Context: an optimization exercise on an open-source flow, tuned for small area. The choices shown serve that exercise and are no tape-out recipe. The RTL was checked by simulation tests, not by an equivalence proof against the original design. Not every run is shown, and edits may drop behaviour that the tests do not exercise. The clock port is modelled as an ideal driver; clocking choices that lean on that would not hold on a real chip. With no activity given, the tool overestimates toggling in this design, so its power and IR-drop figures are unreliable.

Fig. 1: run 1, routed metal, one color a layer
Two of the layers only.
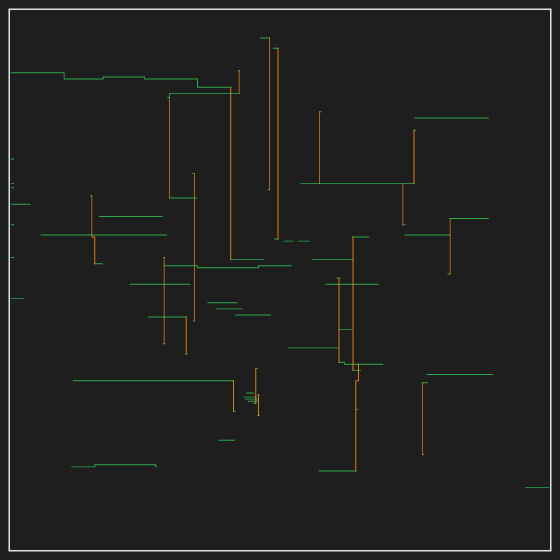
Fig. 2: run 1, signal metal coverage by tile
The bar under the picture is 50 um long. The die is cut into 36 by 36 equal tiles; dark purple is low, yellow is high, scaled to the fullest tile. Values are wire area over tile area, all layers added.
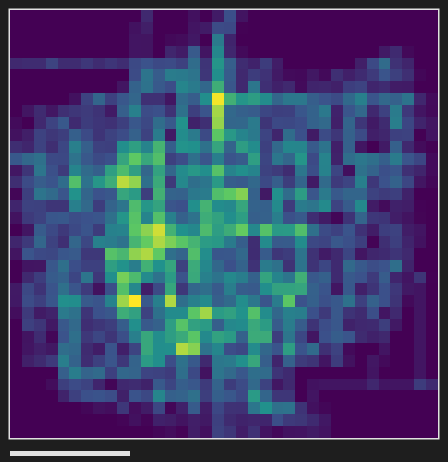
Fig. 3: run 1, cell classes on the final placement
The bar under the picture is 50 um long. Fill, decap, tap and diode cells in gray.
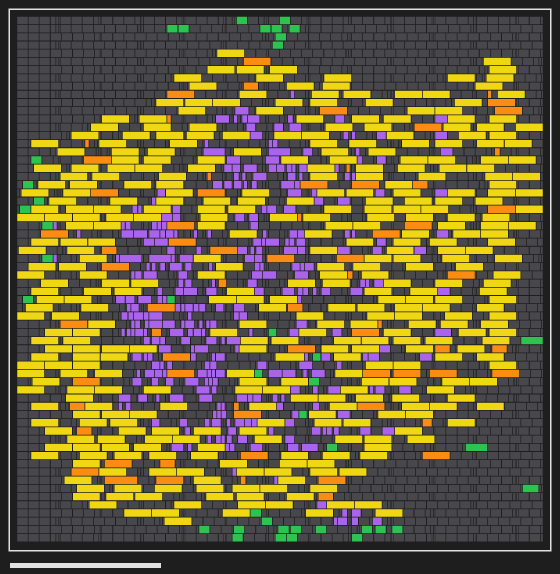
Fig. 4: run 1, I/O nets highlighted
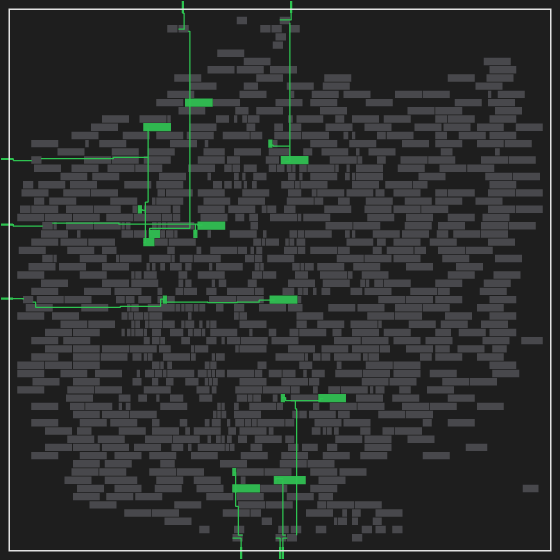
==> flow/design.v <==
module wavelet_transform(clk, rst, data_stream, H_out, L_out, addr);
input clk, rst;
output reg [0:7] H_out;
output reg [0:7] L_out;
output reg  [0:7] addr;
input [0:7] data_stream;
wire [0:7] MUX_A, MUX_B, MUX_C, MUX_D, MUX_E;
wire [0:7] sub1, sub2;
reg  [0:7] d1out, d2out, d3out;
wire [0:7] add1, add2;
reg  [0:7] Ld1out, Ld2out, Ld3out, Ld4out;
reg  sel;
reg  [0:7] BDU_1, BDU_2, BDU_3, BDU_4, BDU_5, BDU_6, BDU_7, BDU_8, BDU_9, BDU_10, BDU_11;
reg  [0:7] HPDU_1, HPDU_2, HPDU_3, HPDU_4, HPDU_5, HPDU_6, HPDU_7, HPDU_8, HPDU_9, HPDU_10, HPDU_11, HPDU_12, HPDU_13, HPDU_14;
reg  [0:7] LPDU_1, LPDU_2, LPDU_3, LPDU_4, LPDU_5, LPDU_6, LPDU_7, LPDU_8, LPDU_9, LPDU_10, LPDU_11, LPDU_12, LPDU_13, LPDU_14;
assign sub1 = MUX_B - d1out;
assign sub2 = MUX_C - d1out;
assign add1 = MUX_D + (H_out >> 2);
assign add2 = MUX_E + (H_out >> 2);
assign MUX_A =  (addr[7] == 1'b1 ? data_stream : (addr[6:7] == 2'b00 ? BDU_2  : (addr[5:7] == 3'b010 ? BDU_9  : (addr[6:7] == 2'b10 ? BDU_3  : 8'h00))));
assign MUX_B =  (addr[7] == 1'b0 ? data_stream : (addr[6:7] == 2'b01 ? BDU_1  : (addr[5:7] == 3'b011 ? BDU_2  : (addr[6:7] == 2'b11 ? L_out  : 8'h00))));
assign MUX_C =  (addr[7] == 1'b0 ? d3out       : (addr[6:7] == 2'b01 ? HPDU_2 : (addr[5:7] == 3'b011 ? HPDU_14: (addr[6:7] == 2'b11 ? HPDU_6 : 8'h00))));
assign MUX_D =  (addr[7] == 1'b1 ? Ld2out      : (addr[6:7] == 2'b10 ? BDU_4  : (addr[5:7] == 3'b100 ? BDU_11 : (addr[6:7] == 2'b00 ? BDU_5  : 8'h00)))); 
assign MUX_E =  (addr[7] == 1'b1 ? Ld4out      : (addr[6:7] == 2'b10 ? LPDU_2 : (addr[5:7] == 3'b100 ? LPDU_14: (addr[6:7] == 2'b00 ? LPDU_6 : 8'h00))));
always@(posedge clk, negedge rst) begin
    if(!rst) begin
        addr <= 0;
    end else begin
        addr <= addr + 1;
    end
end
always@(posedge clk, negedge rst) begin
    if(!rst) begin
        sel <= 0;
    end else begin
        sel <= !sel;
    end
end
always@(posedge clk, negedge rst) begin
    if(!rst) begin
        d1out <= 0;
        d2out <= 0;
        d3out <= 0;
        H_out <= 0;
    end else begin
        d1out <= MUX_A >> 1;
        d2out <= sub1;
        d3out <= d2out;
        H_out <= sub2;
    end
end
always@(posedge clk, negedge rst) begin
    if(!rst) begin
        Ld1out <= 0; 
        Ld2out <= 0; 
        Ld3out <= 0; 
        Ld4out <= 0; 
        L_out  <= 0; 
    end else begin
        Ld1out <= data_stream;
        Ld2out <= Ld1out;
        Ld3out <= add1;
        Ld4out <= Ld3out;
        L_out  <= add2;
    end
end
always@(posedge clk, negedge rst) begin
    if(!rst) begin
        BDU_1 <= 0; 
        BDU_2 <= 0;
        BDU_3 <= 0;
        BDU_4 <= 0;
        BDU_5 <= 0; 
        BDU_6 <= 0; 
        BDU_7 <= 0; 
        BDU_8 <= 0; 
        BDU_9 <= 0; 
        BDU_10 <= 0; 
        BDU_11 <= 0; 
    end else begin
        BDU_1 <= L_out; 
        BDU_2 <= BDU_1;
        BDU_3 <= BDU_2;
        BDU_4 <= BDU_3;
        BDU_5 <= BDU_4; 
        BDU_6 <= BDU_5; 
        BDU_7 <= BDU_6; 
        BDU_8 <= BDU_7; 
        BDU_9 <= BDU_8; 
        BDU_10 <= BDU_9; 
        BDU_11 <= BDU_10; 
    end
end
always@(posedge clk, negedge rst) begin
    if(!rst) begin
        HPDU_1 <= 0; 
        HPDU_2 <= 0;
        HPDU_3 <= 0;
        HPDU_4 <= 0;
        HPDU_5 <= 0; 
        HPDU_6 <= 0; 
        HPDU_7 <= 0; 
        HPDU_8 <= 0; 
        HPDU_9 <= 0; 
        HPDU_10 <= 0; 
        HPDU_11 <= 0; 
        HPDU_12 <= 0; 
        HPDU_13 <= 0; 
        HPDU_14 <= 0; 
    end else begin
        HPDU_1 <= d3out; 
        HPDU_2 <= HPDU_1;
        HPDU_3 <= HPDU_2;
        HPDU_4 <= HPDU_3;
        HPDU_5 <= HPDU_4; 
        HPDU_6 <= HPDU_5; 
        HPDU_7 <= HPDU_6; 
        HPDU_8 <= HPDU_7; 
        HPDU_9 <= HPDU_8; 
        HPDU_10 <= HPDU_9; 
        HPDU_11 <= HPDU_10; 
        HPDU_12 <= HPDU_11; 
        HPDU_13 <= HPDU_12; 
        HPDU_14 <= HPDU_13; 
    end
end
always@(posedge clk, negedge rst) begin
    if(!rst) begin
        LPDU_1 <= 0; 
        LPDU_2 <= 0;
        LPDU_3 <= 0;
        LPDU_4 <= 0;
        LPDU_5 <= 0; 
        LPDU_6 <= 0; 
        LPDU_7 <= 0; 
        LPDU_8 <= 0; 
        LPDU_9 <= 0; 
        LPDU_10 <= 0; 
        LPDU_11 <= 0; 
        LPDU_12 <= 0; 
        LPDU_13 <= 0; 
        LPDU_14 <= 0; 
    end else begin
        LPDU_1 <= Ld4out; 
        LPDU_2 <= LPDU_1;
        LPDU_3 <= LPDU_2;
        LPDU_4 <= LPDU_3;
        LPDU_5 <= LPDU_4; 
        LPDU_6 <= LPDU_5; 
        LPDU_7 <= LPDU_6; 
        LPDU_8 <= LPDU_7;
        LPDU_9 <= LPDU_8;
        LPDU_10 <= LPDU_9;
        LPDU_11 <= LPDU_10; 
        LPDU_12 <= LPDU_11; 
        LPDU_13 <= LPDU_12; 
        LPDU_14 <= LPDU_13; 
    end
end
endmodule
==> flow/run.sh <==
#!/bin/bash
# synth_recipe.tcl (not shown) runs the flow's synth.tcl, then flattens the netlist and writes it again
# the make line also repeats each setting of config.mk as NAME=value (left out here)
make -C /OpenROAD-flow-scripts/flow DESIGN_CONFIG=/design/flow/config.mk WORK_HOME=/design/flow/orfs CLKGATE_MAP_FILE= SYNTH_SCRIPT=/design/flow/synth_recipe.tcl finish
==> flow/config.mk <==
export PLATFORM = sky130hd
export DESIGN_NAME = wavelet_transform
export DESIGN_NICKNAME = wavelet_transform
export VERILOG_FILES = /design/flow/design.v
export SDC_FILE = /design/flow/constraint.sdc
export NUM_CORES = 4
export LEC_CHECK = 0
export CAP_MARGIN = 20
export CORE_MARGIN = 2
export CORE_UTILIZATION = 40
export SLEW_MARGIN = 20
==> flow/constraint.sdc <==
create_clock -name core_clock -period 6.0 [get_ports {clk}]
set_input_delay 1.2000 -clock core_clock [delete_from_list [all_inputs] [get_ports {clk}]]
set_output_delay 1.2000 -clock core_clock [all_outputs]
set_load 0.01 [all_outputs]
==> results.json, run 1 <==
{
  "clockRootBuffer": "clkbuf_16",
  "met1_usage_pct": 21.1,
  "htree_levels": 2,
  "status": "finished clean",
  "synth_ff_type": "dfrtp_1",
  "gr-usage-met2_pct": 20.7,
  "synthSimpleGateAreaFrac_pct": 2.50,
  "period_share_pct": 64.8,
  "multi_input_area_um2": 2180,
  "area_growth_syn_to_layout_pct": 16.9,
  "clkCellAreaFrac_pct": 8.84,
  "drc": 0,
  "floorplan.initialDensity_pct": 40.3,
  "cts_resized": 0,
  "synth_compound_area_share_pct": 6.89,
  "filler_cell_count": 2603,
  "reg2reg_slack_ns": 2.11,
  "flops_and_latches": 391,
  "slew_headroom_pct": 41.5,
  "multi_input_gates": 278,
  "cts_setup_buffers": 0,
  "top_layer": "met4",
  "fmax_ghz": 0.257,
  "synth_top_cell_by_area": "dfrtp_1",
  "nonClkBufAreaFrac_pct": 2.89,
  "rsz0062_at_grt": "no",
  "crit_type": "register to register",
  "wl_mm": 21.0,
  "maxSlewViolCount": 0,
  "numPortBuffers": 33,
  "layout_setup_ws_ns": 2.11,
  "synth_top_area_share_pct": 80.0,
  "use_met3_pct": 2.54,
  "cts_tree": "done",
  "diodes": 0,
  "gr-usage-all-layers_pct": 14.1,
  "syn_nets": 780,
  "yosysSeqAreaShare_pct": 80.0,
  "drive_gt1_share_pct": 12.3,
  "route.layer.met1.wl_mm": 10.4,
  "synth.area.mux_share_pct": 2.98,
  "register_area_um2": 9790,
  "hpwlAfterDp_mm": 13.1,
  "dieHeight_um": 179
}
Back to the opening pictures, Fig. 1:
- green: metal 3 (wire length 637 um)
- orange: metal 4 (wire length 559 um)

Back to the opening pictures, Fig. 2:
- tiles over half the peak: 10%
- fullest tile: 0.46
- emptiest ninth of the die: south-east
- nearly empty tiles: 23%
DR vias: 5,676
drt wl/cell: 17.3 um

Back to the opening pictures, Fig. 3:
- yellow: flops (cells 391; share of their area 71%)
- purple: combinational and other logic (cells 322; share of their area 17%)
- orange: clock drivers and dummy loads (cells 66; share of their area 9.2%)
- green: other buffers and delay cells (cells 40; share of their area 3.0%)

Back to the opening pictures, Fig. 4:
- green: `data_stream` (bits 8; direction input; edge 3 south, 3 west, 2 north; end cells 17; buffers 8; wire 512 um)

==> run 1: critical path, stage by stage (launching register included) <==
cell,delay [ns]
dfrtp_1,0.32
buf_4,0.39
inv_1,0.09
ha_1,0.46
nor2b_1,0.49
a22oi_1,0.12
o21ai_0,0.18
mux2i_1,0.10
ha_1,0.25
fa_1,0.42
nor2b_1,0.13
o21ai_0,0.10
a21boi_0,0.32
nor4_1,0.09
a311o_1,0.32
==> run 1: metrics by stage <==
stage	instance area (um^2)	hold slack [ns]	instances
5_1_grt	14300	0.349	1215
6_report	14300	0.343	1215
4_1_cts	14300	0.343	1215
2_1_floorplan	12200	0.331	735
3_3_place_gp	13000	0.331	1149
3_5_place_dp	13000	0.335	1149
Fig. 5: run 1, static IR drop
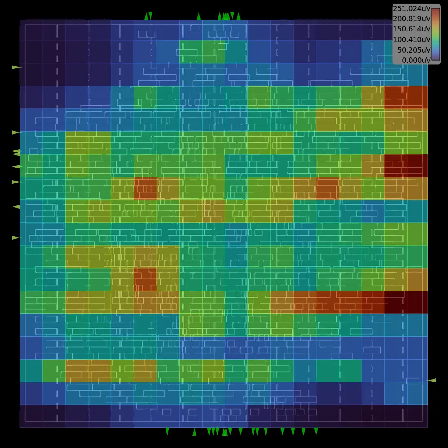

==> run 1 -> run 2 <==
==> flow/design.v (replaced) <==
module wavelet_transform(clk, rst, data_stream, H_out, L_out, addr);
input clk, rst;
output reg [0:7] H_out;
output reg [0:7] L_out;
output reg  [0:7] addr;
input [0:7] data_stream;
wire [2:0] p = addr[5:7];
reg  [6:0] d1;           
reg  [7:0] xr;           
reg  [7:0] se, sf, sg1, sg2, sk;
reg  [7:0] ao, af, ag1, ag2, ak;
reg  [7:0] lq, lp1a, lp1b, lp3;
reg  [7:0] mux_a, mux_b, mux_c, mux_d, mux_e;
always @* begin
    case (p)
    3'd0: begin mux_a = lq;   mux_b = data_stream; mux_c = se;  mux_d = lp3;  mux_e = ak;  end
    3'd1: begin mux_a = data_stream; mux_b = lp3;  mux_c = sf;  mux_d = xr;   mux_e = ao;  end
    3'd2: begin mux_a = lp1b; mux_b = data_stream; mux_c = se;  mux_d = lq;   mux_e = af;  end
    3'd3: begin mux_a = data_stream; mux_b = lp1a; mux_c = sg2; mux_d = xr;   mux_e = ao;  end
    3'd4: begin mux_a = lq;   mux_b = data_stream; mux_c = se;  mux_d = lp1b; mux_e = ag2; end
    3'd5: begin mux_a = data_stream; mux_b = lp1b; mux_c = sf;  mux_d = xr;   mux_e = ao;  end
    3'd6: begin mux_a = lp3;  mux_b = data_stream; mux_c = se;  mux_d = lq;   mux_e = af;  end
    default: begin mux_a = data_stream; mux_b = L_out; mux_c = sk; mux_d = xr; mux_e = ao; end
    endcase
end
wire [7:0] sub1 = mux_b - {1'b0, d1};
wire [7:0] sub2 = mux_c - {1'b0, d1};
wire [7:0] hq   = {2'b00, H_out[0:5]};
wire [7:0] add1 = mux_d + hq;
wire [7:0] add2 = mux_e + hq;
always @(posedge clk, negedge rst) begin
    if (!rst) begin
        addr  <= 0;
        H_out <= 0;
        L_out <= 0;
        d1    <= 0;
    end else begin
        addr  <= addr + 1;
        H_out <= sub2;
        L_out <= add2;
        d1    <= mux_a[7:1];
    end
end
always @(posedge clk, negedge rst) begin
    if (!rst) begin
        xr <= 0;
        se <= 0; sf <= 0; sg1 <= 0; sg2 <= 0; sk <= 0;
        ao <= 0; af <= 0; ag1 <= 0; ag2 <= 0; ak <= 0;
        lq <= 0; lp1a <= 0; lp1b <= 0; lp3 <= 0;
    end else begin
        if (p[0]) xr <= data_stream;
        if (!p[0]) se <= sub1;
        if (p[1:0] == 2'b01) sf <= sub1;
        if (p == 3'd3) begin sg1 <= sub1; sg2 <= sg1; end
        if (p == 3'd7) sk <= sub1;
        if (p[0]) ao <= add1;
        if (p[1:0] == 2'b10) af <= add1;
        if (p == 3'd4) begin ag1 <= add1; ag2 <= ag1; end
        if (p == 3'd0) ak <= add1;
        if (p[1:0] == 2'b10) lq <= L_out;
        if (p == 3'd1) lp1a <= L_out;
        if (p == 3'd1) lp1b <= lp1a;
        else if (p == 3'd4) lp1b <= L_out;
        if (p == 3'd0 || p == 3'd3) lp3 <= L_out;
    end
end
endmodule
--- a/flow/config.mk
+++ b/flow/config.mk
@@ -7,5 +7,6 @@
 export LEC_CHECK = 0
 export CAP_MARGIN = 20
 export CORE_MARGIN = 2
-export CORE_UTILIZATION = 40
+export CORE_UTILIZATION = 55
+export CTS_BUF_LIST = sky130_fd_sc_hd__clkbuf_8
 export SLEW_MARGIN = 20
Fig. 6: run 2, static IR drop
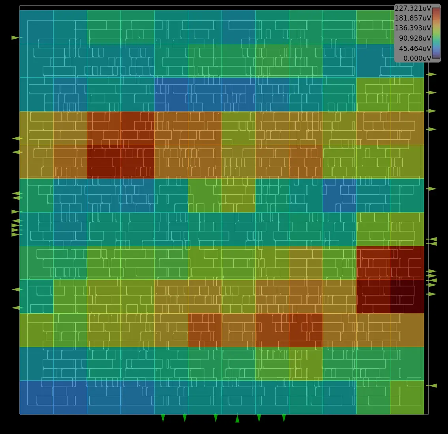

Fig. 7: run 2, routed metal, one color a layer
Two of the layers only.
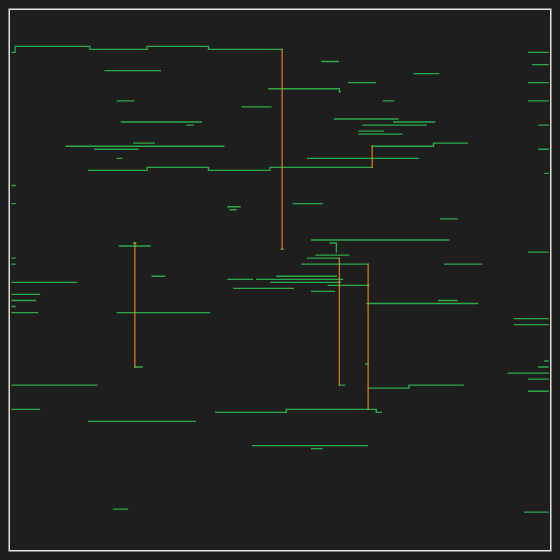
- green: metal 3 (wire length 830 um)
- orange: metal 4 (wire length 139 um)

==> run 2 against run 1 <==
Compared with the run above: still clean on timing, DRC and antenna; routed wire length down 17%; non-clock buffer count up 2; clock skew up 0.0021 ns; hold slack better by 0.13 ns; register-to-register slack worse by 0.33 ns; sequential cell count down 240; fmax down 7.7%; global-route usage up 12 points; first-iteration DRC count up 25%; worst setup slack worse by 0.33 ns; highest routed layer unchanged.
==> results.json, run 2 <==
{
  "drc": 0,
  "htree_levels": 4,
  "period_share_pct": 70.2,
  "rsz0062_at_grt": "no",
  "status": "finished clean",
  "synthTopCellsByCount": "151 x dfrtp_1, 98 x nand2_1, 95 x mux2_2",
  "diodes": 0,
  "slew_headroom_pct": 40.0,
  "synth.area.mux_share_pct": 14.5,
  "gr-total-overflow": 0,
  "wl_mm": 17.4,
  "synth_xor_area_share_pct": 2.77,
  "hp-start": "addr[0]",
  "required_ns": 6.33,
  "slowest_delay_ns": 0.63,
  "floorplan.rows": 42,
  "synth_top_area_share_pct": 49.8,
  "finalHoldViolations": 0,
  "postRouteAntennaNets": 0,
  "dp.cells": 889,
  "floorplan.initialDensity_pct": 56.8,
  "clockRootBuffer": "clkbuf_8",
  "vias": 5367,
  "maxSlewViolCount": 0,
  "synth-adder-area-share_pct": 6.34,
  "reg2reg_from": "addr[7]",
  "cts_resized": 0,
  "cts.hold.buffers_added": 0,
  "cts_tree": "done",
  "hp-class": "register to register",
  "tns_ns": 0,
  "cp_cell_sequence": "clkinv_1, ha_2, buf_4, or2_1, a222oi_1, nand2_1, o21ai_0, ha_1, fa_1, nor2b_1, o21ai_1, a21boi_1, nor2_1, o311ai_0",
  "clk_latency_ns": 0.45,
  "grt_pass1_vias": 5471,
  "coreArea_um2": 13300,
  "yosysSeqAreaShare_pct": 49.8,
  "path_delay_family": "compound AO/OA/AOI/OAI gates",
  "synth_compound_area_share_pct": 13.0,
  "gr-usage-all-layers_pct": 25.6,
  "numPortBuffers": 33,
  "die-area_um2": 14700,
  "area_growth_syn_to_layout_pct": 11.7,
  "grt_max_degree": 98,
  "viasPerCell": 5.83,
  "cts_setup_buffers": 0,
  "io_pins": 34,
  "synthSimpleGateAreaFrac_pct": 10.3,
  "critPathCaptureType": "register",
  "dieHeight_um": 121,
  "drive_gt1_share_pct": 18.8,
  "syn_nets": 754,
  "synth_top_cell_by_area": "dfrtp_1",
  "worstPathArrival_ns": 4.54,
  "worst_pin_slew_ns": 0.901,
  "synth_cells": 708,
  "critPathBufInv": 2,
  "hpwlAfterDp_mm": 11.5,
  "max-cap-violations": 0,
  "crit_type": "register to register",
  "wl_per_cell_um": 18.9,
  "worst_path_max_delay_cell": "or2_1",
  "fmax_ghz": 0.237,
  "grt_pass1_wl_mm": 28.8,
  "synth_ff_type": "dfrtp_1",
  "instances_no_fill": 921
}
==> run 2: final timing paths <==
kind / cells after the start / slack (ns) / end
hold reg to reg: 1 / 0.48 / addr[0]
hold / removal: 1 / 0.48 / addr[0]
setup reg to reg: 14 / 1.79 / se[6]
setup / recovery: 14 / 1.79 / se[6]
max in group asynchronous: 2 / 3.92 / lp3[1]
min in group asynchronous: 1 / 0.84 / ag2[6]
==> run 2: through the flow <==
stage	setup slack, ns	instance area (um^2)	utilization [%]	hold slack [ns]
floorplan	2.36	7580	-	0.443
global placement	1.95	8050	60.3	0.457
detailed placement	1.87	8050	60.3	0.466
CTS	1.82	8470	63.5	0.477
global route	1.30	8470	63.5	0.509
finish	1.79	8470	63.5	0.475
==> run 2: metal layers <==
layer | GRT usage (%) | share of wire, %
met1 | 36.9 | 48
met2 | 39.5 | 46
met3 | 5.83 | 4.8
met4 | 6.18 | 0.79
met5 | 0 | 0
==> run 2: area by class of cell <==
type                       count  area (um^2)
clock inverter                14          174
clock buffer                  18          248
multi-input combinational    495         3560
tap                          176          220
fill                        1130         4880
sequential                   151         3780
inverter                      25         93.8
timing repair buffer          42          399
Fig. 8: run 2, signal metal coverage by tile
The bar under the picture is 20 um long. The die is cut into 24 by 24 equal tiles; dark purple is low, yellow is high, scaled to the fullest tile. Values are wire area over tile area, all layers added.
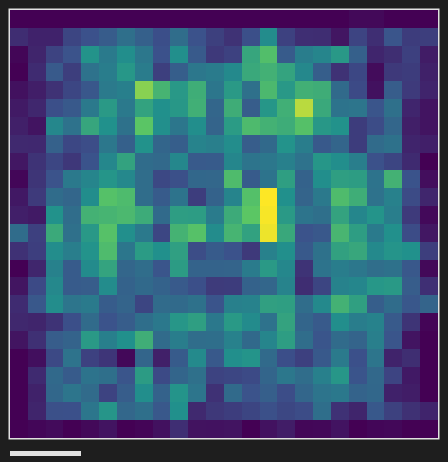

==> run 2 -> run 3 <==
--- a/flow/config.mk
+++ b/flow/config.mk
@@ -7,6 +7,5 @@
 export LEC_CHECK = 0
 export CAP_MARGIN = 20
 export CORE_MARGIN = 2
-export CORE_UTILIZATION = 55
-export CTS_BUF_LIST = sky130_fd_sc_hd__clkbuf_8
+export CORE_UTILIZATION = 40
 export SLEW_MARGIN = 20
Fig. 9: run 3, signal metal coverage by tile
The bar under the picture is 50 um long. The die is cut into 28 by 28 equal tiles; dark purple is low, yellow is high, scaled to the fullest tile. Values are wire area over tile area, all layers added.
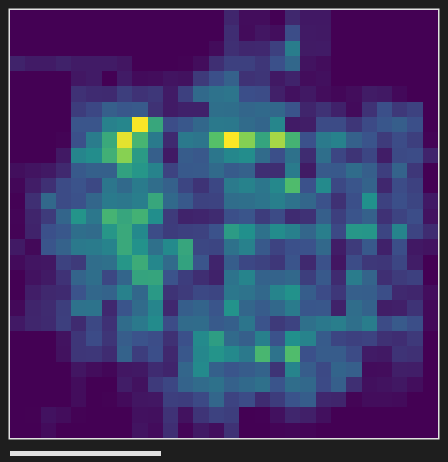
- nearly empty tiles: 24%
- fullest tile: 0.74
- tiles over half the peak: 5.4%
- mean over tiles: 0.14
final WL: 18.2 mm
drt wl/cell: 18.6 um
gr usage total: 19.2%
DR vias: 5,427

==> run 3 against run 2 <==
Compared with the run above: still clean on timing, DRC and antenna; via count is 1.1% higher; sequential cell count stayed put; die area increased by 36%; first-iteration DRC count fell by 7.9%; register-to-register slack worse by 0.39 ns; global-route usage fell by 6.4 points; utilization fell by 17 points; fmax fell by 8.5%; sequential share of layout area decreased by 1.1 points; critical endpoint is now sg1[6].
==> results.json, run 3 <==
{
  "clkCellAreaFrac_pct": 6.47,
  "cts_resized": 0,
  "worst-path-stages": 14,
  "drc": 0,
  "grt_pass1_vias": 5666,
  "route.layer.met1.wl_mm": 7.94,
  "status": "finished clean",
  "dieHeight_um": 142,
  "top_layer": "met4",
  "cpMostUsedCell": "ha_1",
  "diodes": 0,
  "dp.cells": 947,
  "area_growth_syn_to_layout_pct": 14.5,
  "reg2reg_from": "addr[7]",
  "hp-class": "register to register",
  "die-area_um2": 20100,
  "whs_ns": 0.468,
  "synth_top_cell_by_area": "dfrtp_1",
  "coreArea_um2": 18600,
  "slowest_delay_ns": 0.70,
  "yosysSeqAreaShare_pct": 49.8,
  "gr-usage-met2_pct": 32.5,
  "inverters_excl_clock": 25,
  "io_pins": 34,
  "critPathCaptureType": "register",
  "drive_gt1_share_pct": 18.7,
  "dp_slack_ns": 1.45,
  "multi_input_gates": 495,
  "postRouteAntennaNets": 0,
  "htree_levels": 4,
  "synth_cells": 708,
  "cts_setup_buffers": 0,
  "multi_input_area_um2": 3550,
  "min_to": "addr[0]",
  "clock_buffers": 19,
  "instances_no_fill": 979,
  "slew_headroom_pct": 41.3,
  "finalHoldViolations": 0,
  "crit_end": "sg1[6]",
  "reg2reg_slack_ns": 1.40,
  "maxSlewViolCount": 0,
  "hpwlAfterDp_mm": 12.6,
  "syn_nets": 754,
  "clk_latency_ns": 0.43,
  "met1_usage_pct": 24.9,
  "worstPathArrival_ns": 4.89,
  "cp_cell_sequence": "clkinv_1, ha_1, buf_4, nor2_2, o211ai_2, nand2_1, o21ai_0, ha_1, fa_1, nor2b_1, o21ai_1, a21boi_1, nor2_1, o311ai_0",
  "clockRootBuffer": "clkbuf_16",
  "grt_pass1_wl_mm": 29.9,
  "rsz0062_at_grt": "no",
  "filler_cell_count": 1697,
  "met2_length_mm": 9.16
}
Fig. 10: run 3, cell classes on the final placement
The bar under the picture is 50 um long. Fill, decap, tap and diode cells in gray.
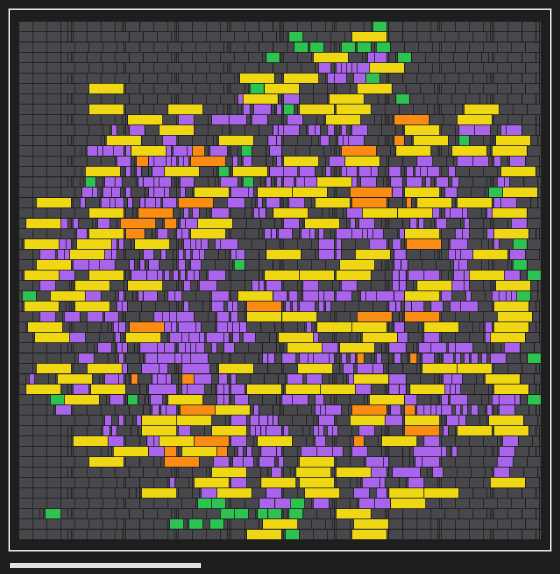
- orange: clock drivers and dummy loads (cells 32; share of their area 6.7%)
- yellow: flops (cells 151; share of their area 45%)
- purple: combinational and other logic (cells 520; share of their area 43%)
- green: other buffers and delay cells (cells 42; share of their area 4.8%)
post-route cell area: 8680 um^2
Std-Cell Rows: 50

==> run 3: cell counts after synthesis <==
Identical to the previous run, type by type.
==> run 3: metrics by stage <==
stage / cell area (um^2) / utilization (%)
6_report: 8680 / 46.6
5_1_grt: 8680 / 46.6
4_1_cts: 8680 / 46.6
3_5_place_dp: 8120 / 43.6
3_3_place_gp: 8120 / 43.6
2_1_floorplan: 7580 / -
==> run 3: kinds of logic after synthesis <==
kind of cell / after synthesis / synth area share [%]
AO/OA/AOI/OAI: 148 / 13.0
XOR/XNOR: 24 / 2.77
adder cells (fa/ha/maj): 36 / 6.34
buffers and inverters: 62 / 3.27
flip-flops: 151 / 49.8
multiplexers: 98 / 14.5
AND/OR/NAND/NOR: 189 / 10.3
Fig. 11: run 3, routed metal, one color a layer
Two of the layers only.
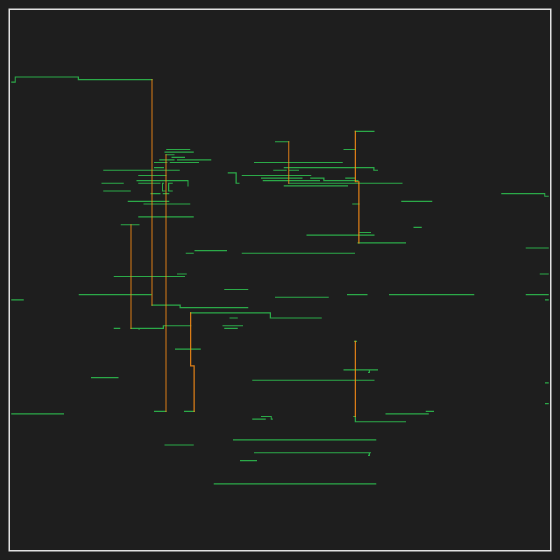

==> run 3 -> run 4 <==
==> flow/design.v (replaced) <==
module wavelet_transform(clk, rst, data_stream, H_out, L_out, addr);
input clk, rst;
output reg [0:7] H_out;
output reg [0:7] L_out;
output reg  [0:7] addr;
input [0:7] data_stream;
wire [2:0] p = addr[5:7];
reg  [7:0] a1, a2;       
reg  [7:0] se, sf, sg1, sg2, sk;
reg  [7:0] ao, af, ag1, ag2, ak;
reg  [7:0] lp1, lpx, lp3;
reg  [7:0] mux_a, mux_b, mux_c, mux_e;
always @* begin
    case (p)
    3'd0: begin mux_a = lpx;         mux_b = data_stream; mux_c = se;  mux_e = ak;  end
    3'd1: begin mux_a = data_stream; mux_b = lpx;         mux_c = sf;  mux_e = ao;  end
    3'd2: begin mux_a = lpx;         mux_b = data_stream; mux_c = se;  mux_e = af;  end
    3'd3: begin mux_a = data_stream; mux_b = lp1;         mux_c = sg2; mux_e = ao;  end
    3'd4: begin mux_a = lpx;         mux_b = data_stream; mux_c = se;  mux_e = ag2; end
    3'd5: begin mux_a = data_stream; mux_b = lpx;         mux_c = sf;  mux_e = ao;  end
    3'd6: begin mux_a = lp3;         mux_b = data_stream; mux_c = se;  mux_e = af;  end
    default: begin mux_a = data_stream; mux_b = L_out;    mux_c = sk;  mux_e = ao;  end
    endcase
end
function [7:0] add8(input [7:0] x, input [7:0] y, input ci);
    integer i;
    reg c;
    begin
        c = ci;
        for (i = 0; i < 8; i = i + 1) begin
            add8[i] = (x[i] ^ y[i]) ^ c;
            c = (x[i] & y[i]) | (c & (x[i] ^ y[i]));
        end
    end
endfunction
wire [7:0] nd1  = ~{1'b0, a1[7:1]};
wire [7:0] sub1 = add8(mux_b, nd1, 1'b1);
wire [7:0] sub2 = add8(mux_c, nd1, 1'b1);
wire [7:0] hq   = {2'b00, H_out[0:5]};
wire [7:0] add1 = add8(a2, hq, 1'b0);
wire [7:0] add2 = add8(mux_e, hq, 1'b0);
always @(posedge clk, negedge rst) begin
    if (!rst) begin
        addr  <= 0;
        H_out <= 0;
        L_out <= 0;
        a1    <= 0;
        a2    <= 0;
    end else begin
        addr  <= addr + 1;
        H_out <= sub2;
        L_out <= add2;
        a1    <= mux_a;
        a2    <= a1;
    end
end
always @(posedge clk, negedge rst) begin
    if (!rst) begin
        se <= 0; sf <= 0; sg1 <= 0; sg2 <= 0; sk <= 0;
        ao <= 0; af <= 0; ag1 <= 0; ag2 <= 0; ak <= 0;
        lp1 <= 0; lpx <= 0; lp3 <= 0;
    end else begin
        if (!p[0]) se <= sub1;
        if (p[1:0] == 2'b01) sf <= sub1;
        if (p == 3'd3) begin sg1 <= sub1; sg2 <= sg1; end
        if (p == 3'd7) sk <= sub1;
        if (p[0]) ao <= add1;
        if (p[1:0] == 2'b10) af <= add1;
        if (p == 3'd4) begin ag1 <= add1; ag2 <= ag1; end
        if (p == 3'd0) ak <= add1;
        if (p == 3'd1) lp1 <= L_out;
        if (p == 3'd1) lpx <= lp1;
        else if (p[1:0] != 2'b11) lpx <= L_out;
        if (p == 3'd3) lp3 <= L_out;
    end
end
endmodule
--- a/flow/config.mk
+++ b/flow/config.mk
@@ -7,5 +7,7 @@
 export LEC_CHECK = 0
 export CAP_MARGIN = 20
 export CORE_MARGIN = 2
-export CORE_UTILIZATION = 40
+export CORE_UTILIZATION = 55
+export CTS_BUF_LIST = sky130_fd_sc_hd__clkbuf_4 sky130_fd_sc_hd__clkbuf_8
+export CTS_CLUSTER_SIZE = 8
 export SLEW_MARGIN = 20
Fig. 12: run 4, routed metal, one color a layer
Two of the layers only.
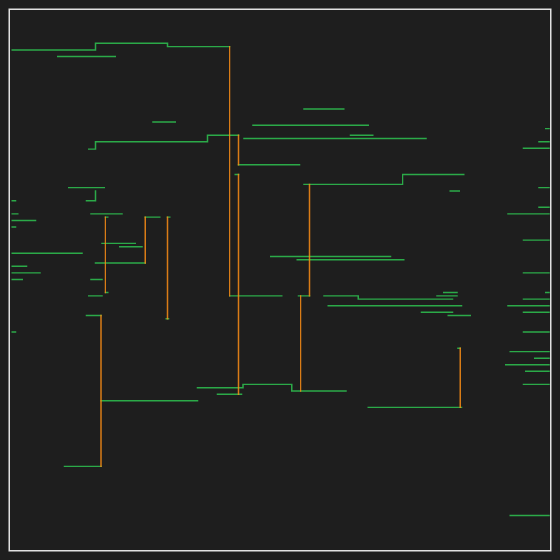
- green: metal 3 (wire length 619 um)
- orange: metal 4 (wire length 236 um)
final WL: 12.8 mm
gr usage total: 22.4%
DR vias: 3,865
drt wl/cell: 18.9 um

==> run 4 against run 3 <==
Compared with the run above: global-route usage up 3.2 points; count of clock-buffer cells in the layout increased by 3; routed wire length shrank 30%; final cell count shrank 31%; still clean on timing, DRC and antenna; clock skew shrank 0.0015 ns; area after synthesis shrank 15%; synthesized cell count is 32% lower; non-clock buffer count rose by 3.
==> results.json, run 4 <==
{
  "clock_buffers": 22,
  "cts_resized": 0,
  "synth_top_family_by_area": "multiplexers",
  "required_ns": 6.32,
  "tns_ns": 0,
  "fmax_ghz": 0.207,
  "worstPathArrival_ns": 5.15,
  "crit_end": "sf[7]",
  "worst_pin_slew_ns": 0.942,
  "nonClkBufAreaFrac_pct": 5.73,
  "slowest_delay_ns": 0.43,
  "numPortBuffers": 33,
  "biggestCellCategory": "registers",
  "grt_max_degree": 99,
  "synthSimpleGateAreaFrac_pct": 4.53,
  "status": "finished clean",
  "syn_nets": 528,
  "grt_pass1_vias": 4134,
  "rsz0062_at_grt": "no",
  "synth_xor_area_share_pct": 1.37,
  "drive_gt1_share_pct": 25.7,
  "yosysSeqAreaShare_pct": 56.2,
  "cpMostUsedCell": "fa_1",
  "drc": 0,
  "flops_and_latches": 144,
  "io_pins": 34,
  "crit_type": "register to register",
  "critPathCaptureType": "register",
  "clk_latency_ns": 0.45,
  "critPathBufInv": 3,
  "cp_cell_sequence": "buf_4, ha_1, ha_2, nor4_4, buf_4, a221oi_1, ha_1, inv_1, fa_1, fa_1, fa_1, fa_1, fa_1, fa_1, xnor2_1, a21oi_1",
  "htree_levels": 4,
  "multi_input_area_share_pct": 34.7,
  "worst_path_max_delay_cell": "fa_1",
  "grt_pass1_wl_mm": 21.4,
  "period_share_pct": 80.5,
  "gr-usage-met2_pct": 35.4,
  "worst-path-stages": 16,
  "max-cap-violations": 0,
  "synth_cells": 484,
  "gr-max-usage-layer": "met2",
  "coreArea_um2": 11400,
  "dp_slack_ns": 0.944,
  "multi_input_area_um2": 2550,
  "dieHeight_um": 112,
  "synth-adder-area-share_pct": 9.21,
  "register_area_um2": 3600,
  "reg2reg_slack_ns": 1.17,
  "r2r-end": "sf[7]",
  "cts.hold.buffers_added": 0,
  "clockRootBuffer": "clkbuf_8",
  "met2_length_mm": 6.16,
  "inverters_excl_clock": 39,
  "hp-class": "register to register",
  "signal_buffers": 45,
  "top_layer": "met4",
  "hpwlAfterDp_mm": 8.55,
  "routed-wl-met3_um": 618,
  "met1_usage_pct": 30.1,
  "synth_ff_type": "dfrtp_1",
  "synth_compound_area_share_pct": 7.63,
  "synthTopCellsByCount": "144 x dfrtp_1, 87 x mux2_2, 44 x nand2_1",
  "cts_tree": "done",
  "cts_setup_buffers": 0,
  "finalHoldViolations": 0,
  "slew_headroom_pct": 37.1,
  "min_to": "a2[0]",
  "hp-start": "a1[0]",
  "viasPerCell": 5.71,
  "postRouteAntennaNets": 0,
  "ff2ff_path_depth": 16,
  "area_growth_syn_to_layout_pct": 14.7,
  "nWellTaps": 143,
  "diodes": 0,
  "path_delay_family": "adder cells",
  "layout_setup_ws_ns": 1.17
}
Fig. 13: run 4, cell classes on the final placement
The bar under the picture is 20 um long. Fill, decap, tap and diode cells in gray.
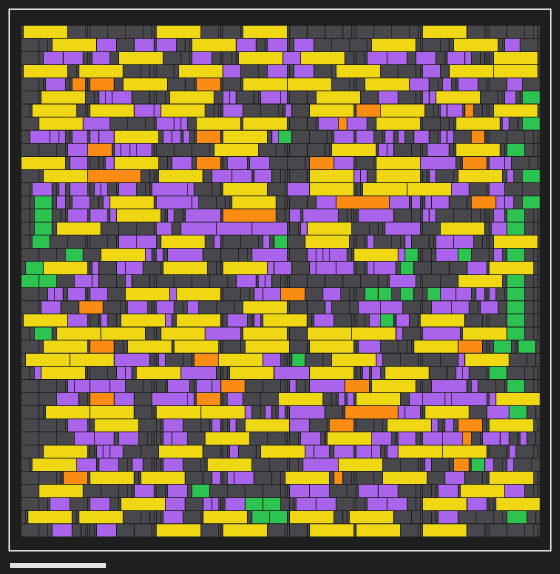
- orange: clock drivers and dummy loads (cells 32; share of their area 6.3%)
- purple: combinational and other logic (cells 313; share of their area 38%)
- green: other buffers and delay cells (cells 45; share of their area 5.9%)
- yellow: flops (cells 144; share of their area 50%)
sequential cell area share: 49.0%
Std-Cell Rows: 39

[run 4: changes by cell type after synthesis, sizes merged, moves of 18 or more]
cell   previous run  this run
fa                4        22
a22oi            23         2
nor2             62        12
o21ai            40        12
nand2            98        45
ha               32        12
[run 4: per-stage QoR]
stage / cell area [um^2] / cells / util, % / hold WS (ns)
after global placement: 6900 / 645 / 60.4 / 0.345
final: 7350 / 677 / 64.4 / 0.360
after global routing: 7350 / 677 / 64.4 / 0.369
after floorplan: 6410 / 484 / - / 0.331
after detailed placement: 6900 / 645 / 60.4 / 0.352
after CTS: 7350 / 677 / 64.4 / 0.363
Fig. 14: run 4, I/O nets highlighted
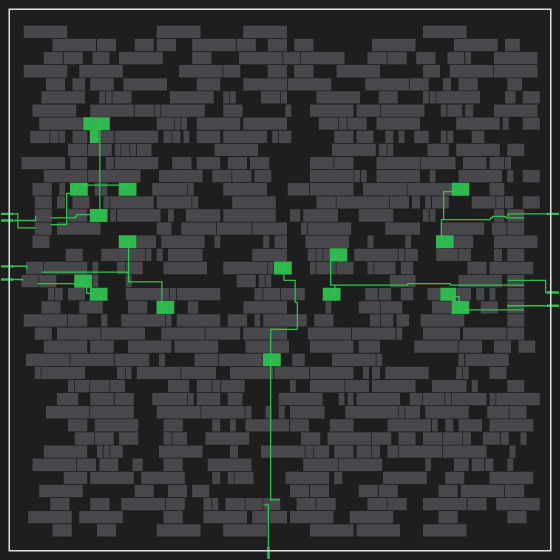

==> run 4 -> run 5 <==
--- a/flow/config.mk
+++ b/flow/config.mk
@@ -8,6 +8,5 @@
 export CAP_MARGIN = 20
 export CORE_MARGIN = 2
 export CORE_UTILIZATION = 55
-export CTS_BUF_LIST = sky130_fd_sc_hd__clkbuf_4 sky130_fd_sc_hd__clkbuf_8
-export CTS_CLUSTER_SIZE = 8
+export CTS_BUF_LIST = sky130_fd_sc_hd__clkbuf_8
 export SLEW_MARGIN = 20
Fig. 15: run 5, I/O nets highlighted
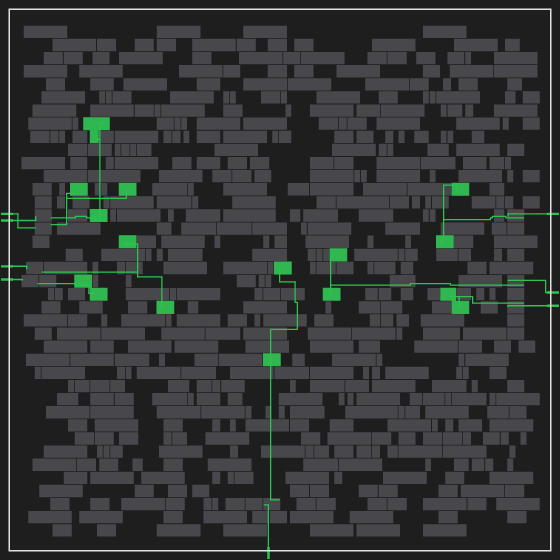
- green: `data_stream` (bits 8; direction input; edge 4 west, 3 east, 1 south; end cells 17; buffers 8; wire 336 um)
number of port buffers: 33
IO Pins: 34

Fig. 16: run 5, signal metal coverage by tile
The bar under the picture is 20 um long. The die is cut into 22 by 22 equal tiles; dark purple is low, yellow is high, scaled to the fullest tile. Values are wire area over tile area, all layers added.
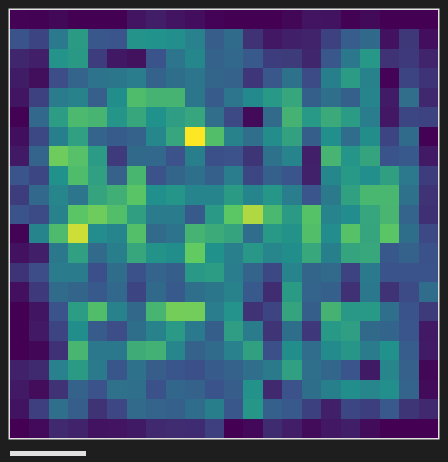
- fullest tile: 0.48
- tiles over half the peak: 22%
- mean over tiles: 0.16
- nearly empty tiles: 5.8%
gr usage total: 22.4%
final WL: 12.8 mm
drt wl/cell: 19.0 um
DR vias: 3,850

==> run 5 against run 4 <==
Compared with the run above: still clean on timing, DRC and antenna; die area is the same; critical path depth shrank 1; utilization is essentially flat; fmax is essentially flat; via count shrank 0.39%; clock skew shrank 0.00058 ns; routed wire length grew 0.20%; critical endpoint is now sf[6]; largest cell class unchanged; highest routed layer unchanged.
==> results.json, run 5 <==
{
  "clock_buffers": 21,
  "synth_ff_type": "dfrtp_1",
  "postRouteAntennaNets": 0,
  "crit_end": "sf[6]",
  "final_area_um2": 7350,
  "die-area_um2": 12500,
  "cp_cell_sequence": "buf_4, ha_1, ha_2, nor4_4, buf_4, a221oi_1, ha_1, inv_1, fa_1, fa_1, fa_1, fa_1, fa_1, fa_1, mux2_2",
  "fmax_ghz": 0.207,
  "max-cap-violations": 0,
  "min_to": "a2[0]",
  "dp.cells": 645,
  "grt_pass1_wl_mm": 21.5,
  "synth_top_cell_by_area": "dfrtp_1",
  "cts_tree": "done",
  "htree_levels": 4,
  "cts_setup_buffers": 0,
  "slew_headroom_pct": 37.1,
  "multi_input_gates": 274,
  "clockRootBuffer": "clkbuf_8",
  "met2_length_mm": 6.20,
  "drc": 0,
  "inverters_excl_clock": 39,
  "floorplan.rows": 39,
  "layout_setup_ws_ns": 1.17,
  "multi_input_area_um2": 2550,
  "path_delay_family": "adder cells",
  "multi_input_area_share_pct": 34.7,
  "synthTopCellsByCount": "144 x dfrtp_1, 87 x mux2_2, 44 x nand2_1",
  "synth_cells": 484,
  "diodes": 0,
  "final_core_util_pct": 64.4,
  "worst_pin_slew_ns": 0.942,
  "top_layer": "met4",
  "filler_cell_count": 865,
  "grt_max_degree": 99,
  "signal_buffers": 45,
  "drive_gt1_share_pct": 25.5,
  "hp-class": "register to register",
  "worst_path_max_delay_cell": "fa_1",
  "required_ns": 6.34,
  "reg2reg_from": "addr[7]",
  "sh_seq_area_pct": 49.0,
  "finalHoldViolations": 0,
  "reg2reg_slack_ns": 1.17,
  "worstPathArrival_ns": 5.17,
  "floorplan.initialDensity_pct": 56.2,
  "cts_resized": 0,
  "register_area_um2": 3600,
  "gr-total-overflow": 0,
  "critPathCaptureType": "register",
  "cts.hold.buffers_added": 0,
  "crit_type": "register to register",
  "hp-start": "a1[0]",
  "cpMostUsedCell": "fa_1",
  "nonClkBufAreaFrac_pct": 5.74,
  "rsz0062_at_grt": "no",
  "routed-wl-met3_um": 590,
  "dieHeight_um": 112,
  "hpwlAfterDp_mm": 8.55,
  "status": "finished clean"
}
-- run 5: cell count changes in the layout (fill, tap and decap cells not counted) --
cell      previous run  this run
inv_1               39        40
clkbuf_4             1         0
-- run 5: cell families after synthesis --
family | count (synthesis) | synth area share, %
adders and majority gates | 34 | 9.21
and+or+nand+nor | 67 | 4.53
xor gates and xnor gates | 10 | 1.37
buffers and inverters | 66 | 4.08
muxes | 98 | 17.0
DFF | 144 | 56.2
AOI/OAI and AO/OA | 65 | 7.63
-- run 5: metal layers --
layer | global-route usage, % | vias to the layer above
li1 | - | 1748
met1 | 30.2 | 1985
met2 | 35.4 | 94
met3 | 5.61 | 23
met4 | 9.11 | 0
met5 | 0 | -
Fig. 17: run 5, static IR drop
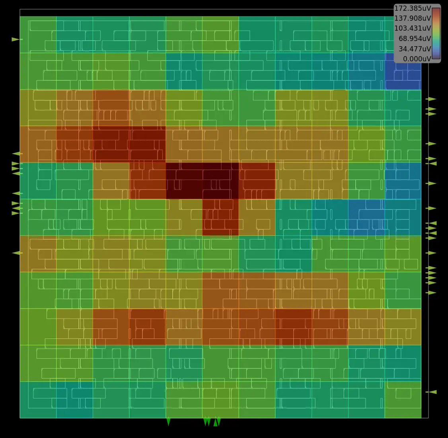

==> run 5 -> run 6 <==
==> flow/flow/run.sh (new file) <==
#!/bin/bash
# Own layout flow: the standard synthesis and ORFS steps, with
#  - single-size buffers on the ports (buf_1 instead of clkdlybuf4s50_1),
#  - a clock tree of small clock buffers without dummy loads.
# Each call's full output goes to a log file in the work folder.
set -euo pipefail
export BUFFER_PORTS_ARGS="-buffer_cell sky130_fd_sc_hd__buf_1"
export CTS_ARGS="-sink_clustering_enable -repair_clock_nets -buf_list sky130_fd_sc_hd__clkbuf_8 -dont_use_dummy_load"
bash standard.sh synth > synth.log 2>&1
bash standard.sh finish > layout.log 2>&1
==> flow/standard.sh (new file) <==
#!/bin/bash
# synth_recipe.tcl (not shown) runs the flow's synth.tcl, then flattens the netlist and writes it again
# the make line also repeats each setting of config.mk as NAME=value (left out here)
make -C /OpenROAD-flow-scripts/flow DESIGN_CONFIG=/design/flow/config.mk WORK_HOME=/design/flow/orfs CLKGATE_MAP_FILE= SYNTH_SCRIPT=/design/flow/synth_recipe.tcl "${@:-finish}"
removed: flow/run.sh
Fig. 18: run 6, static IR drop
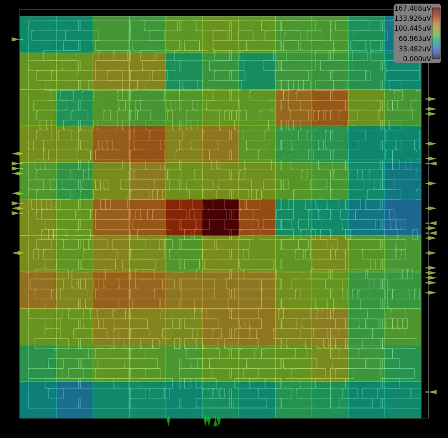

==> run 6 against run 5 <==
Compared with the run above: final cell count decreased by 1.9%; routed wire length increased by 0.11%; critical endpoint is now sk[7]; count of clock-buffer cells in the layout decreased by 4; critical path type unchanged; non-clock buffer count increased by 2; still clean; design area decreased by 5.2%.
==> results.json, run 6 <==
{
  "status": "finished clean",
  "top_layer": "met4",
  "syn_nets": 528,
  "cp_cell_sequence": "buf_4, ha_1, ha_2, buf_4, a222oi_1, nand2_1, fa_1, fa_1, fa_1, fa_1, fa_1, fa_1, xnor2_1, a21oi_1",
  "worst_path_max_delay_cell": "fa_1",
  "worst_pin_slew_ns": 0.946,
  "multi_input_area_share_pct": 36.6,
  "viasPerCell": 5.77,
  "gr-max-usage-layer": "met2",
  "max-cap-violations": 0,
  "slew_headroom_pct": 36.8,
  "cpMostUsedCell": "fa_1",
  "critPathBufInv": 2,
  "gr-usage-all-layers_pct": 22.7,
  "coreArea_um2": 11400,
  "synth_cells": 484,
  "drc": 0,
  "hp-class": "register to register",
  "fin_nets": 567,
  "yosysSeqAreaShare_pct": 56.2,
  "use_met3_pct": 5.17,
  "required_ns": 6.31,
  "io_pins": 34,
  "synth_area_um2": 6410,
  "worstPathArrival_ns": 5.15,
  "dieHeight_um": 112,
  "inverters_excl_clock": 39,
  "slowest_delay_ns": 0.42,
  "synth_cell_types": 29,
  "register_area_um2": 3600,
  "synthTopCellsByCount": "144 x dfrtp_1, 87 x mux2_2, 44 x nand2_1",
  "die-area_um2": 12500,
  "fmax_ghz": 0.207,
  "maxSlewViolCount": 0,
  "cts.hold.buffers_added": 0,
  "floorplan.initialDensity_pct": 56.2,
  "cts_resized": 0,
  "grt_max_degree": 79,
  "dp.cells": 646,
  "area_growth_syn_to_layout_pct": 8.62,
  "cts_setup_buffers": 0,
  "floorplan.rows": 39,
  "route.layer.met1.wl_mm": 5.89,
  "nWellTaps": 143,
  "sh_seq_area_pct": 51.7,
  "biggestCellCategory": "registers",
  "drive_gt1_share_pct": 23.8,
  "clk_latency_ns": 0.45,
  "yosysMostFrequentCell": "dfrtp_1",
  "crit_type": "register to register",
  "routed-wl-met3_um": 625,
  "htree_levels": 4,
  "gr-total-overflow": 0,
  "nonClkBufAreaFrac_pct": 3.63,
  "met2_length_mm": 6.15,
  "instances_no_fill": 664,
  "hpwlAfterDp_mm": 8.77,
  "critPathCaptureType": "register",
  "signal_buffers": 47,
  "path_delay_family": "adder cells",
  "grt_pass1_wl_mm": 21.6,
  "final_area_um2": 6970,
  "synth_top_cell_by_area": "dfrtp_1",
  "filler_cell_count": 915,
  "clockRootBuffer": "clkbuf_8",
  "rsz0062_at_grt": "no",
  "cts_tree": "done",
  "clock_buffers": 17,
  "finalHoldViolations": 0,
  "wl_per_cell_um": 19.4,
  "period_share_pct": 80.7,
  "flops_and_latches": 144,
  "multi_input_gates": 274,
  "diodes": 0,
  "synth_top_area_share_pct": 56.2,
  "grt_pass1_vias": 4085,
  "place_area_um2": 6700,
  "die_w_um": 112,
  "clkCellAreaFrac_pct": 3.36,
  "postRouteAntennaNets": 0,
  "met1_usage_pct": 31.4,
  "vias": 3829,
  "tns_ns": 0,
  "synth_ff_type": "dfrtp_1",
  "multi_input_area_um2": 2550,
  "wl_mm": 12.9
}
Fig. 19: run 6, I/O nets highlighted
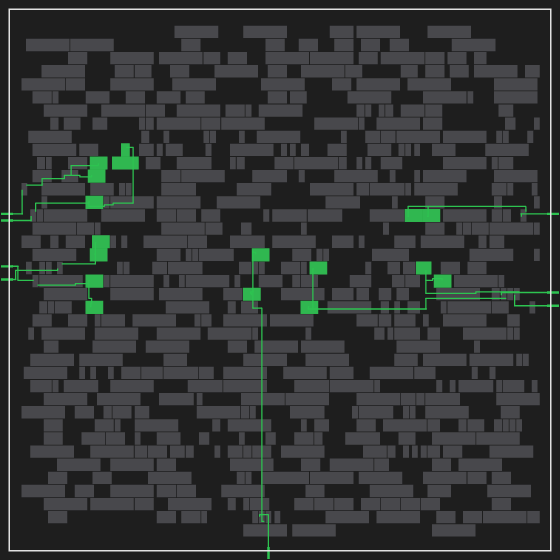
- green: `data_stream` (bits 8; direction input; edge 4 west, 3 east, 1 south; end cells 17; buffers 8; wire 327 um)

==> run 6: cell counts after synthesis <==
Identical to the previous run, type by type.
==> run 6: metrics by stage <==
stage	hold WS (ns)	util [%]	setup slack, ns
final	0.358	61.0	1.16
after global placement	0.340	58.7	1.23
after CTS	0.362	60.8	1.13
after global routing	0.374	61.0	0.883
after detailed placement	0.348	58.7	1.14
after floorplan	0.331	-	1.18
==> run 6: final timing paths <==
kind                          from    end  slack [ns]  cells past startpoint
max                        addr[7]  sk[7]        1.16                     14
min reg2reg                  a1[0]  a2[0]        0.36                      0
max reg2reg                addr[7]  sk[7]        1.16                     14
min in group asynchronous      rst  af[7]        0.64                      1
max in group asynchronous      rst  a1[0]        4.10                      3
min                          a1[0]  a2[0]        0.36                      0
==> run 6: logic make-up (layout without fill, tap and decap cells) <==
| logic type | count (synthesis) | count (layout) | synth area share (%) |
|---|---|---|---|
| DFF | 144 | 144 | 56.2 |
| muxes | 98 | 98 | 17.0 |
| and+or+nand+nor | 67 | 67 | 4.53 |
| buffers and inverters | 66 | 103 | 4.08 |
| AOI/OAI and AO/OA | 65 | 65 | 7.63 |
| adders and majority gates | 34 | 34 | 9.21 |
| xor gates and xnor gates | 10 | 10 | 1.37 |
Fig. 20: run 6, signal metal coverage by tile
The bar under the picture is 20 um long. The die is cut into 22 by 22 equal tiles; dark purple is low, yellow is high, scaled to the fullest tile. Values are wire area over tile area, all layers added.
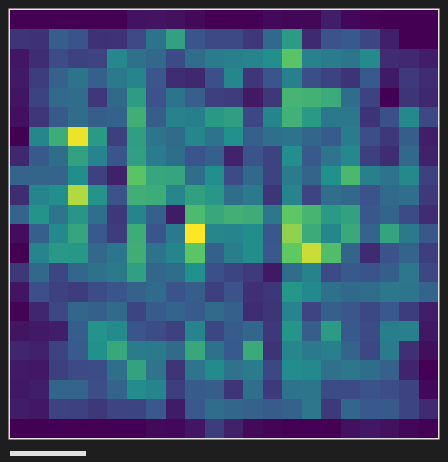

==> run 6 -> run 7 <==
==> flow/design.v (replaced) <==
module wavelet_transform(clk, rst, data_stream, H_out, L_out, addr);
input clk, rst;
output reg [0:7] H_out;
output reg [0:7] L_out;
output reg  [0:7] addr;
input [0:7] data_stream;
wire [2:0] p = addr[5:7];
reg  [7:0] a1, a2;       
reg  [7:0] se, sf, sg1, sg2, sk;
reg  [7:0] ao, af, ag1, ag2, ak;
reg  [7:0] lp1, lpx, lp3;
reg  [7:0] mux_a, mux_b, mux_c, mux_e;
reg  warm;
wire early = !warm && !addr[4];
always @* begin
    case (p)
    3'd0: begin mux_a = early ? 8'h00 : lpx; mux_b = data_stream;
                mux_c = early ? 8'h00 : se;  mux_e = early ? 8'h00 : ak;  end
    3'd1: begin mux_a = data_stream;         mux_b = lpx;
                mux_c = early ? 8'h00 : sf;  mux_e = early ? 8'h00 : ao;  end
    3'd2: begin mux_a = early ? 8'h00 : lpx; mux_b = data_stream;
                mux_c = se;                  mux_e = early ? 8'h00 : af;  end
    3'd3: begin mux_a = data_stream;         mux_b = lp1;
                mux_c = warm ? sg2 : 8'h00;  mux_e = ao;  end
    3'd4: begin mux_a = lpx;                 mux_b = data_stream;
                mux_c = se;                  mux_e = warm ? ag2 : 8'h00; end
    3'd5: begin mux_a = data_stream;         mux_b = lpx;
                mux_c = sf;                  mux_e = ao;  end
    3'd6: begin mux_a = lp3;                 mux_b = data_stream;
                mux_c = se;                  mux_e = af;  end
    default: begin mux_a = data_stream;      mux_b = L_out;
                mux_c = early ? 8'h00 : sk;  mux_e = ao;  end
    endcase
end
function [7:0] add8(input [7:0] x, input [7:0] y, input ci);
    integer i;
    reg c;
    begin
        c = ci;
        for (i = 0; i < 8; i = i + 1) begin
            add8[i] = (x[i] ^ y[i]) ^ c;
            c = (x[i] & y[i]) | (c & (x[i] ^ y[i]));
        end
    end
endfunction
wire [7:0] nd1  = ~{1'b0, a1[7:1]};
wire [7:0] sub1 = add8(mux_b, nd1, 1'b1);
wire [7:0] sub2 = add8(mux_c, nd1, 1'b1);
wire [7:0] hq   = {2'b00, H_out[0:5]};
wire [7:0] add1 = add8(a2, hq, 1'b0);
wire [7:0] add2 = add8(mux_e, hq, 1'b0);
always @(posedge clk, negedge rst) begin
    if (!rst) begin
        addr  <= 0;
        H_out <= 0;
        L_out <= 0;
        a1    <= 0;
        a2    <= 0;
    end else begin
        addr  <= addr + 1;
        H_out <= sub2;
        L_out <= add2;
        a1    <= mux_a;
        a2    <= a1;
    end
end
always @(posedge clk, negedge rst) begin
    if (!rst)
        warm <= 1'b0;
    else if (addr[4:7] == 4'hf)
        warm <= 1'b1;
end
always @(posedge clk) begin
    if (!p[0]) se <= sub1;
    if (p[1:0] == 2'b01) sf <= sub1;
    if (p == 3'd3) begin sg1 <= sub1; sg2 <= sg1; end
    if (p == 3'd7) sk <= sub1;
    if (p[0]) ao <= add1;
    if (p[1:0] == 2'b10) af <= add1;
    if (p == 3'd4) begin ag1 <= add1; ag2 <= ag1; end
    if (p == 3'd0) ak <= add1;
    if (p == 3'd1) lp1 <= L_out;
    if (p == 3'd1) lpx <= lp1;
    else if (p[1:0] != 2'b11) lpx <= L_out;
    if (p == 3'd3) lp3 <= L_out;
end
endmodule
==> flow/run.sh (new file) <==
#!/bin/bash
# synth_recipe.tcl (not shown) runs the flow's synth.tcl, then flattens the netlist and writes it again
# the make line also repeats each setting of config.mk as NAME=value (left out here)
make -C /OpenROAD-flow-scripts/flow DESIGN_CONFIG=/design/flow/config.mk WORK_HOME=/design/flow/orfs CLKGATE_MAP_FILE= SYNTH_SCRIPT=/design/flow/synth_recipe.tcl finish
removed: flow/flow/run.sh
removed: flow/standard.sh
Fig. 21: run 7, signal metal coverage by tile
The bar under the picture is 20 um long. The die is cut into 22 by 22 equal tiles; dark purple is low, yellow is high, scaled to the fullest tile. Values are wire area over tile area, all layers added.
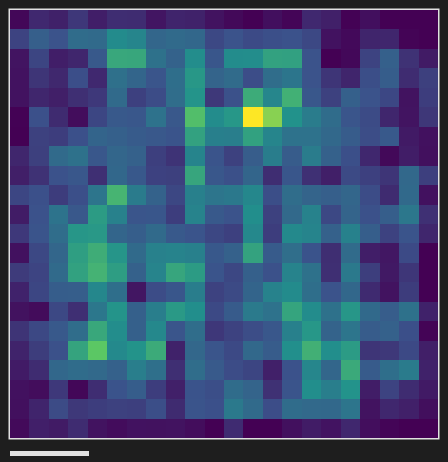
- nearly empty tiles: 4.8%
- fullest tile: 0.62
- mean over tiles: 0.17

Fig. 22: run 7, routed metal, one color a layer
Two of the layers only.
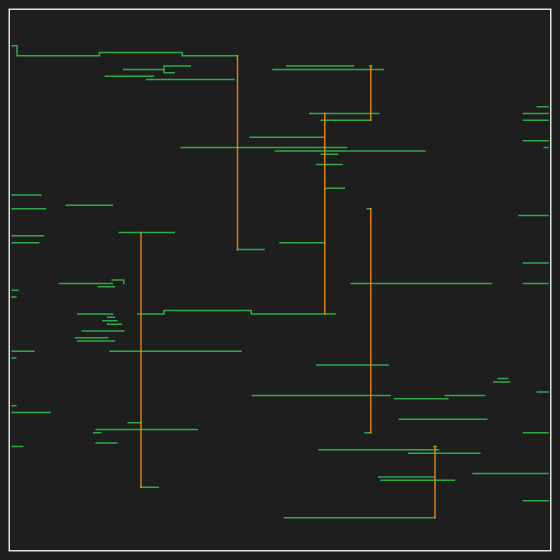
- green: metal 3 (wire length 736 um)
- orange: metal 4 (wire length 200 um)
gr usage total: 22.9%
final WL: 12.2 mm

==> run 7 against run 6 <==
Compared with the run above: area after synthesis decreased by 7.0%; sequential cell count increased by 1; via count decreased by 12%; worst setup slack got worse by 0.26 ns; fmax decreased by 5.0%; die area decreased by 6.8%; hold slack got worse by 0.0061 ns; count of clock-buffer cells in the layout unchanged; clock skew decreased by 0.015 ns; highest routed layer unchanged.
==> results.json, run 7 <==
{
  "grt_max_degree": 42,
  "tns_ns": 0,
  "gr-total-overflow": 0,
  "critPathBufInv": 2,
  "yosysMostFrequentCell": "edfxtp_1",
  "cpMostUsedCell": "fa_1",
  "synth_area_um2": 5960,
  "io_pins": 34,
  "yosysSeqAreaShare_pct": 69.6,
  "period_share_pct": 84.9,
  "floorplan.rows": 38,
  "routed-wl-met3_um": 735,
  "htree_levels": 4,
  "clockBufferDepth": 2,
  "required_ns": 6.33,
  "viasPerCell": 5.77,
  "final_core_util_pct": 64.2,
  "maxSlewViolCount": 0,
  "startpoint": "addr[6]",
  "whs_path_depth": 0,
  "clk_latency_ns": 0.44,
  "area_growth_syn_to_layout_pct": 15.2,
  "top_layer": "met4",
  "hp-class": "register to register",
  "grt_antenna_before_repair": 0,
  "layout_setup_ws_ns": 0.903,
  "dieHeight_um": 108,
  "drive_gt1_share_pct": 12.4,
  "finalSetupViolations": 0,
  "path_delay_family": "adder cells",
  "met1_usage_pct": 32.2,
  "slowest_delay_ns": 0.66,
  "drc": 0,
  "synth_top_area_share_pct": 52.4,
  "cts.hold.buffers_added": 0,
  "gr-max-usage-layer": "met2",
  "synth_top_cell_by_area": "edfxtp_1",
  "hp-start": "a1[0]",
  "status": "finished clean",
  "worst-path-stages": 14,
  "ff2ff_path_depth": 14,
  "fmax_ghz": 0.196,
  "dp_slack_ns": 0.719,
  "clockRootBuffer": "clkbuf_8",
  "reg2reg_slack_ns": 0.90,
  "place_area_um2": 6470,
  "max-cap-violations": 0,
  "route.layer.met1.wl_mm": 5.45,
  "numPortBuffers": 33,
  "vias": 3359,
  "hpwlAfterDp_mm": 8.40,
  "coreArea_um2": 10700,
  "die-area_um2": 11700,
  "critPathMaxFanout": 14,
  "met2_length_mm": 5.78,
  "floorplan.initialDensity_pct": 55.7,
  "worst_clock_skew_ns": 0.00897,
  "critPathCaptureType": "register",
  "finalHoldViolations": 0,
  "reg2reg_from": "addr[6]",
  "ys_top_cells_by_area": "edfxtp_1 52%, dfrtp_1 17%, fa_1 7.4%, a222oi_1 3.2%, ha_1 2.5%",
  "die_w_um": 108,
  "cts_buffers": 17,
  "cts_resized": 0,
  "use_met3_pct": 6.15,
  "grt_pass1_vias": 3390,
  "cts_setup_buffers": 0,
  "final_area_um2": 6870,
  "synth_ff_type": "edfxtp_1",
  "filler_cell_count": 832,
  "slew_headroom_pct": 36.5,
  "drtIter0Drc": 286,
  "r2r-end": "H_out[0]",
  "wl_per_cell_um": 20.9,
  "cts_tree": "done",
  "min_to": "a2[0]",
  "synth_cells": 382,
  "fin_nets": 473,
  "diodes": 0,
  "synth_edf_count": 104,
  "rsz0062_at_grt": "no",
  "synth_cell_types": 44,
  "cp_cell_sequence": "inv_1, ha_1, or3_1, a211oi_2, o21a_1, ha_1, inv_1, fa_1, fa_1, fa_1, fa_1, fa_1, fa_1, xnor2_1",
  "worstPathArrival_ns": 5.42,
  "crit_end": "H_out[0]",
  "crit_type": "register to register",
  "worst_pin_slew_ns": 0.953,
  "postRouteAntennaNets": 0,
  "worst_path_max_delay_cell": "a211oi_2",
  "drt-pass1-iter-count": 5,
  "synthTopCellsByCount": "104 x edfxtp_1, 41 x dfrtp_1, 37 x nand2_1",
  "gr-usage-met2_pct": 34.7,
  "grt_pass1_wl_mm": 19.2,
  "syn_nets": 426
}
## run 7: cell types whose count changed in the layout (fill, tap and decap cells not counted), sizes merged, moves of 6 or more
cell,before,now
edfxtp,0,104
inv,39,33
nand2,45,37
mux2,87,9
nor2,12,4
nand3,3,19
a22o,9,3
dfrtp,144,41
mux2i,11,1
a32oi,0,8
clkdlybuf4s50,0,32
a21oi,17,1
buf,47,12
clkinvlp,0,6
## run 7: final cells by class
cell class / instances / area [um^2] / area share [%]
clock inverter: 15 / 161 / 2.35
clock buffer: 17 / 234 / 3.41
sequential: 145 / 4150 / 60.4
inverter: 30 / 113 / 1.64
tap: 140 / 175 / 2.55
timing repair buffer: 44 / 408 / 5.94
multi-input combinational: 191 / 1630 / 23.7
## run 7: cell families (layout without fill, tap and decap cells)
logic type	count (synthesis)	count (layout)	share of synthesized area [%]
flops	145	145	69.6
simple gates	76	76	5.79
compound gates	62	62	8.39
buf+inv	46	106	3.06
fa+ha+maj	34	34	9.91
mux	10	10	1.93
xor+xnor	9	9	1.32
## run 7: metrics by stage
stage          instances  hold WS, ns
2_1_floorplan        382        0.331
3_3_place_gp         550        0.337
3_5_place_dp         550        0.337
4_1_cts              582        0.358
5_1_grt              582        0.371
6_report             582        0.352
Fig. 23: run 7, cell classes on the final placement
The bar under the picture is 20 um long. Fill, decap, tap and diode cells in gray.
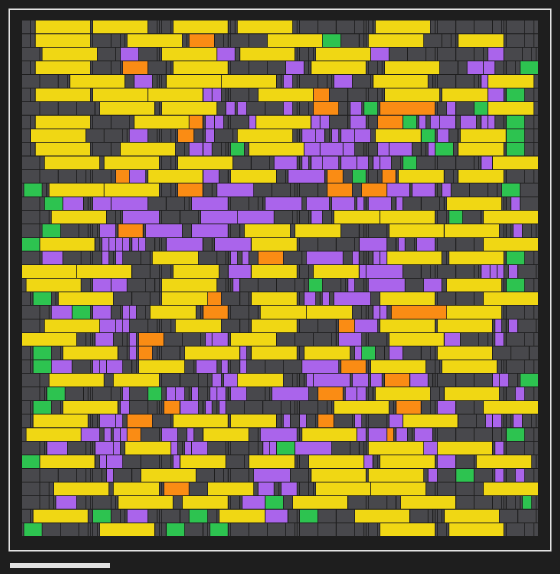

==> run 7 -> run 8 <==
==> flow/flow/run.sh (new file) <==
#!/bin/bash
# Own layout flow: the standard synthesis and ORFS steps, with
#  - single-size buffers on the ports (buf_1 instead of clkdlybuf4s50_1),
#  - a clock tree of small clock buffers without dummy loads.
# Each call's full output goes to a log file in the work folder.
set -euo pipefail
export BUFFER_PORTS_ARGS="-buffer_cell sky130_fd_sc_hd__buf_1"
export CTS_ARGS="-sink_clustering_enable -repair_clock_nets -buf_list sky130_fd_sc_hd__clkbuf_4 -sink_clustering_size 10 -dont_use_dummy_load"
bash standard.sh synth > synth.log 2>&1
bash standard.sh finish > layout.log 2>&1
==> flow/standard.sh (new file) <==
#!/bin/bash
# synth_recipe.tcl (not shown) runs the flow's synth.tcl, then flattens the netlist and writes it again
# the make line also repeats each setting of config.mk as NAME=value (left out here)
make -C /OpenROAD-flow-scripts/flow DESIGN_CONFIG=/design/flow/config.mk WORK_HOME=/design/flow/orfs CLKGATE_MAP_FILE= SYNTH_SCRIPT=/design/flow/synth_recipe.tcl "${@:-finish}"
removed: flow/run.sh
Fig. 24: run 8, cell classes on the final placement
The bar under the picture is 20 um long. Fill, decap, tap and diode cells in gray.
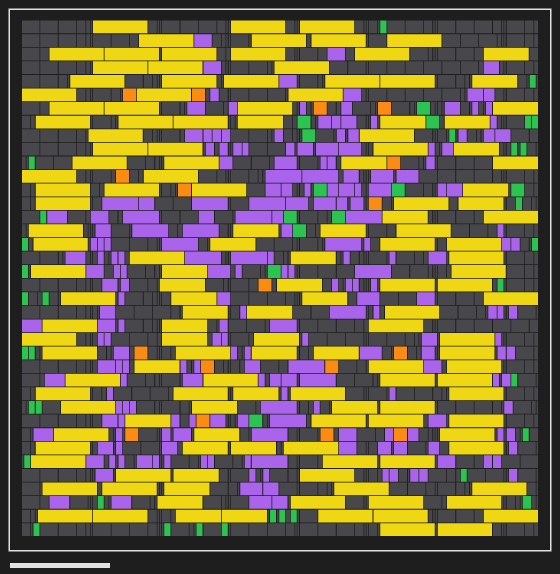
- green: other buffers and delay cells (cells 45; share of their area 3.5%)
- purple: combinational and other logic (cells 221; share of their area 28%)
- yellow: flops (cells 145; share of their area 67%)
- orange: clock drivers (cells 17; share of their area 2.0%)

==> run 8 against run 7 <==
Compared with the run above: area after synthesis unchanged; worst setup slack lost 0.19 ns; still clean; critical path depth is the same; sequential cell count unchanged; first-iteration DRC count is 3.5% lower; hold slack better by 0.022 ns; sequential share of layout area grew 4.3 points; count of clock-buffer cells in the layout unchanged.
==> results.json, run 8 <==
{
  "htree_levels": 4,
  "coreArea_um2": 10700,
  "gr-total-overflow": 0,
  "final_core_util_pct": 59.9,
  "clk_latency_ns": 0.53,
  "worst_path_max_delay_cell": "a211oi_2",
  "required_ns": 6.38,
  "ys_top_cells_by_area": "edfxtp_1 52%, dfrtp_1 17%, fa_1 7.4%, a222oi_1 3.2%, ha_1 2.5%",
  "synth_xor_area_share_pct": 1.32,
  "synthTopCellsByCount": "104 x edfxtp_1, 41 x dfrtp_1, 37 x nand2_1",
  "dp.cells": 551,
  "filler_cell_count": 854,
  "area_growth_syn_to_layout_pct": 7.51,
  "status": "finished clean",
  "synth_compound_area_share_pct": 8.39,
  "drive_gt1_share_pct": 9.81,
  "die_w_um": 108,
  "finalSetupViolations": 0,
  "critPathBufInv": 2,
  "instances_no_fill": 568,
  "register_area_um2": 4150,
  "syn_nets": 426,
  "synth_edf_count": 104,
  "grt_antenna_before_repair": 0,
  "final_area_um2": 6410,
  "cpMostUsedCell": "fa_1",
  "max-cap-violations": 0,
  "drc": 0,
  "floorplan.initialDensity_pct": 55.7,
  "vias": 3303,
  "io_pins": 34,
  "drt-pass1-iter-count": 6,
  "yosysSeqAreaShare_pct": 69.6,
  "period_share_pct": 88.1,
  "viasPerCell": 5.82,
  "dp_slack_ns": 0.736,
  "synth_top_family_by_area": "adder cells",
  "clockRootBuffer": "clkbuf_4",
  "synth_area_um2": 5960,
  "wl_mm": 12.3,
  "layout_setup_ws_ns": 0.714,
  "yosysMostFrequentCell": "edfxtp_1",
  "critPathMaxFanout": 14,
  "cts_buffers": 17,
  "grt_max_degree": 42,
  "cts_resized": 0,
  "grt_pass1_wl_mm": 19.7
}
Fig. 25: run 8, static IR drop
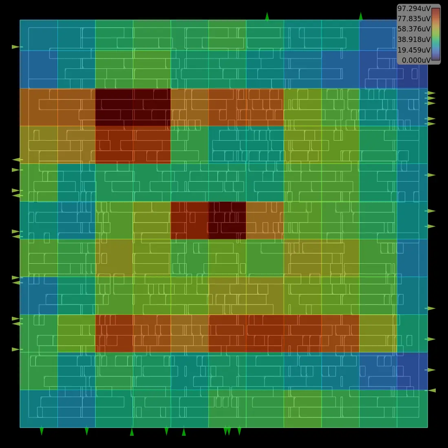

## run 8: final timing paths
path / from / to / slack [ns] / cells after the start
setup / recovery: addr[7] / H_out[0] / 0.71 / 14
hold / removal: a1[0] / a2[0] / 0.37 / 0
setup reg to reg: addr[7] / H_out[0] / 0.71 / 14
hold reg to reg: a1[0] / a2[0] / 0.37 / 0
max in group asynchronous: rst / H_out[4] / 4.53 / 1
min in group asynchronous: rst / L_out[7] / 0.84 / 1
## run 8: cell type report
cell class	count	area share, %
clock buffer	17	1.99
inverter	30	1.76
multi-input combinational	191	25.4
sequential	145	64.7
tap	140	2.73
timing repair buffer	45	3.36
## run 8: kinds of logic after synthesis
family / Yosys count
fa+ha+maj: 34
mux: 10
compound gates: 62
simple gates: 76
buf+inv: 46
flops: 145
xor+xnor: 9
## run 8: per-stage QoR
stage          hold slack (ns)
6_report                 0.374
5_1_grt                  0.398
4_1_cts                  0.368
3_5_place_dp             0.340
3_3_place_gp             0.336
2_1_floorplan            0.331
## run 8: routing by layer
metal	routed length (um)	global-route usage [%]
met1	5480	33.3
met2	5990	36.6
met3	709	6.45
met4	87	6.32
met5	0	0
Fig. 26: run 8, signal metal coverage by tile
The bar under the picture is 20 um long. The die is cut into 22 by 22 equal tiles; dark purple is low, yellow is high, scaled to the fullest tile. Values are wire area over tile area, all layers added.
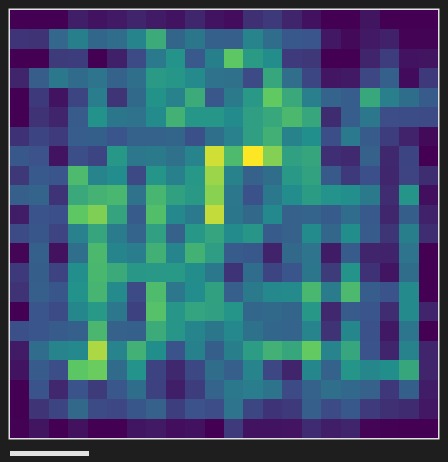

==> run 8 -> run 9 <==
==> flow/flow/run.sh (replaced) <==
#!/bin/bash
# Own layout flow: the standard synthesis and ORFS steps, with
#  - single-size buffers on the ports (buf_1 instead of clkdlybuf4s50_1),
#  - a clock tree of small clock buffers without dummy loads.
# Each call's full output goes to a log file in the work folder.
set -euo pipefail
export BUFFER_PORTS_ARGS="-buffer_cell sky130_fd_sc_hd__buf_1"
export CTS_ARGS="-sink_clustering_enable -repair_clock_nets -buf_list sky130_fd_sc_hd__clkbuf_8 -dont_use_dummy_load"
bash standard.sh synth > synth.log 2>&1
bash standard.sh finish > layout.log 2>&1
Fig. 27: run 9, signal metal coverage by tile
The bar under the picture is 20 um long. The die is cut into 22 by 22 equal tiles; dark purple is low, yellow is high, scaled to the fullest tile. Values are wire area over tile area, all layers added.
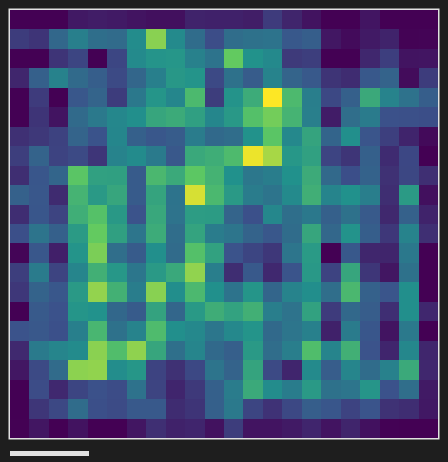
- nearly empty tiles: 7.2%
- fullest tile: 0.50
- densest ninth of the die: center
- tiles over half the peak: 22%
gr usage total: 23.5%
final WL: 12.3 mm
drt wl/cell: 21.6 um
DR vias: 3,322

Fig. 28: run 9, static IR drop
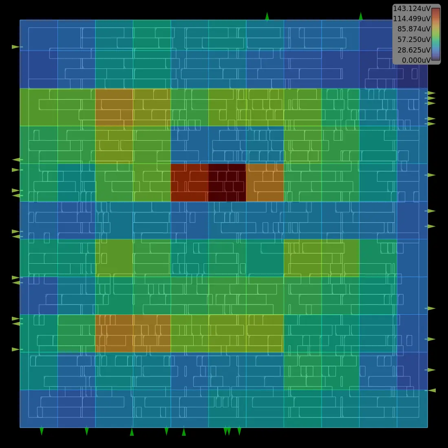

==> run 9 against run 8 <==
Compared with the run above: still clean; register-to-register slack gained 0.03 ns; count of clock-buffer cells in the layout stayed put; final cell count unchanged; largest cell class unchanged.
==> results.json, run 9 <==
{
  "status": "finished clean",
  "coreArea_um2": 10700,
  "worst_path_max_delay_cell": "a211oi_2",
  "hp-class": "register to register",
  "clkTransAtPathRegs_ns": 0.07,
  "biggestCellCategory": "registers",
  "io_pins": 34,
  "slowest_delay_ns": 0.67,
  "yosysMostFrequentCell": "edfxtp_1",
  "cts_resized": 0,
  "die-area_um2": 11700,
  "maxSlewViolCount": 0,
  "finalHoldViolations": 0,
  "drc": 0,
  "rsz0062_at_grt": "no",
  "cpMostUsedCell": "fa_1",
  "multi_input_gates": 191,
  "diodes": 0,
  "die_w_um": 108,
  "drive_gt1_share_pct": 9.81,
  "grt_max_degree": 42,
  "slew_headroom_pct": 34.6,
  "flops_and_latches": 145,
  "grt_pass1_wl_mm": 19.7,
  "clock_buffers": 17,
  "ff2ff_path_depth": 14,
  "grt_pass1_vias": 3468,
  "synth_edf_count": 104,
  "filler_cell_count": 845,
  "route.layer.met1.wl_mm": 5.51,
  "required_ns": 6.31,
  "ys_ff_latch": 145,
  "clkCellAreaFrac_pct": 3.59,
  "reg2reg_from": "addr[7]",
  "syn_nets": 426,
  "grt_antenna_before_repair": 0,
  "worst-path-stages": 14,
  "hpwlAfterDp_mm": 8.57,
  "synth_ff_type": "edfxtp_1",
  "top_layer": "met4",
  "critPathCaptureType": "register",
  "synth_area_per_cell_um2": 15.6,
  "viasPerCell": 5.85,
  "cts_tree": "done",
  "drtIter0Drc": 249,
  "r2r-end": "H_out[0]",
  "max-cap-violations": 0,
  "period_share_pct": 87.6,
  "whs_ns": 0.357,
  "multi_input_area_um2": 1630,
  "yosysSeqAreaShare_pct": 69.6,
  "crit_type": "register to register",
  "gr-max-usage-layer": "met2",
  "ys_top_cells_by_area": "edfxtp_1 52%, dfrtp_1 17%, fa_1 7.4%, a222oi_1 3.2%, ha_1 2.5%",
  "routed-wl-met3_um": 705,
  "gp_congestion": 0.800,
  "hp-start": "a1[0]",
  "crit_end": "H_out[0]",
  "clockRootBuffer": "clkbuf_8",
  "synth_cells": 382,
  "nWellTaps": 140,
  "floorplan.rows": 38,
  "worstPathArrival_ns": 5.57,
  "area_growth_syn_to_layout_pct": 9.30,
  "worst_pin_slew_ns": 0.981,
  "cts.hold.buffers_added": 0,
  "synth_area_um2": 5960,
  "layout_min_cycle_time_ns": 5.26,
  "cp_cell_sequence": "inv_1, ha_1, or3_1, a211oi_2, o21a_1, ha_1, inv_1, fa_1, fa_1, fa_1, fa_1, fa_1, fa_1, xnor2_1",
  "register_area_um2": 4150,
  "gr-usage-met2_pct": 36.3,
  "critPathMaxFanout": 14,
  "met2_length_mm": 5.95,
  "dieHeight_um": 108,
  "worst_clock_skew_ns": 0.0242,
  "multi_input_area_share_pct": 25.0,
  "cts_setup_buffers": 0,
  "tns_ns": 0,
  "synth_top_area_share_pct": 52.4,
  "path_delay_family": "adder cells",
  "critPathBufInv": 2,
  "floorplan.initialDensity_pct": 55.7,
  "synth_cell_types": 44,
  "postRouteAntennaNets": 0,
  "clockBufferDepth": 2,
  "sh_seq_area_pct": 63.7,
  "clk_latency_ns": 0.44,
  "cts_buffers": 17,
  "startpoint": "addr[7]",
  "synth_top_cell_by_area": "edfxtp_1",
  "drt-pass1-iter-count": 5,
  "signal_buffers": 45,
  "fin_nets": 474,
  "whs_path_depth": 0,
  "synthTopCellsByCount": "104 x edfxtp_1, 41 x dfrtp_1, 37 x nand2_1",
  "gr-total-overflow": 0,
  "min_to": "a2[0]",
  "inverters_excl_clock": 30,
  "fmax_ghz": 0.190,
  "finalSetupViolations": 0,
  "numPortBuffers": 33,
  "use_met3_pct": 6.45,
  "final_core_util_pct": 60.9,
  "synthArstFlopShare_pct": 28.3,
  "reg2reg_slack_ns": 0.74,
  "nonClkBufAreaFrac_pct": 3.30,
  "htree_levels": 4,
  "met1_usage_pct": 33.2
}
==> run 9: cell counts after synthesis <==
Identical to the previous run, type by type.
==> run 9: kinds of logic after synthesis <==
family | Yosys count | synth area share, %
flops | 145 | 69.6
simple gates | 76 | 5.79
compound gates | 62 | 8.39
buf+inv | 46 | 3.06
fa+ha+maj | 34 | 9.91
mux | 10 | 1.93
xor+xnor | 9 | 1.32
==> run 9: metrics by stage <==
| stage | setup slack (ns) | instances | instance area, um^2 |
|---|---|---|---|
| CTS | 0.725 | 568 | 6520 |
| global route | 0.419 | 568 | 6520 |
| finish | 0.742 | 568 | 6520 |
| floorplan | 0.747 | 382 | 5960 |
| global placement | 0.881 | 551 | 6280 |
| detailed placement | 0.736 | 551 | 6280 |
Fig. 29: run 9, cell classes on the final placement
The bar under the picture is 20 um long. Fill, decap, tap and diode cells in gray.
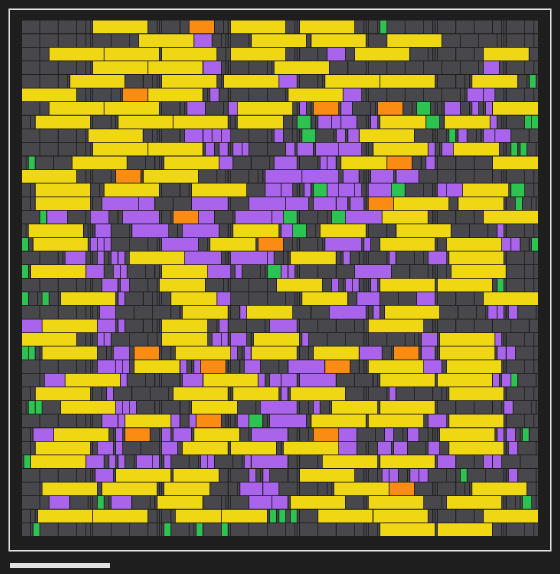

==> run 9 -> run 10 <==
--- a/flow/config.mk
+++ b/flow/config.mk
@@ -5,8 +5,8 @@
 export SDC_FILE = /design/flow/constraint.sdc
 export NUM_CORES = 4
 export LEC_CHECK = 0
-export CAP_MARGIN = 20
+export CAP_MARGIN = 0
 export CORE_MARGIN = 2
-export CORE_UTILIZATION = 55
+export CORE_UTILIZATION = 70
 export CTS_BUF_LIST = sky130_fd_sc_hd__clkbuf_8
-export SLEW_MARGIN = 20
+export SLEW_MARGIN = 0
Fig. 30: run 10, cell classes on the final placement
The bar under the picture is 20 um long. Fill, decap, tap and diode cells in gray.
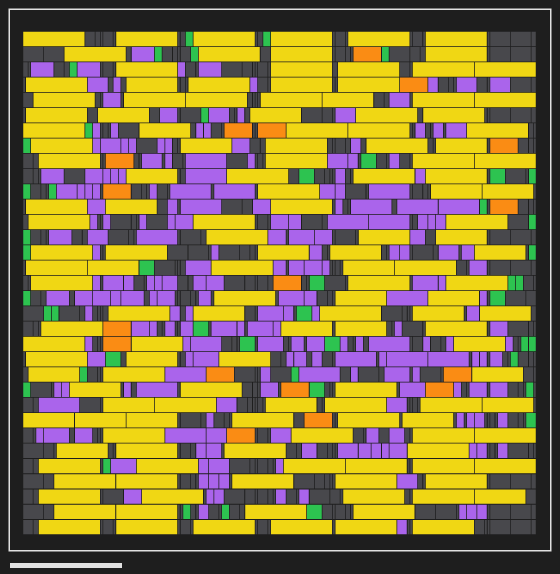
- orange: clock drivers (cells 17; share of their area 3.7%)
- purple: combinational and other logic (cells 221; share of their area 27%)
- green: other buffers and delay cells (cells 46; share of their area 3.5%)
- yellow: flops (cells 145; share of their area 65%)

Fig. 31: run 10, I/O nets highlighted
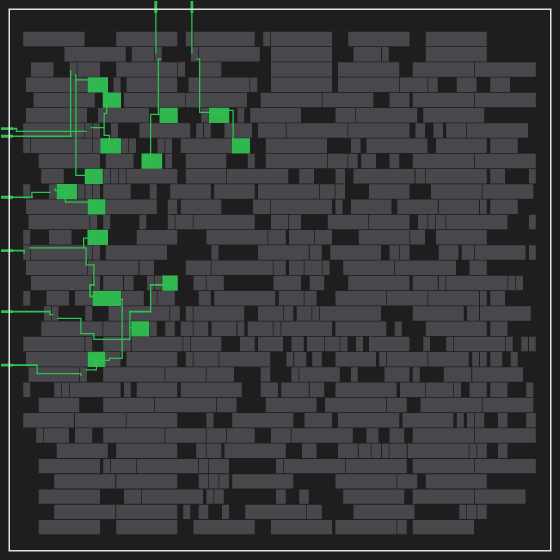
- green: `data_stream` (bits 8; direction input; edge 6 west, 2 north; end cells 16; buffers 8; wire 253 um)

==> run 10 against run 9 <==
Compared with the run above: sequential share of layout area is 0.36 points higher; clock skew up 0.0045 ns.
==> results.json, run 10 <==
{
  "status": "finished clean",
  "drive_gt1_share_pct": 10.0,
  "synthTopCellsByCount": "104 x edfxtp_1, 41 x dfrtp_1, 37 x nand2_1",
  "reg2reg_from": "addr[7]",
  "wl_per_cell_um": 23.1,
  "ff2ff_path_depth": 16,
  "hp-start": "a1[0]",
  "synth_cells": 382,
  "reg2reg_slack_ns": 0.76,
  "route.layer.met1.wl_mm": 5.33,
  "drc": 0,
  "floorplan.initialDensity_pct": 72.6,
  "synth_cell_types": 44,
  "cts_tree": "done",
  "numPortBuffers": 33,
  "clockBufferDepth": 2,
  "synth_area_um2": 5960,
  "critPathCaptureType": "register",
  "floorplan.rows": 33,
  "worst_path_max_delay_cell": "ha_1",
  "whs_path_depth": 0,
  "routed-wl-met3_um": 818,
  "gr-usage-all-layers_pct": 30.0,
  "postRouteAntennaNets": 0,
  "worst_clock_skew_ns": 0.0288,
  "finalSetupViolations": 0,
  "period_share_pct": 87.4,
  "synth_area_per_cell_um2": 15.6,
  "startpoint": "addr[7]",
  "synth_top_area_share_pct": 52.4,
  "whs_ns": 0.350,
  "final_core_util_pct": 78.9,
  "use_met3_pct": 5.95,
  "fmax_ghz": 0.191,
  "tns_ns": 0,
  "clk_latency_ns": 0.44,
  "cpMostUsedCell": "fa_1",
  "min_to": "a2[0]",
  "synth_ff_type": "edfxtp_1",
  "grt_pass1_vias": 3446,
  "cts_resized": 0,
  "htree_levels": 4,
  "met1_usage_pct": 45.4,
  "ys_ff_latch": 145,
  "fin_nets": 475,
  "critPathMaxFanout": 14,
  "cts_setup_buffers": 0,
  "yosysSeqAreaShare_pct": 69.6,
  "gr-total-overflow": 0,
  "layout_min_cycle_time_ns": 5.24,
  "hpwlAfterDp_mm": 8.47,
  "max-cap-violations": 0,
  "synth_edf_count": 104,
  "syn_nets": 426,
  "path_delay_family": "adder cells",
  "cp_cell_sequence": "buf_4, ha_1, ha_1, nor2_1, nor2_1, o21ai_0, o31ai_1, ha_1, inv_1, fa_1, fa_1, fa_1, fa_1, fa_1, fa_1, xnor2_1",
  "ys_top_cells_by_area": "edfxtp_1 52%, dfrtp_1 17%, fa_1 7.4%, a222oi_1 3.2%, ha_1 2.5%",
  "clkTransAtPathRegs_ns": 0.07,
  "gr-max-usage-layer": "met1",
  "yosysMostFrequentCell": "edfxtp_1",
  "die-area_um2": 9270
}
## run 10: metrics by stage
stage / instances / cell area [um^2]
after floorplan: 382 / 5960
after global placement: 517 / 6250
after detailed placement: 517 / 6250
after CTS: 534 / 6480
after global routing: 534 / 6480
final: 534 / 6480
## run 10: cells by family (layout without fill, tap and decap cells)
logic type	Yosys count	count (layout)	share of synthesized area, %
xor+xnor	9	9	1.32
buf+inv	46	93	3.06
fa+ha+maj	34	34	9.91
mux	10	10	1.93
simple gates	76	76	5.79
compound gates	62	62	8.39
flops	145	145	69.6
## run 10: worst reg2reg max path: stages (launching register included)
cell	delay, ns
dfrtp_1	0.35
buf_4	0.22
ha_1	0.26
ha_1	0.64
nor2_1	0.18
nor2_1	0.14
o21ai_0	0.09
o31ai_1	0.08
ha_1	0.18
inv_1	0.05
fa_1	0.41
fa_1	0.44
fa_1	0.45
fa_1	0.43
fa_1	0.43
fa_1	0.41
xnor2_1	0.28
## run 10: area by class of cell
type                    instances  area, um^2
fillers                       466        1740
flip-flops and latches        145        4150
well taps                     105         131
inverters                      30         113
clock buffers                  17         234
repair buffers                 46         223
multi-input cells             191        1630
Fig. 32: run 10, routed metal, one color a layer
Two of the layers only.
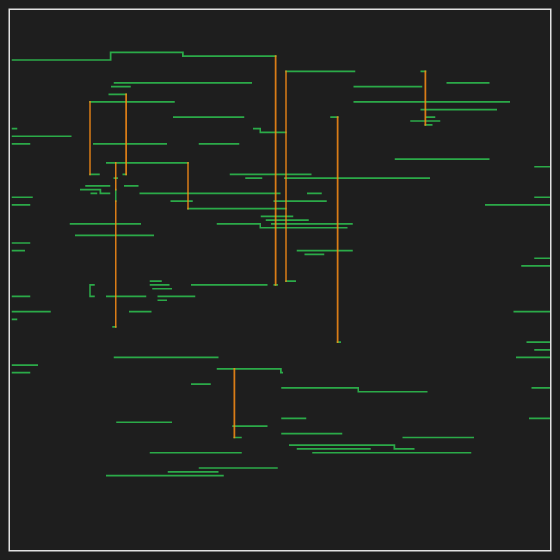

==> run 10 -> run 11 <==
==> flow/flow/run.sh (replaced) <==
#!/bin/bash
# Own layout flow: the standard synthesis and ORFS steps, with
#  - single-size buffers on the ports (buf_1 instead of clkdlybuf4s50_1),
#  - a clock tree of clkbuf_4 cells without dummy loads, where the clock
#    buffers whose loads see too high a slew are upsized to clkbuf_8
#    (flow/fixclk.tcl) before routing.
# Each step's full output goes to a log file of its own in the work folder.
set -euo pipefail
export BUFFER_PORTS_ARGS="-buffer_cell sky130_fd_sc_hd__buf_1"
export CTS_ARGS="-sink_clustering_enable -repair_clock_nets -buf_list sky130_fd_sc_hd__clkbuf_4 -dont_use_dummy_load"
bash standard.sh synth > synth.log 2>&1
bash standard.sh cts > place_cts.log 2>&1
RESULTS="$PWD/orfs/results/$FLOW_PLATFORM/wavelet_transform/base" openroad -no_init -exit flow/fixclk.tcl > fixclk.log 2>&1
bash standard.sh finish > route_finish.log 2>&1
==> flow/flow/fixclk.tcl (new file) <==
# After CTS: the clock tree is built from clkbuf_4 cells. Upsize to clkbuf_8
# every clock buffer whose loads see a slew above the target, then legalise
# the placement again.
set plat $::env(FLOW_HOME)/platforms/sky130hd
set res $::env(RESULTS)
read_liberty $plat/lib/sky130_fd_sc_hd__tt_025C_1v80.lib
read_db $res/4_cts.odb
read_sdc $res/4_cts.sdc
source $plat/setRC.tcl
set_propagated_clock [all_clocks]

set target 0.105
for {set iter 0} {$iter < 5} {incr iter} {
  estimate_parasitics -placement
  set changed 0
  foreach inst [get_cells *] {
    if {[get_property $inst ref_name] ne "sky130_fd_sc_hd__clkbuf_4"} { continue }
    set out [get_pins -of_objects $inst -filter "direction == output"]
    set worst 0
    foreach p [get_pins -of_objects [get_nets -of_objects $out] -filter "direction == input"] {
      set s [get_property $p slew_max]
      if {$s > $worst} { set worst $s }
    }
    if {$worst > $target} {
      replace_cell $inst [get_lib_cells */sky130_fd_sc_hd__clkbuf_8]
      puts "upsized [get_full_name $inst]: load slew [format %.3f $worst] ns"
      set changed 1
    }
  }
  if {!$changed} { break }
}
detailed_placement
check_placement -verbose
estimate_parasitics -placement
set worst 0
foreach p [get_pins -hierarchical */CLK] {
  set s [get_property $p slew_max]
  if {$s > $worst} { set worst $s }
}
puts "worst flip-flop clock pin slew after fix: [format %.3f $worst] ns"
report_checks -path_delay min_max -format end
write_db $res/4_cts.odb
==> flow/config.mk (replaced) <==
export PLATFORM = sky130hd
export DESIGN_NAME = wavelet_transform
export DESIGN_NICKNAME = wavelet_transform
export VERILOG_FILES = /design/flow/design.v
export SDC_FILE = /design/flow/constraint.sdc
export NUM_CORES = 4
export LEC_CHECK = 0
export CAP_MARGIN = 20
export CORE_MARGIN = 2
export CORE_UTILIZATION = 55
export GPL_TIMING_DRIVEN = 0
export SLEW_MARGIN = 20
Fig. 33: run 11, routed metal, one color a layer
Two of the layers only.
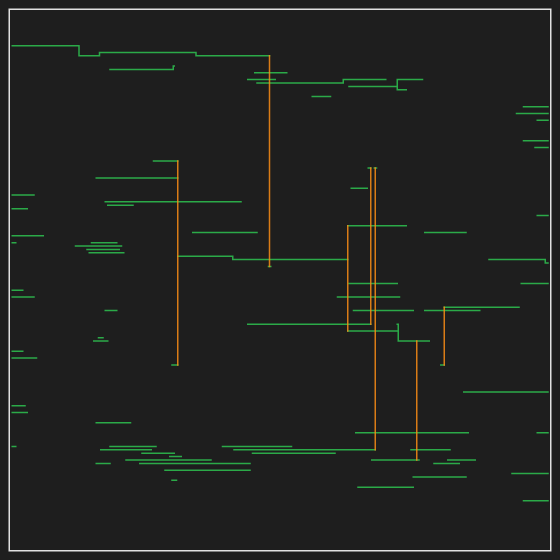
- green: metal 3 (wire length 725 um)
- orange: metal 4 (wire length 227 um)
drt wl/cell: 21.3 um
final WL: 12.3 mm
DR vias: 3,368

==> run 11 against run 10 <==
Compared with the run above: synthesized cell count is the same; design area grew 0.48%; sequential cell count is the same; non-clock buffer count grew 9; routed wire length shrank 0.45%.
==> results.json, run 11 <==
{
  "crit_end": "sk[7]",
  "period_share_pct": 94.0,
  "hpwlAfterDp_mm": 8.69,
  "hp-class": "register to register",
  "clockBufferDepth": 2,
  "min_to": "a2[5]",
  "floorplan.initialDensity_pct": 55.7,
  "gp_congestion": 0.764,
  "htree_levels": 4,
  "grt_pass1_vias": 3413,
  "reg2reg_slack_ns": 0.36,
  "cts_sinks": 145,
  "io_pins": 34,
  "gr-max-usage-layer": "met2",
  "hp-start": "a1[5]",
  "drive_gt1_share_pct": 10.3,
  "final_core_util_pct": 60.9,
  "worst_path_max_delay_cell": "dfrtp_2",
  "use_met3_pct": 6.45,
  "critPathMaxFanout": 15,
  "synth_ff_type": "edfxtp_1",
  "tns_ns": 0,
  "dp.cells": 557,
  "gr-total-overflow": 0,
  "synth_top_area_share_pct": 52.4,
  "clockRootBuffer": "clkbuf_4",
  "whs_path_depth": 0,
  "route.layer.met1.wl_mm": 5.50,
  "drc": 0,
  "synth_area_um2": 5960,
  "rsz0062_at_grt": "no",
  "area_growth_syn_to_layout_pct": 9.21,
  "diodes": 0,
  "ys_ff_latch": 145,
  "cts_tree": "done",
  "place_area_um2": 6310,
  "synthTopCellsByCount": "104 x edfxtp_1, 41 x dfrtp_1, 37 x nand2_1",
  "synth_edf_count": 104,
  "final_area_um2": 6510,
  "syn_nets": 426,
  "max-cap-violations": 0,
  "gr-usage-all-layers_pct": 23.2,
  "drt-pass1-iter-count": 7,
  "required_ns": 6.21,
  "dp_slack_ns": -0.347,
  "synthArstFlopShare_pct": 28.3,
  "ys_top_cells_by_area": "edfxtp_1 52%, dfrtp_1 17%, fa_1 7.4%, a222oi_1 3.2%, ha_1 2.5%",
  "path_delay_family": "adder cells",
  "critPathBufInv": 2,
  "numPortBuffers": 33,
  "clk_latency_ns": 0.42,
  "filler_cell_count": 852,
  "viasPerCell": 5.83,
  "die-area_um2": 11700,
  "met1_usage_pct": 32.1,
  "startpoint": "addr[7]",
  "met2_length_mm": 5.84,
  "postRouteAntennaNets": 0,
  "layout_min_cycle_time_ns": 5.64,
  "critPathCaptureType": "register",
  "slew_headroom_pct": 30.9,
  "die_w_um": 108,
  "finalSetupViolations": 0,
  "synth_cells": 382,
  "coreArea_um2": 10700,
  "fin_nets": 484,
  "worst_pin_slew_ns": 1.04,
  "synth_top_cell_by_area": "edfxtp_1",
  "reg2reg_from": "addr[7]",
  "grt_antenna_before_repair": 0,
  "cts_buffers": 17,
  "top_layer": "met4",
  "crit_type": "register to register",
  "synth_cell_types": 44,
  "status": "finished clean",
  "clkTransAtPathRegs_ns": 0.10,
  "maxSlewViolCount": 0,
  "slowest_delay_ns": 0.56,
  "cts.hold.buffers_added": 0,
  "cp_cell_sequence": "ha_1, ha_2, clkbuf_1, a22o_1, o31ai_1, ha_1, inv_1, fa_1, fa_1, fa_1, fa_1, fa_1, fa_1, xnor2_2",
  "dieHeight_um": 108,
  "instances_no_fill": 578,
  "layout_setup_ws_ns": 0.362,
  "yosysMostFrequentCell": "edfxtp_1",
  "cpMostUsedCell": "fa_1",
  "worst_clock_skew_ns": 0.0277,
  "cts_setup_buffers": 0,
  "ff2ff_path_depth": 14,
  "cts_resized": 2,
  "synth_area_per_cell_um2": 15.6,
  "yosysSeqAreaShare_pct": 69.6,
  "floorplan.rows": 38,
  "worstPathArrival_ns": 5.85,
  "drtIter0Drc": 361,
  "r2r-end": "sk[7]"
}
Fig. 34: run 11, signal metal coverage by tile
The bar under the picture is 20 um long. The die is cut into 22 by 22 equal tiles; dark purple is low, yellow is high, scaled to the fullest tile. Values are wire area over tile area, all layers added.
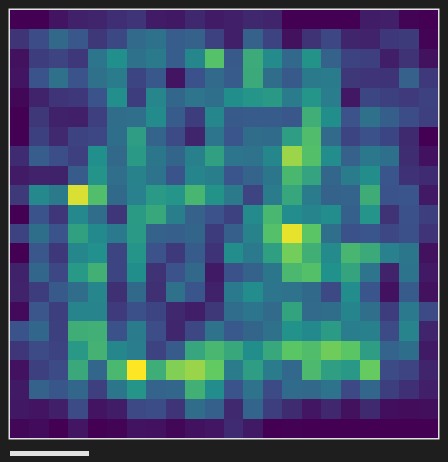
- fullest tile: 0.55
- nearly empty tiles: 6.0%
- tiles over half the peak: 16%
- mean over tiles: 0.17

-- run 11: cell count changes in the layout (fill, tap and decap cells not counted), moves of 3 or more --
cell      change
buf_1         +3
buf_2         +3
buf_4         -9
clkbuf_1      +9
clkbuf_4     +13
clkbuf_8     -13
-- run 11: kinds of logic after synthesis --
| family | count (synthesis) | synth area share (%) |
|---|---|---|
| buffers and inverters | 46 | 3.06 |
| AOI/OAI and AO/OA | 62 | 8.39 |
| muxes | 10 | 1.93 |
| xor gates and xnor gates | 9 | 1.32 |
| adders and majority gates | 34 | 9.91 |
| DFF | 145 | 69.6 |
| and+or+nand+nor | 76 | 5.79 |
-- run 11: layout make-up --
class | count | area [um^2] | area share, %
inverter | 30 | 116 | 1.79
tap | 140 | 175 | 2.69
sequential | 145 | 4150 | 63.7
timing repair buffer | 39 | 203 | 3.11
buffer | 16 | 71.3 | 1.10
clock buffer | 17 | 153 | 2.34
multi-input combinational | 191 | 1640 | 25.2
Fig. 35: run 11, I/O nets highlighted
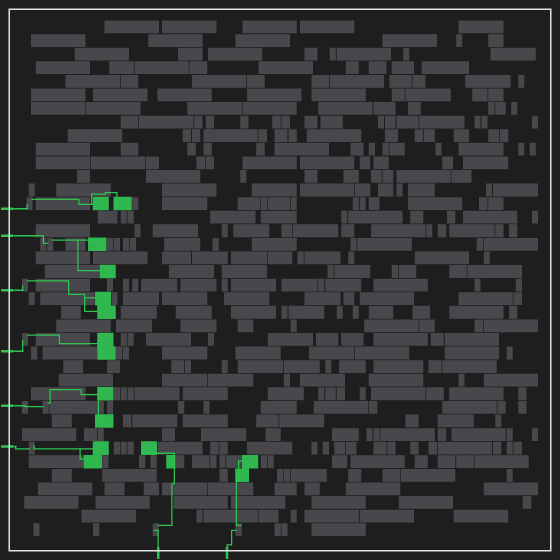

==> run 11 -> run 12 <==
--- a/flow/flow/run.sh
+++ b/flow/flow/run.sh
@@ -7,6 +7,7 @@
 # Each step's full output goes to a log file of its own in the work folder.
 set -euo pipefail
 export BUFFER_PORTS_ARGS="-buffer_cell sky130_fd_sc_hd__buf_1"
+export RECOVER_POWER=100
 export CTS_ARGS="-sink_clustering_enable -repair_clock_nets -buf_list sky130_fd_sc_hd__clkbuf_4 -dont_use_dummy_load"
 bash standard.sh synth > synth.log 2>&1
 bash standard.sh cts > place_cts.log 2>&1
--- a/flow/config.mk
+++ b/flow/config.mk
@@ -8,5 +8,4 @@
 export CAP_MARGIN = 20
 export CORE_MARGIN = 2
 export CORE_UTILIZATION = 55
-export GPL_TIMING_DRIVEN = 0
 export SLEW_MARGIN = 20
Fig. 36: run 12, I/O nets highlighted
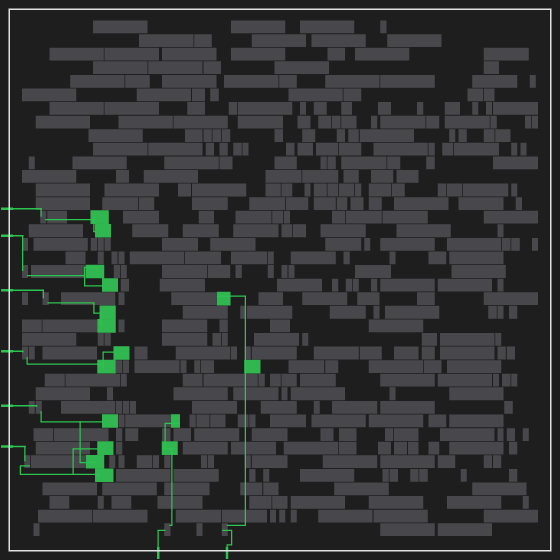
- green: `data_stream` (bits 8; direction input; edge 6 west, 2 south; end cells 16; buffers 8; wire 257 um)

==> run 12 against run 11 <==
Compared with the run above: highest routed layer unchanged; final cell count down 1.7%; non-clock buffer count down 10; utilization is 0.94 points lower; critical path type unchanged; hold slack better by 0.0067 ns; now fails the layout checks on max-capacitance violations, max-slew violations; largest cell class unchanged; routed wire length shrank 0.31%; die area stayed put; first-iteration DRC count down 22%.
==> results.json, run 12 <==
{
  "coreArea_um2": 10700,
  "status": "finished with violations",
  "cts_setup_buffers": 0,
  "synthTopCellsByCount": "104 x edfxtp_1, 41 x dfrtp_1, 37 x nand2_1",
  "slowest_delay_ns": 0.78,
  "slew_headroom_pct": -55.1,
  "numPortBuffers": 33,
  "max-cap-violations": 1,
  "multi_input_area_um2": 1630,
  "syn_nets": 426,
  "whs_ns": 0.373,
  "critPathCaptureType": "register",
  "synth_area_um2": 5960,
  "top_layer": "met4",
  "met2_length_mm": 5.92,
  "multi_input_area_share_pct": 25.4,
  "clkCellAreaFrac_pct": 2.38,
  "so.violations": "max-capacitance violations, max-slew violations",
  "rsz0062_at_grt": "no",
  "clockRootBuffer": "clkbuf_4",
  "nonClkBufAreaFrac_pct": 3.04,
  "synth_edf_count": 104,
  "final_core_util_pct": 59.9,
  "nWellTaps": 140,
  "tns_ns": 0,
  "routed-wl-met3_um": 744,
  "maxSlewViolCount": 42,
  "whs_path_depth": 0,
  "finalSetupViolations": 0,
  "filler_cell_count": 855,
  "grt_antenna_before_repair": 0,
  "synth_cells": 382,
  "finalHoldViolations": 0,
  "hpwlAfterDp_mm": 8.57,
  "route.layer.met1.wl_mm": 5.43,
  "min_to": "a2[0]",
  "period_share_pct": 89.6
}
Fig. 37: run 12, static IR drop
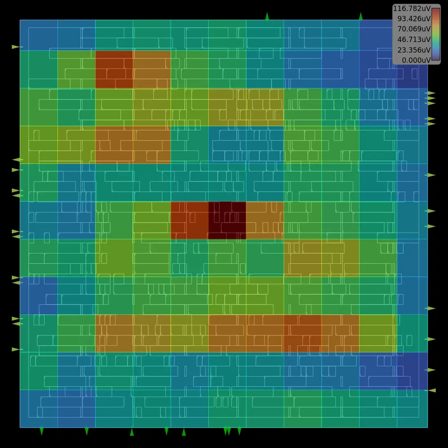

## run 12: cell counts after synthesis
No cell type changed its count.
## run 12: metal layers
metal  vias up  global-route usage [%]
li1       1500                       -
met1      1712                    33.4
met2       115                    36.5
met3        14                    6.45
met4         0                    6.32
met5         -                       0
## run 12: stage by stage
stage                     setup slack (ns)  instance area [um^2]
after CTS                            0.713                  6410
after detailed placement             0.736                  6280
after global routing                 0.215                  6410
final                                0.625                  6410
after global placement               0.881                  6280
after floorplan                      0.747                  5960
## run 12: logic make-up (layout without fill, tap and decap cells)
logic type	count (synthesis)	in the layout	share of synthesized area, %
buffers and inverters	46	92	3.06
multiplexers	10	10	1.93
XOR/XNOR	9	9	1.32
AND/OR/NAND/NOR	76	76	5.79
adder cells (fa/ha/maj)	34	34	9.91
AO/OA/AOI/OAI	62	62	8.39
flip-flops	145	145	69.6
## run 12: critical path, delay by kind of cell (launching register included)
family	cells	cell delay [ns]
fa+ha+maj	8	2.42
buf+inv	5	1.41
mux	1	0.47
flops	1	0.36
compound gates	2	0.29
simple gates	1	0.17
xor+xnor	1	0.13
Fig. 38: run 12, signal metal coverage by tile
The bar under the picture is 20 um long. The die is cut into 22 by 22 equal tiles; dark purple is low, yellow is high, scaled to the fullest tile. Values are wire area over tile area, all layers added.
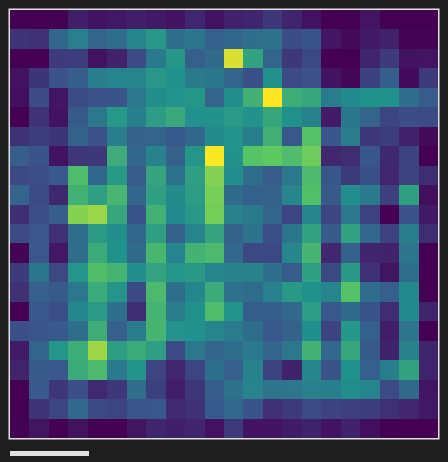

==> run 12 -> run 13 <==
--- a/flow/flow/run.sh
+++ b/flow/flow/run.sh
@@ -7,7 +7,6 @@
 # Each step's full output goes to a log file of its own in the work folder.
 set -euo pipefail
 export BUFFER_PORTS_ARGS="-buffer_cell sky130_fd_sc_hd__buf_1"
-export RECOVER_POWER=100
 export CTS_ARGS="-sink_clustering_enable -repair_clock_nets -buf_list sky130_fd_sc_hd__clkbuf_4 -dont_use_dummy_load"
 bash standard.sh synth > synth.log 2>&1
 bash standard.sh cts > place_cts.log 2>&1
Fig. 39: run 13, signal metal coverage by tile
The bar under the picture is 20 um long. The die is cut into 22 by 22 equal tiles; dark purple is low, yellow is high, scaled to the fullest tile. Values are wire area over tile area, all layers added.
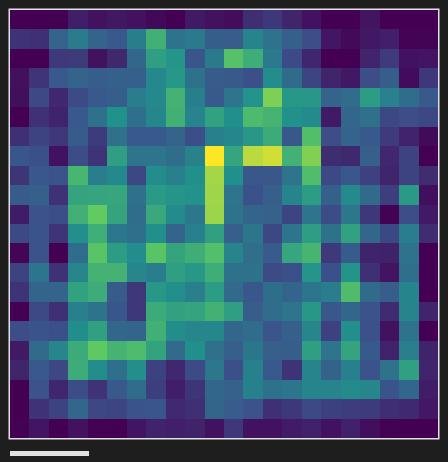
- mean over tiles: 0.17
- nearly empty tiles: 7.0%
- densest ninth of the die: center
- emptiest ninth of the die: north-east
- tiles over half the peak: 18%
- fullest tile: 0.54

==> run 13 against run 12 <==
Compared with the run above: the run now finishes clean; worst setup slack gained 0.081 ns; first-iteration DRC count shrank 0.35%; final cell count is the same; design area grew 0.37%; clock skew is essentially flat; via count shrank 0.66%; global-route usage is the same; die area is the same.
==> results.json, run 13 <==
{
  "viasPerCell": 5.84,
  "sh_seq_area_pct": 64.5,
  "critPathMaxFanout": 14,
  "dp_slack_ns": 0.736,
  "synth_xor_area_share_pct": 1.32,
  "yosysSeqAreaShare_pct": 69.6,
  "biggestCellCategory": "registers",
  "wl_mm": 12.4,
  "die_w_um": 108,
  "area_growth_syn_to_layout_pct": 7.93,
  "met1_usage_pct": 33.4,
  "synthSimpleGateAreaFrac_pct": 5.79,
  "fin_nets": 474,
  "ys_ff_latch": 145,
  "reg2reg_slack_ns": 0.71,
  "critPathCaptureType": "register",
  "synthTopCellsByCount": "104 x edfxtp_1, 41 x dfrtp_1, 37 x nand2_1",
  "grt_max_degree": 42,
  "drt-pass1-iter-count": 5,
  "grt_antenna_before_repair": 0,
  "numPortBuffers": 33,
  "gr-usage-all-layers_pct": 23.5,
  "nWellTaps": 140,
  "yosysMostFrequentCell": "edfxtp_1",
  "synth_compound_area_share_pct": 8.39,
  "diodes": 0,
  "synth_area_per_cell_um2": 15.6,
  "synth_area_um2": 5960,
  "tns_ns": 0,
  "gr-usage-met2_pct": 36.5,
  "worst_pin_slew_ns": 0.994,
  "clkTransAtPathRegs_ns": 0.10,
  "drive_gt1_share_pct": 9.81,
  "clockRootBuffer": "clkbuf_4",
  "synth_cells": 382,
  "period_share_pct": 88.2,
  "hpwlAfterDp_mm": 8.57,
  "postRouteAntennaNets": 0,
  "coreArea_um2": 10700,
  "clk_latency_ns": 0.42,
  "register_area_um2": 4150,
  "io_pins": 34,
  "floorplan.initialDensity_pct": 55.7,
  "layout_setup_ws_ns": 0.705,
  "ys_top_cells_by_area": "edfxtp_1 52%, dfrtp_1 17%, fa_1 7.4%, a222oi_1 3.2%, ha_1 2.5%",
  "gp_congestion": 0.800,
  "maxSlewViolCount": 0,
  "floorplan.rows": 38,
  "status": "finished clean",
  "synth_edf_count": 104,
  "drtIter0Drc": 282,
  "worstPathArrival_ns": 5.59,
  "final_area_um2": 6430,
  "synth-adder-area-share_pct": 9.91,
  "inverters_excl_clock": 30,
  "clkCellAreaFrac_pct": 2.37,
  "nonClkBufAreaFrac_pct": 3.34,
  "clock_buffers": 17,
  "synth_top_cell_by_area": "edfxtp_1",
  "cts_resized": 0
}
Fig. 40: run 13, static IR drop
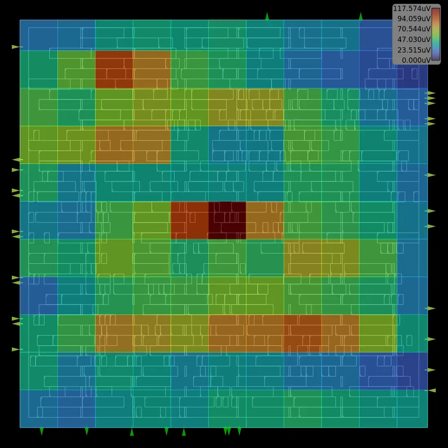

[run 13: cell counts after synthesis]
No cell type changed its count.
[run 13: worst max-delay path, cell delays in order (launching register included)]
cell	delay [ns]
dfrtp_1	0.36
inv_1	0.21
ha_1	0.47
or3_1	0.47
a211oi_2	0.69
o21a_1	0.23
ha_1	0.14
inv_1	0.05
fa_1	0.41
fa_1	0.43
fa_1	0.42
fa_1	0.39
fa_1	0.39
fa_1	0.39
xnor2_1	0.14
[run 13: path summary, 6_finish.rpt]
| check | from | endpoint | cells past startpoint |
|---|---|---|---|
| hold reg to reg | a1[0] | a2[0] | 0 |
| setup reg to reg | addr[7] | H_out[0] | 14 |
| min in group asynchronous | rst | a1[5] | 1 |
| setup / recovery | addr[7] | H_out[0] | 14 |
| max in group asynchronous | rst | L_out[7] | 1 |
| hold / removal | a1[0] | a2[0] | 0 |
[run 13: metal layers]
layer  part of all wire, %  routed length [um]
met2                    48                5930
met3                   5.7                 702
met5                     0                   0
met4                   1.3                 163
met1                    45                5560

==> notes/layouts.md <==
Pictures saved along the way, in no particular order.

Static IR drop.
(a)
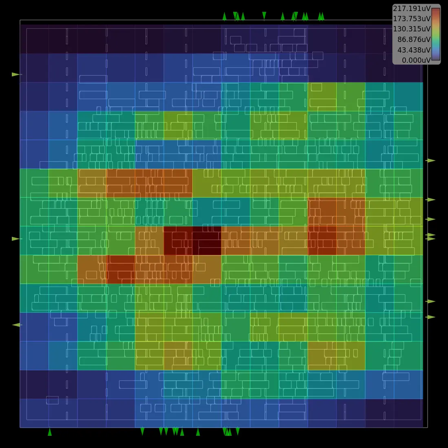
(b)
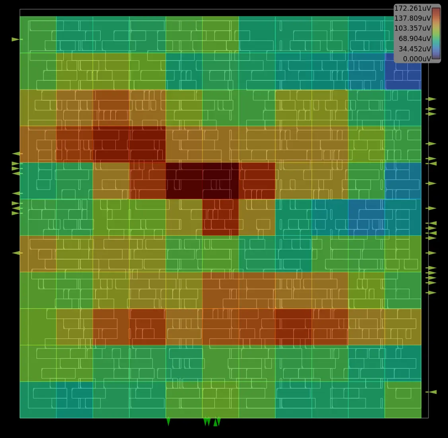
(c)
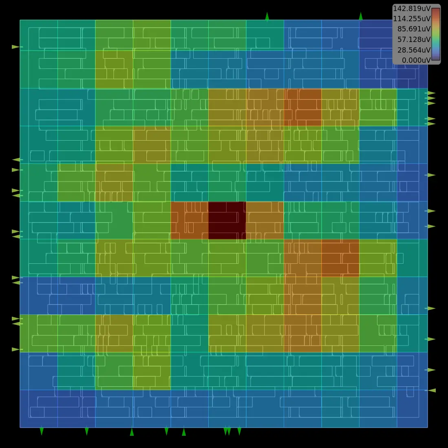
(d)
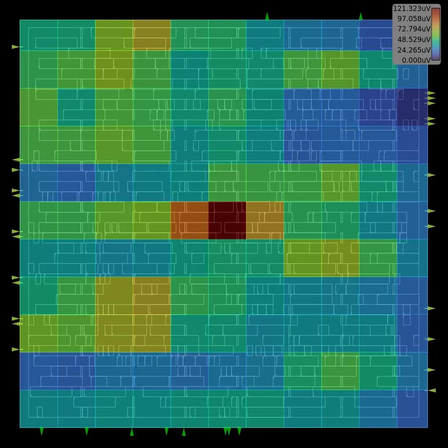
(e)
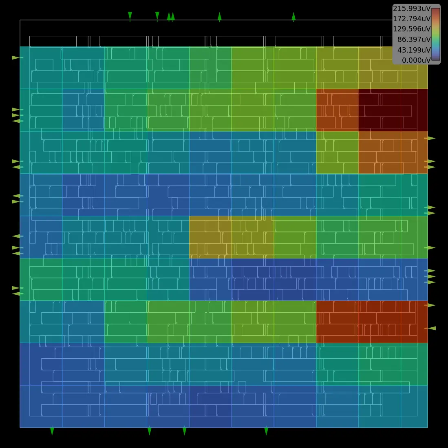
run 10: (e)
run 7: (c)
run 11: (d)
run 3: (a)
run 4: (b)


## Gallery

I/O nets highlighted.
image #1
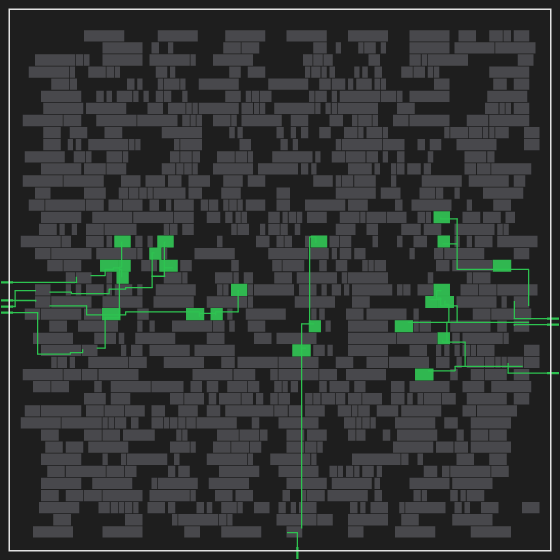
image #2
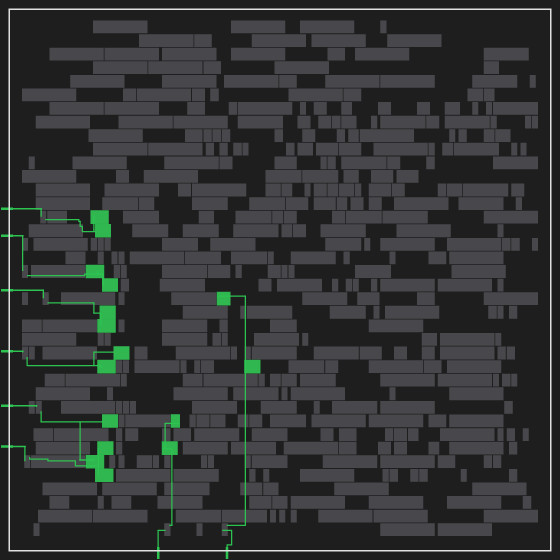
image #3
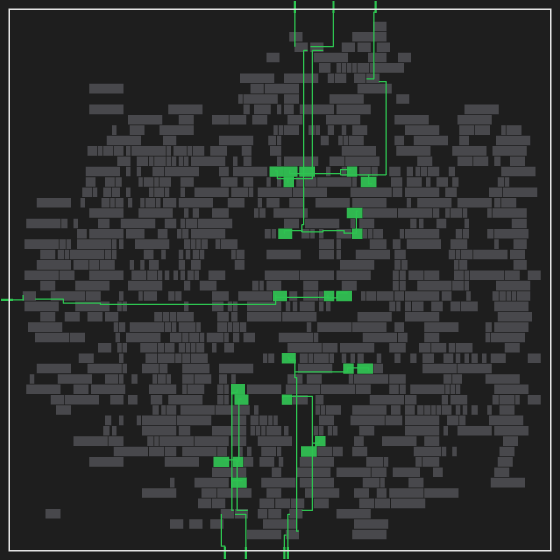
run 3: image #3
run 8: image #2
run 2: image #1
The one with the fewest cells is image #2.

Key to image #1:
- green: `data_stream` (bits 8; direction input; edge 4 west, 3 east, 1 south; end cells 23; buffers 8; wire 431 um)

## afterwards: timing with drivers on the ports
No port has a modelled driver above. Below, the same layouts with a new extraction and two added sets of constraints.
Step 1: set_driving_cell puts a clkbuf_16 on clk and a buf_2 on each other input, an assumption about the parent block.
Step 2 moves the port delays by t, midway between the first and last clock arrival at a register: inputs arrive t later, outputs are due t later. That takes back most of the time a late clock gives input paths.
Slacks: ideal ports / drivers / drivers and shift; pairs: ideal ports / drivers.
run | shift t [ns] | setup slack, ns | worst setup path at the end
run 1 | 0.552 | 2.114 / 2.114 / 2.114 | register to register
run 2 | 0.479 | 1.789 / 1.789 / 1.789 | register to register
run 3 | 0.462 | 1.398 / 1.398 / 1.398 | register to register
run 4 | 0.482 | 1.170 / 1.170 / 0.972 | input to register
run 5 | 0.486 | 1.167 / 1.167 / 0.961 | input to register
run 6 | 0.469 | 1.160 / 1.160 / 1.160 | register to register
run 7 | 0.471 | 0.903 / 0.903 / 0.746 | input to register
run 8 | 0.540 | 0.714 / 0.714 / 0.714 | register to register
run 9 | 0.465 | 0.742 / 0.742 / 0.742 | register to register
run 10 | 0.465 | 0.759 / 0.759 / 0.759 | register to register
run 11 | 0.441 | 0.362 / 0.362 / 0.362 | register to register
run 12 | 0.440 | 0.625 / 0.625 / 0.625 | register to register
run 13 | 0.442 | 0.705 / 0.705 / 0.705 | register to register
The setup slack of run 5, which loses most, moves by 0.000 ns with the drivers and by -0.206 ns with both steps.
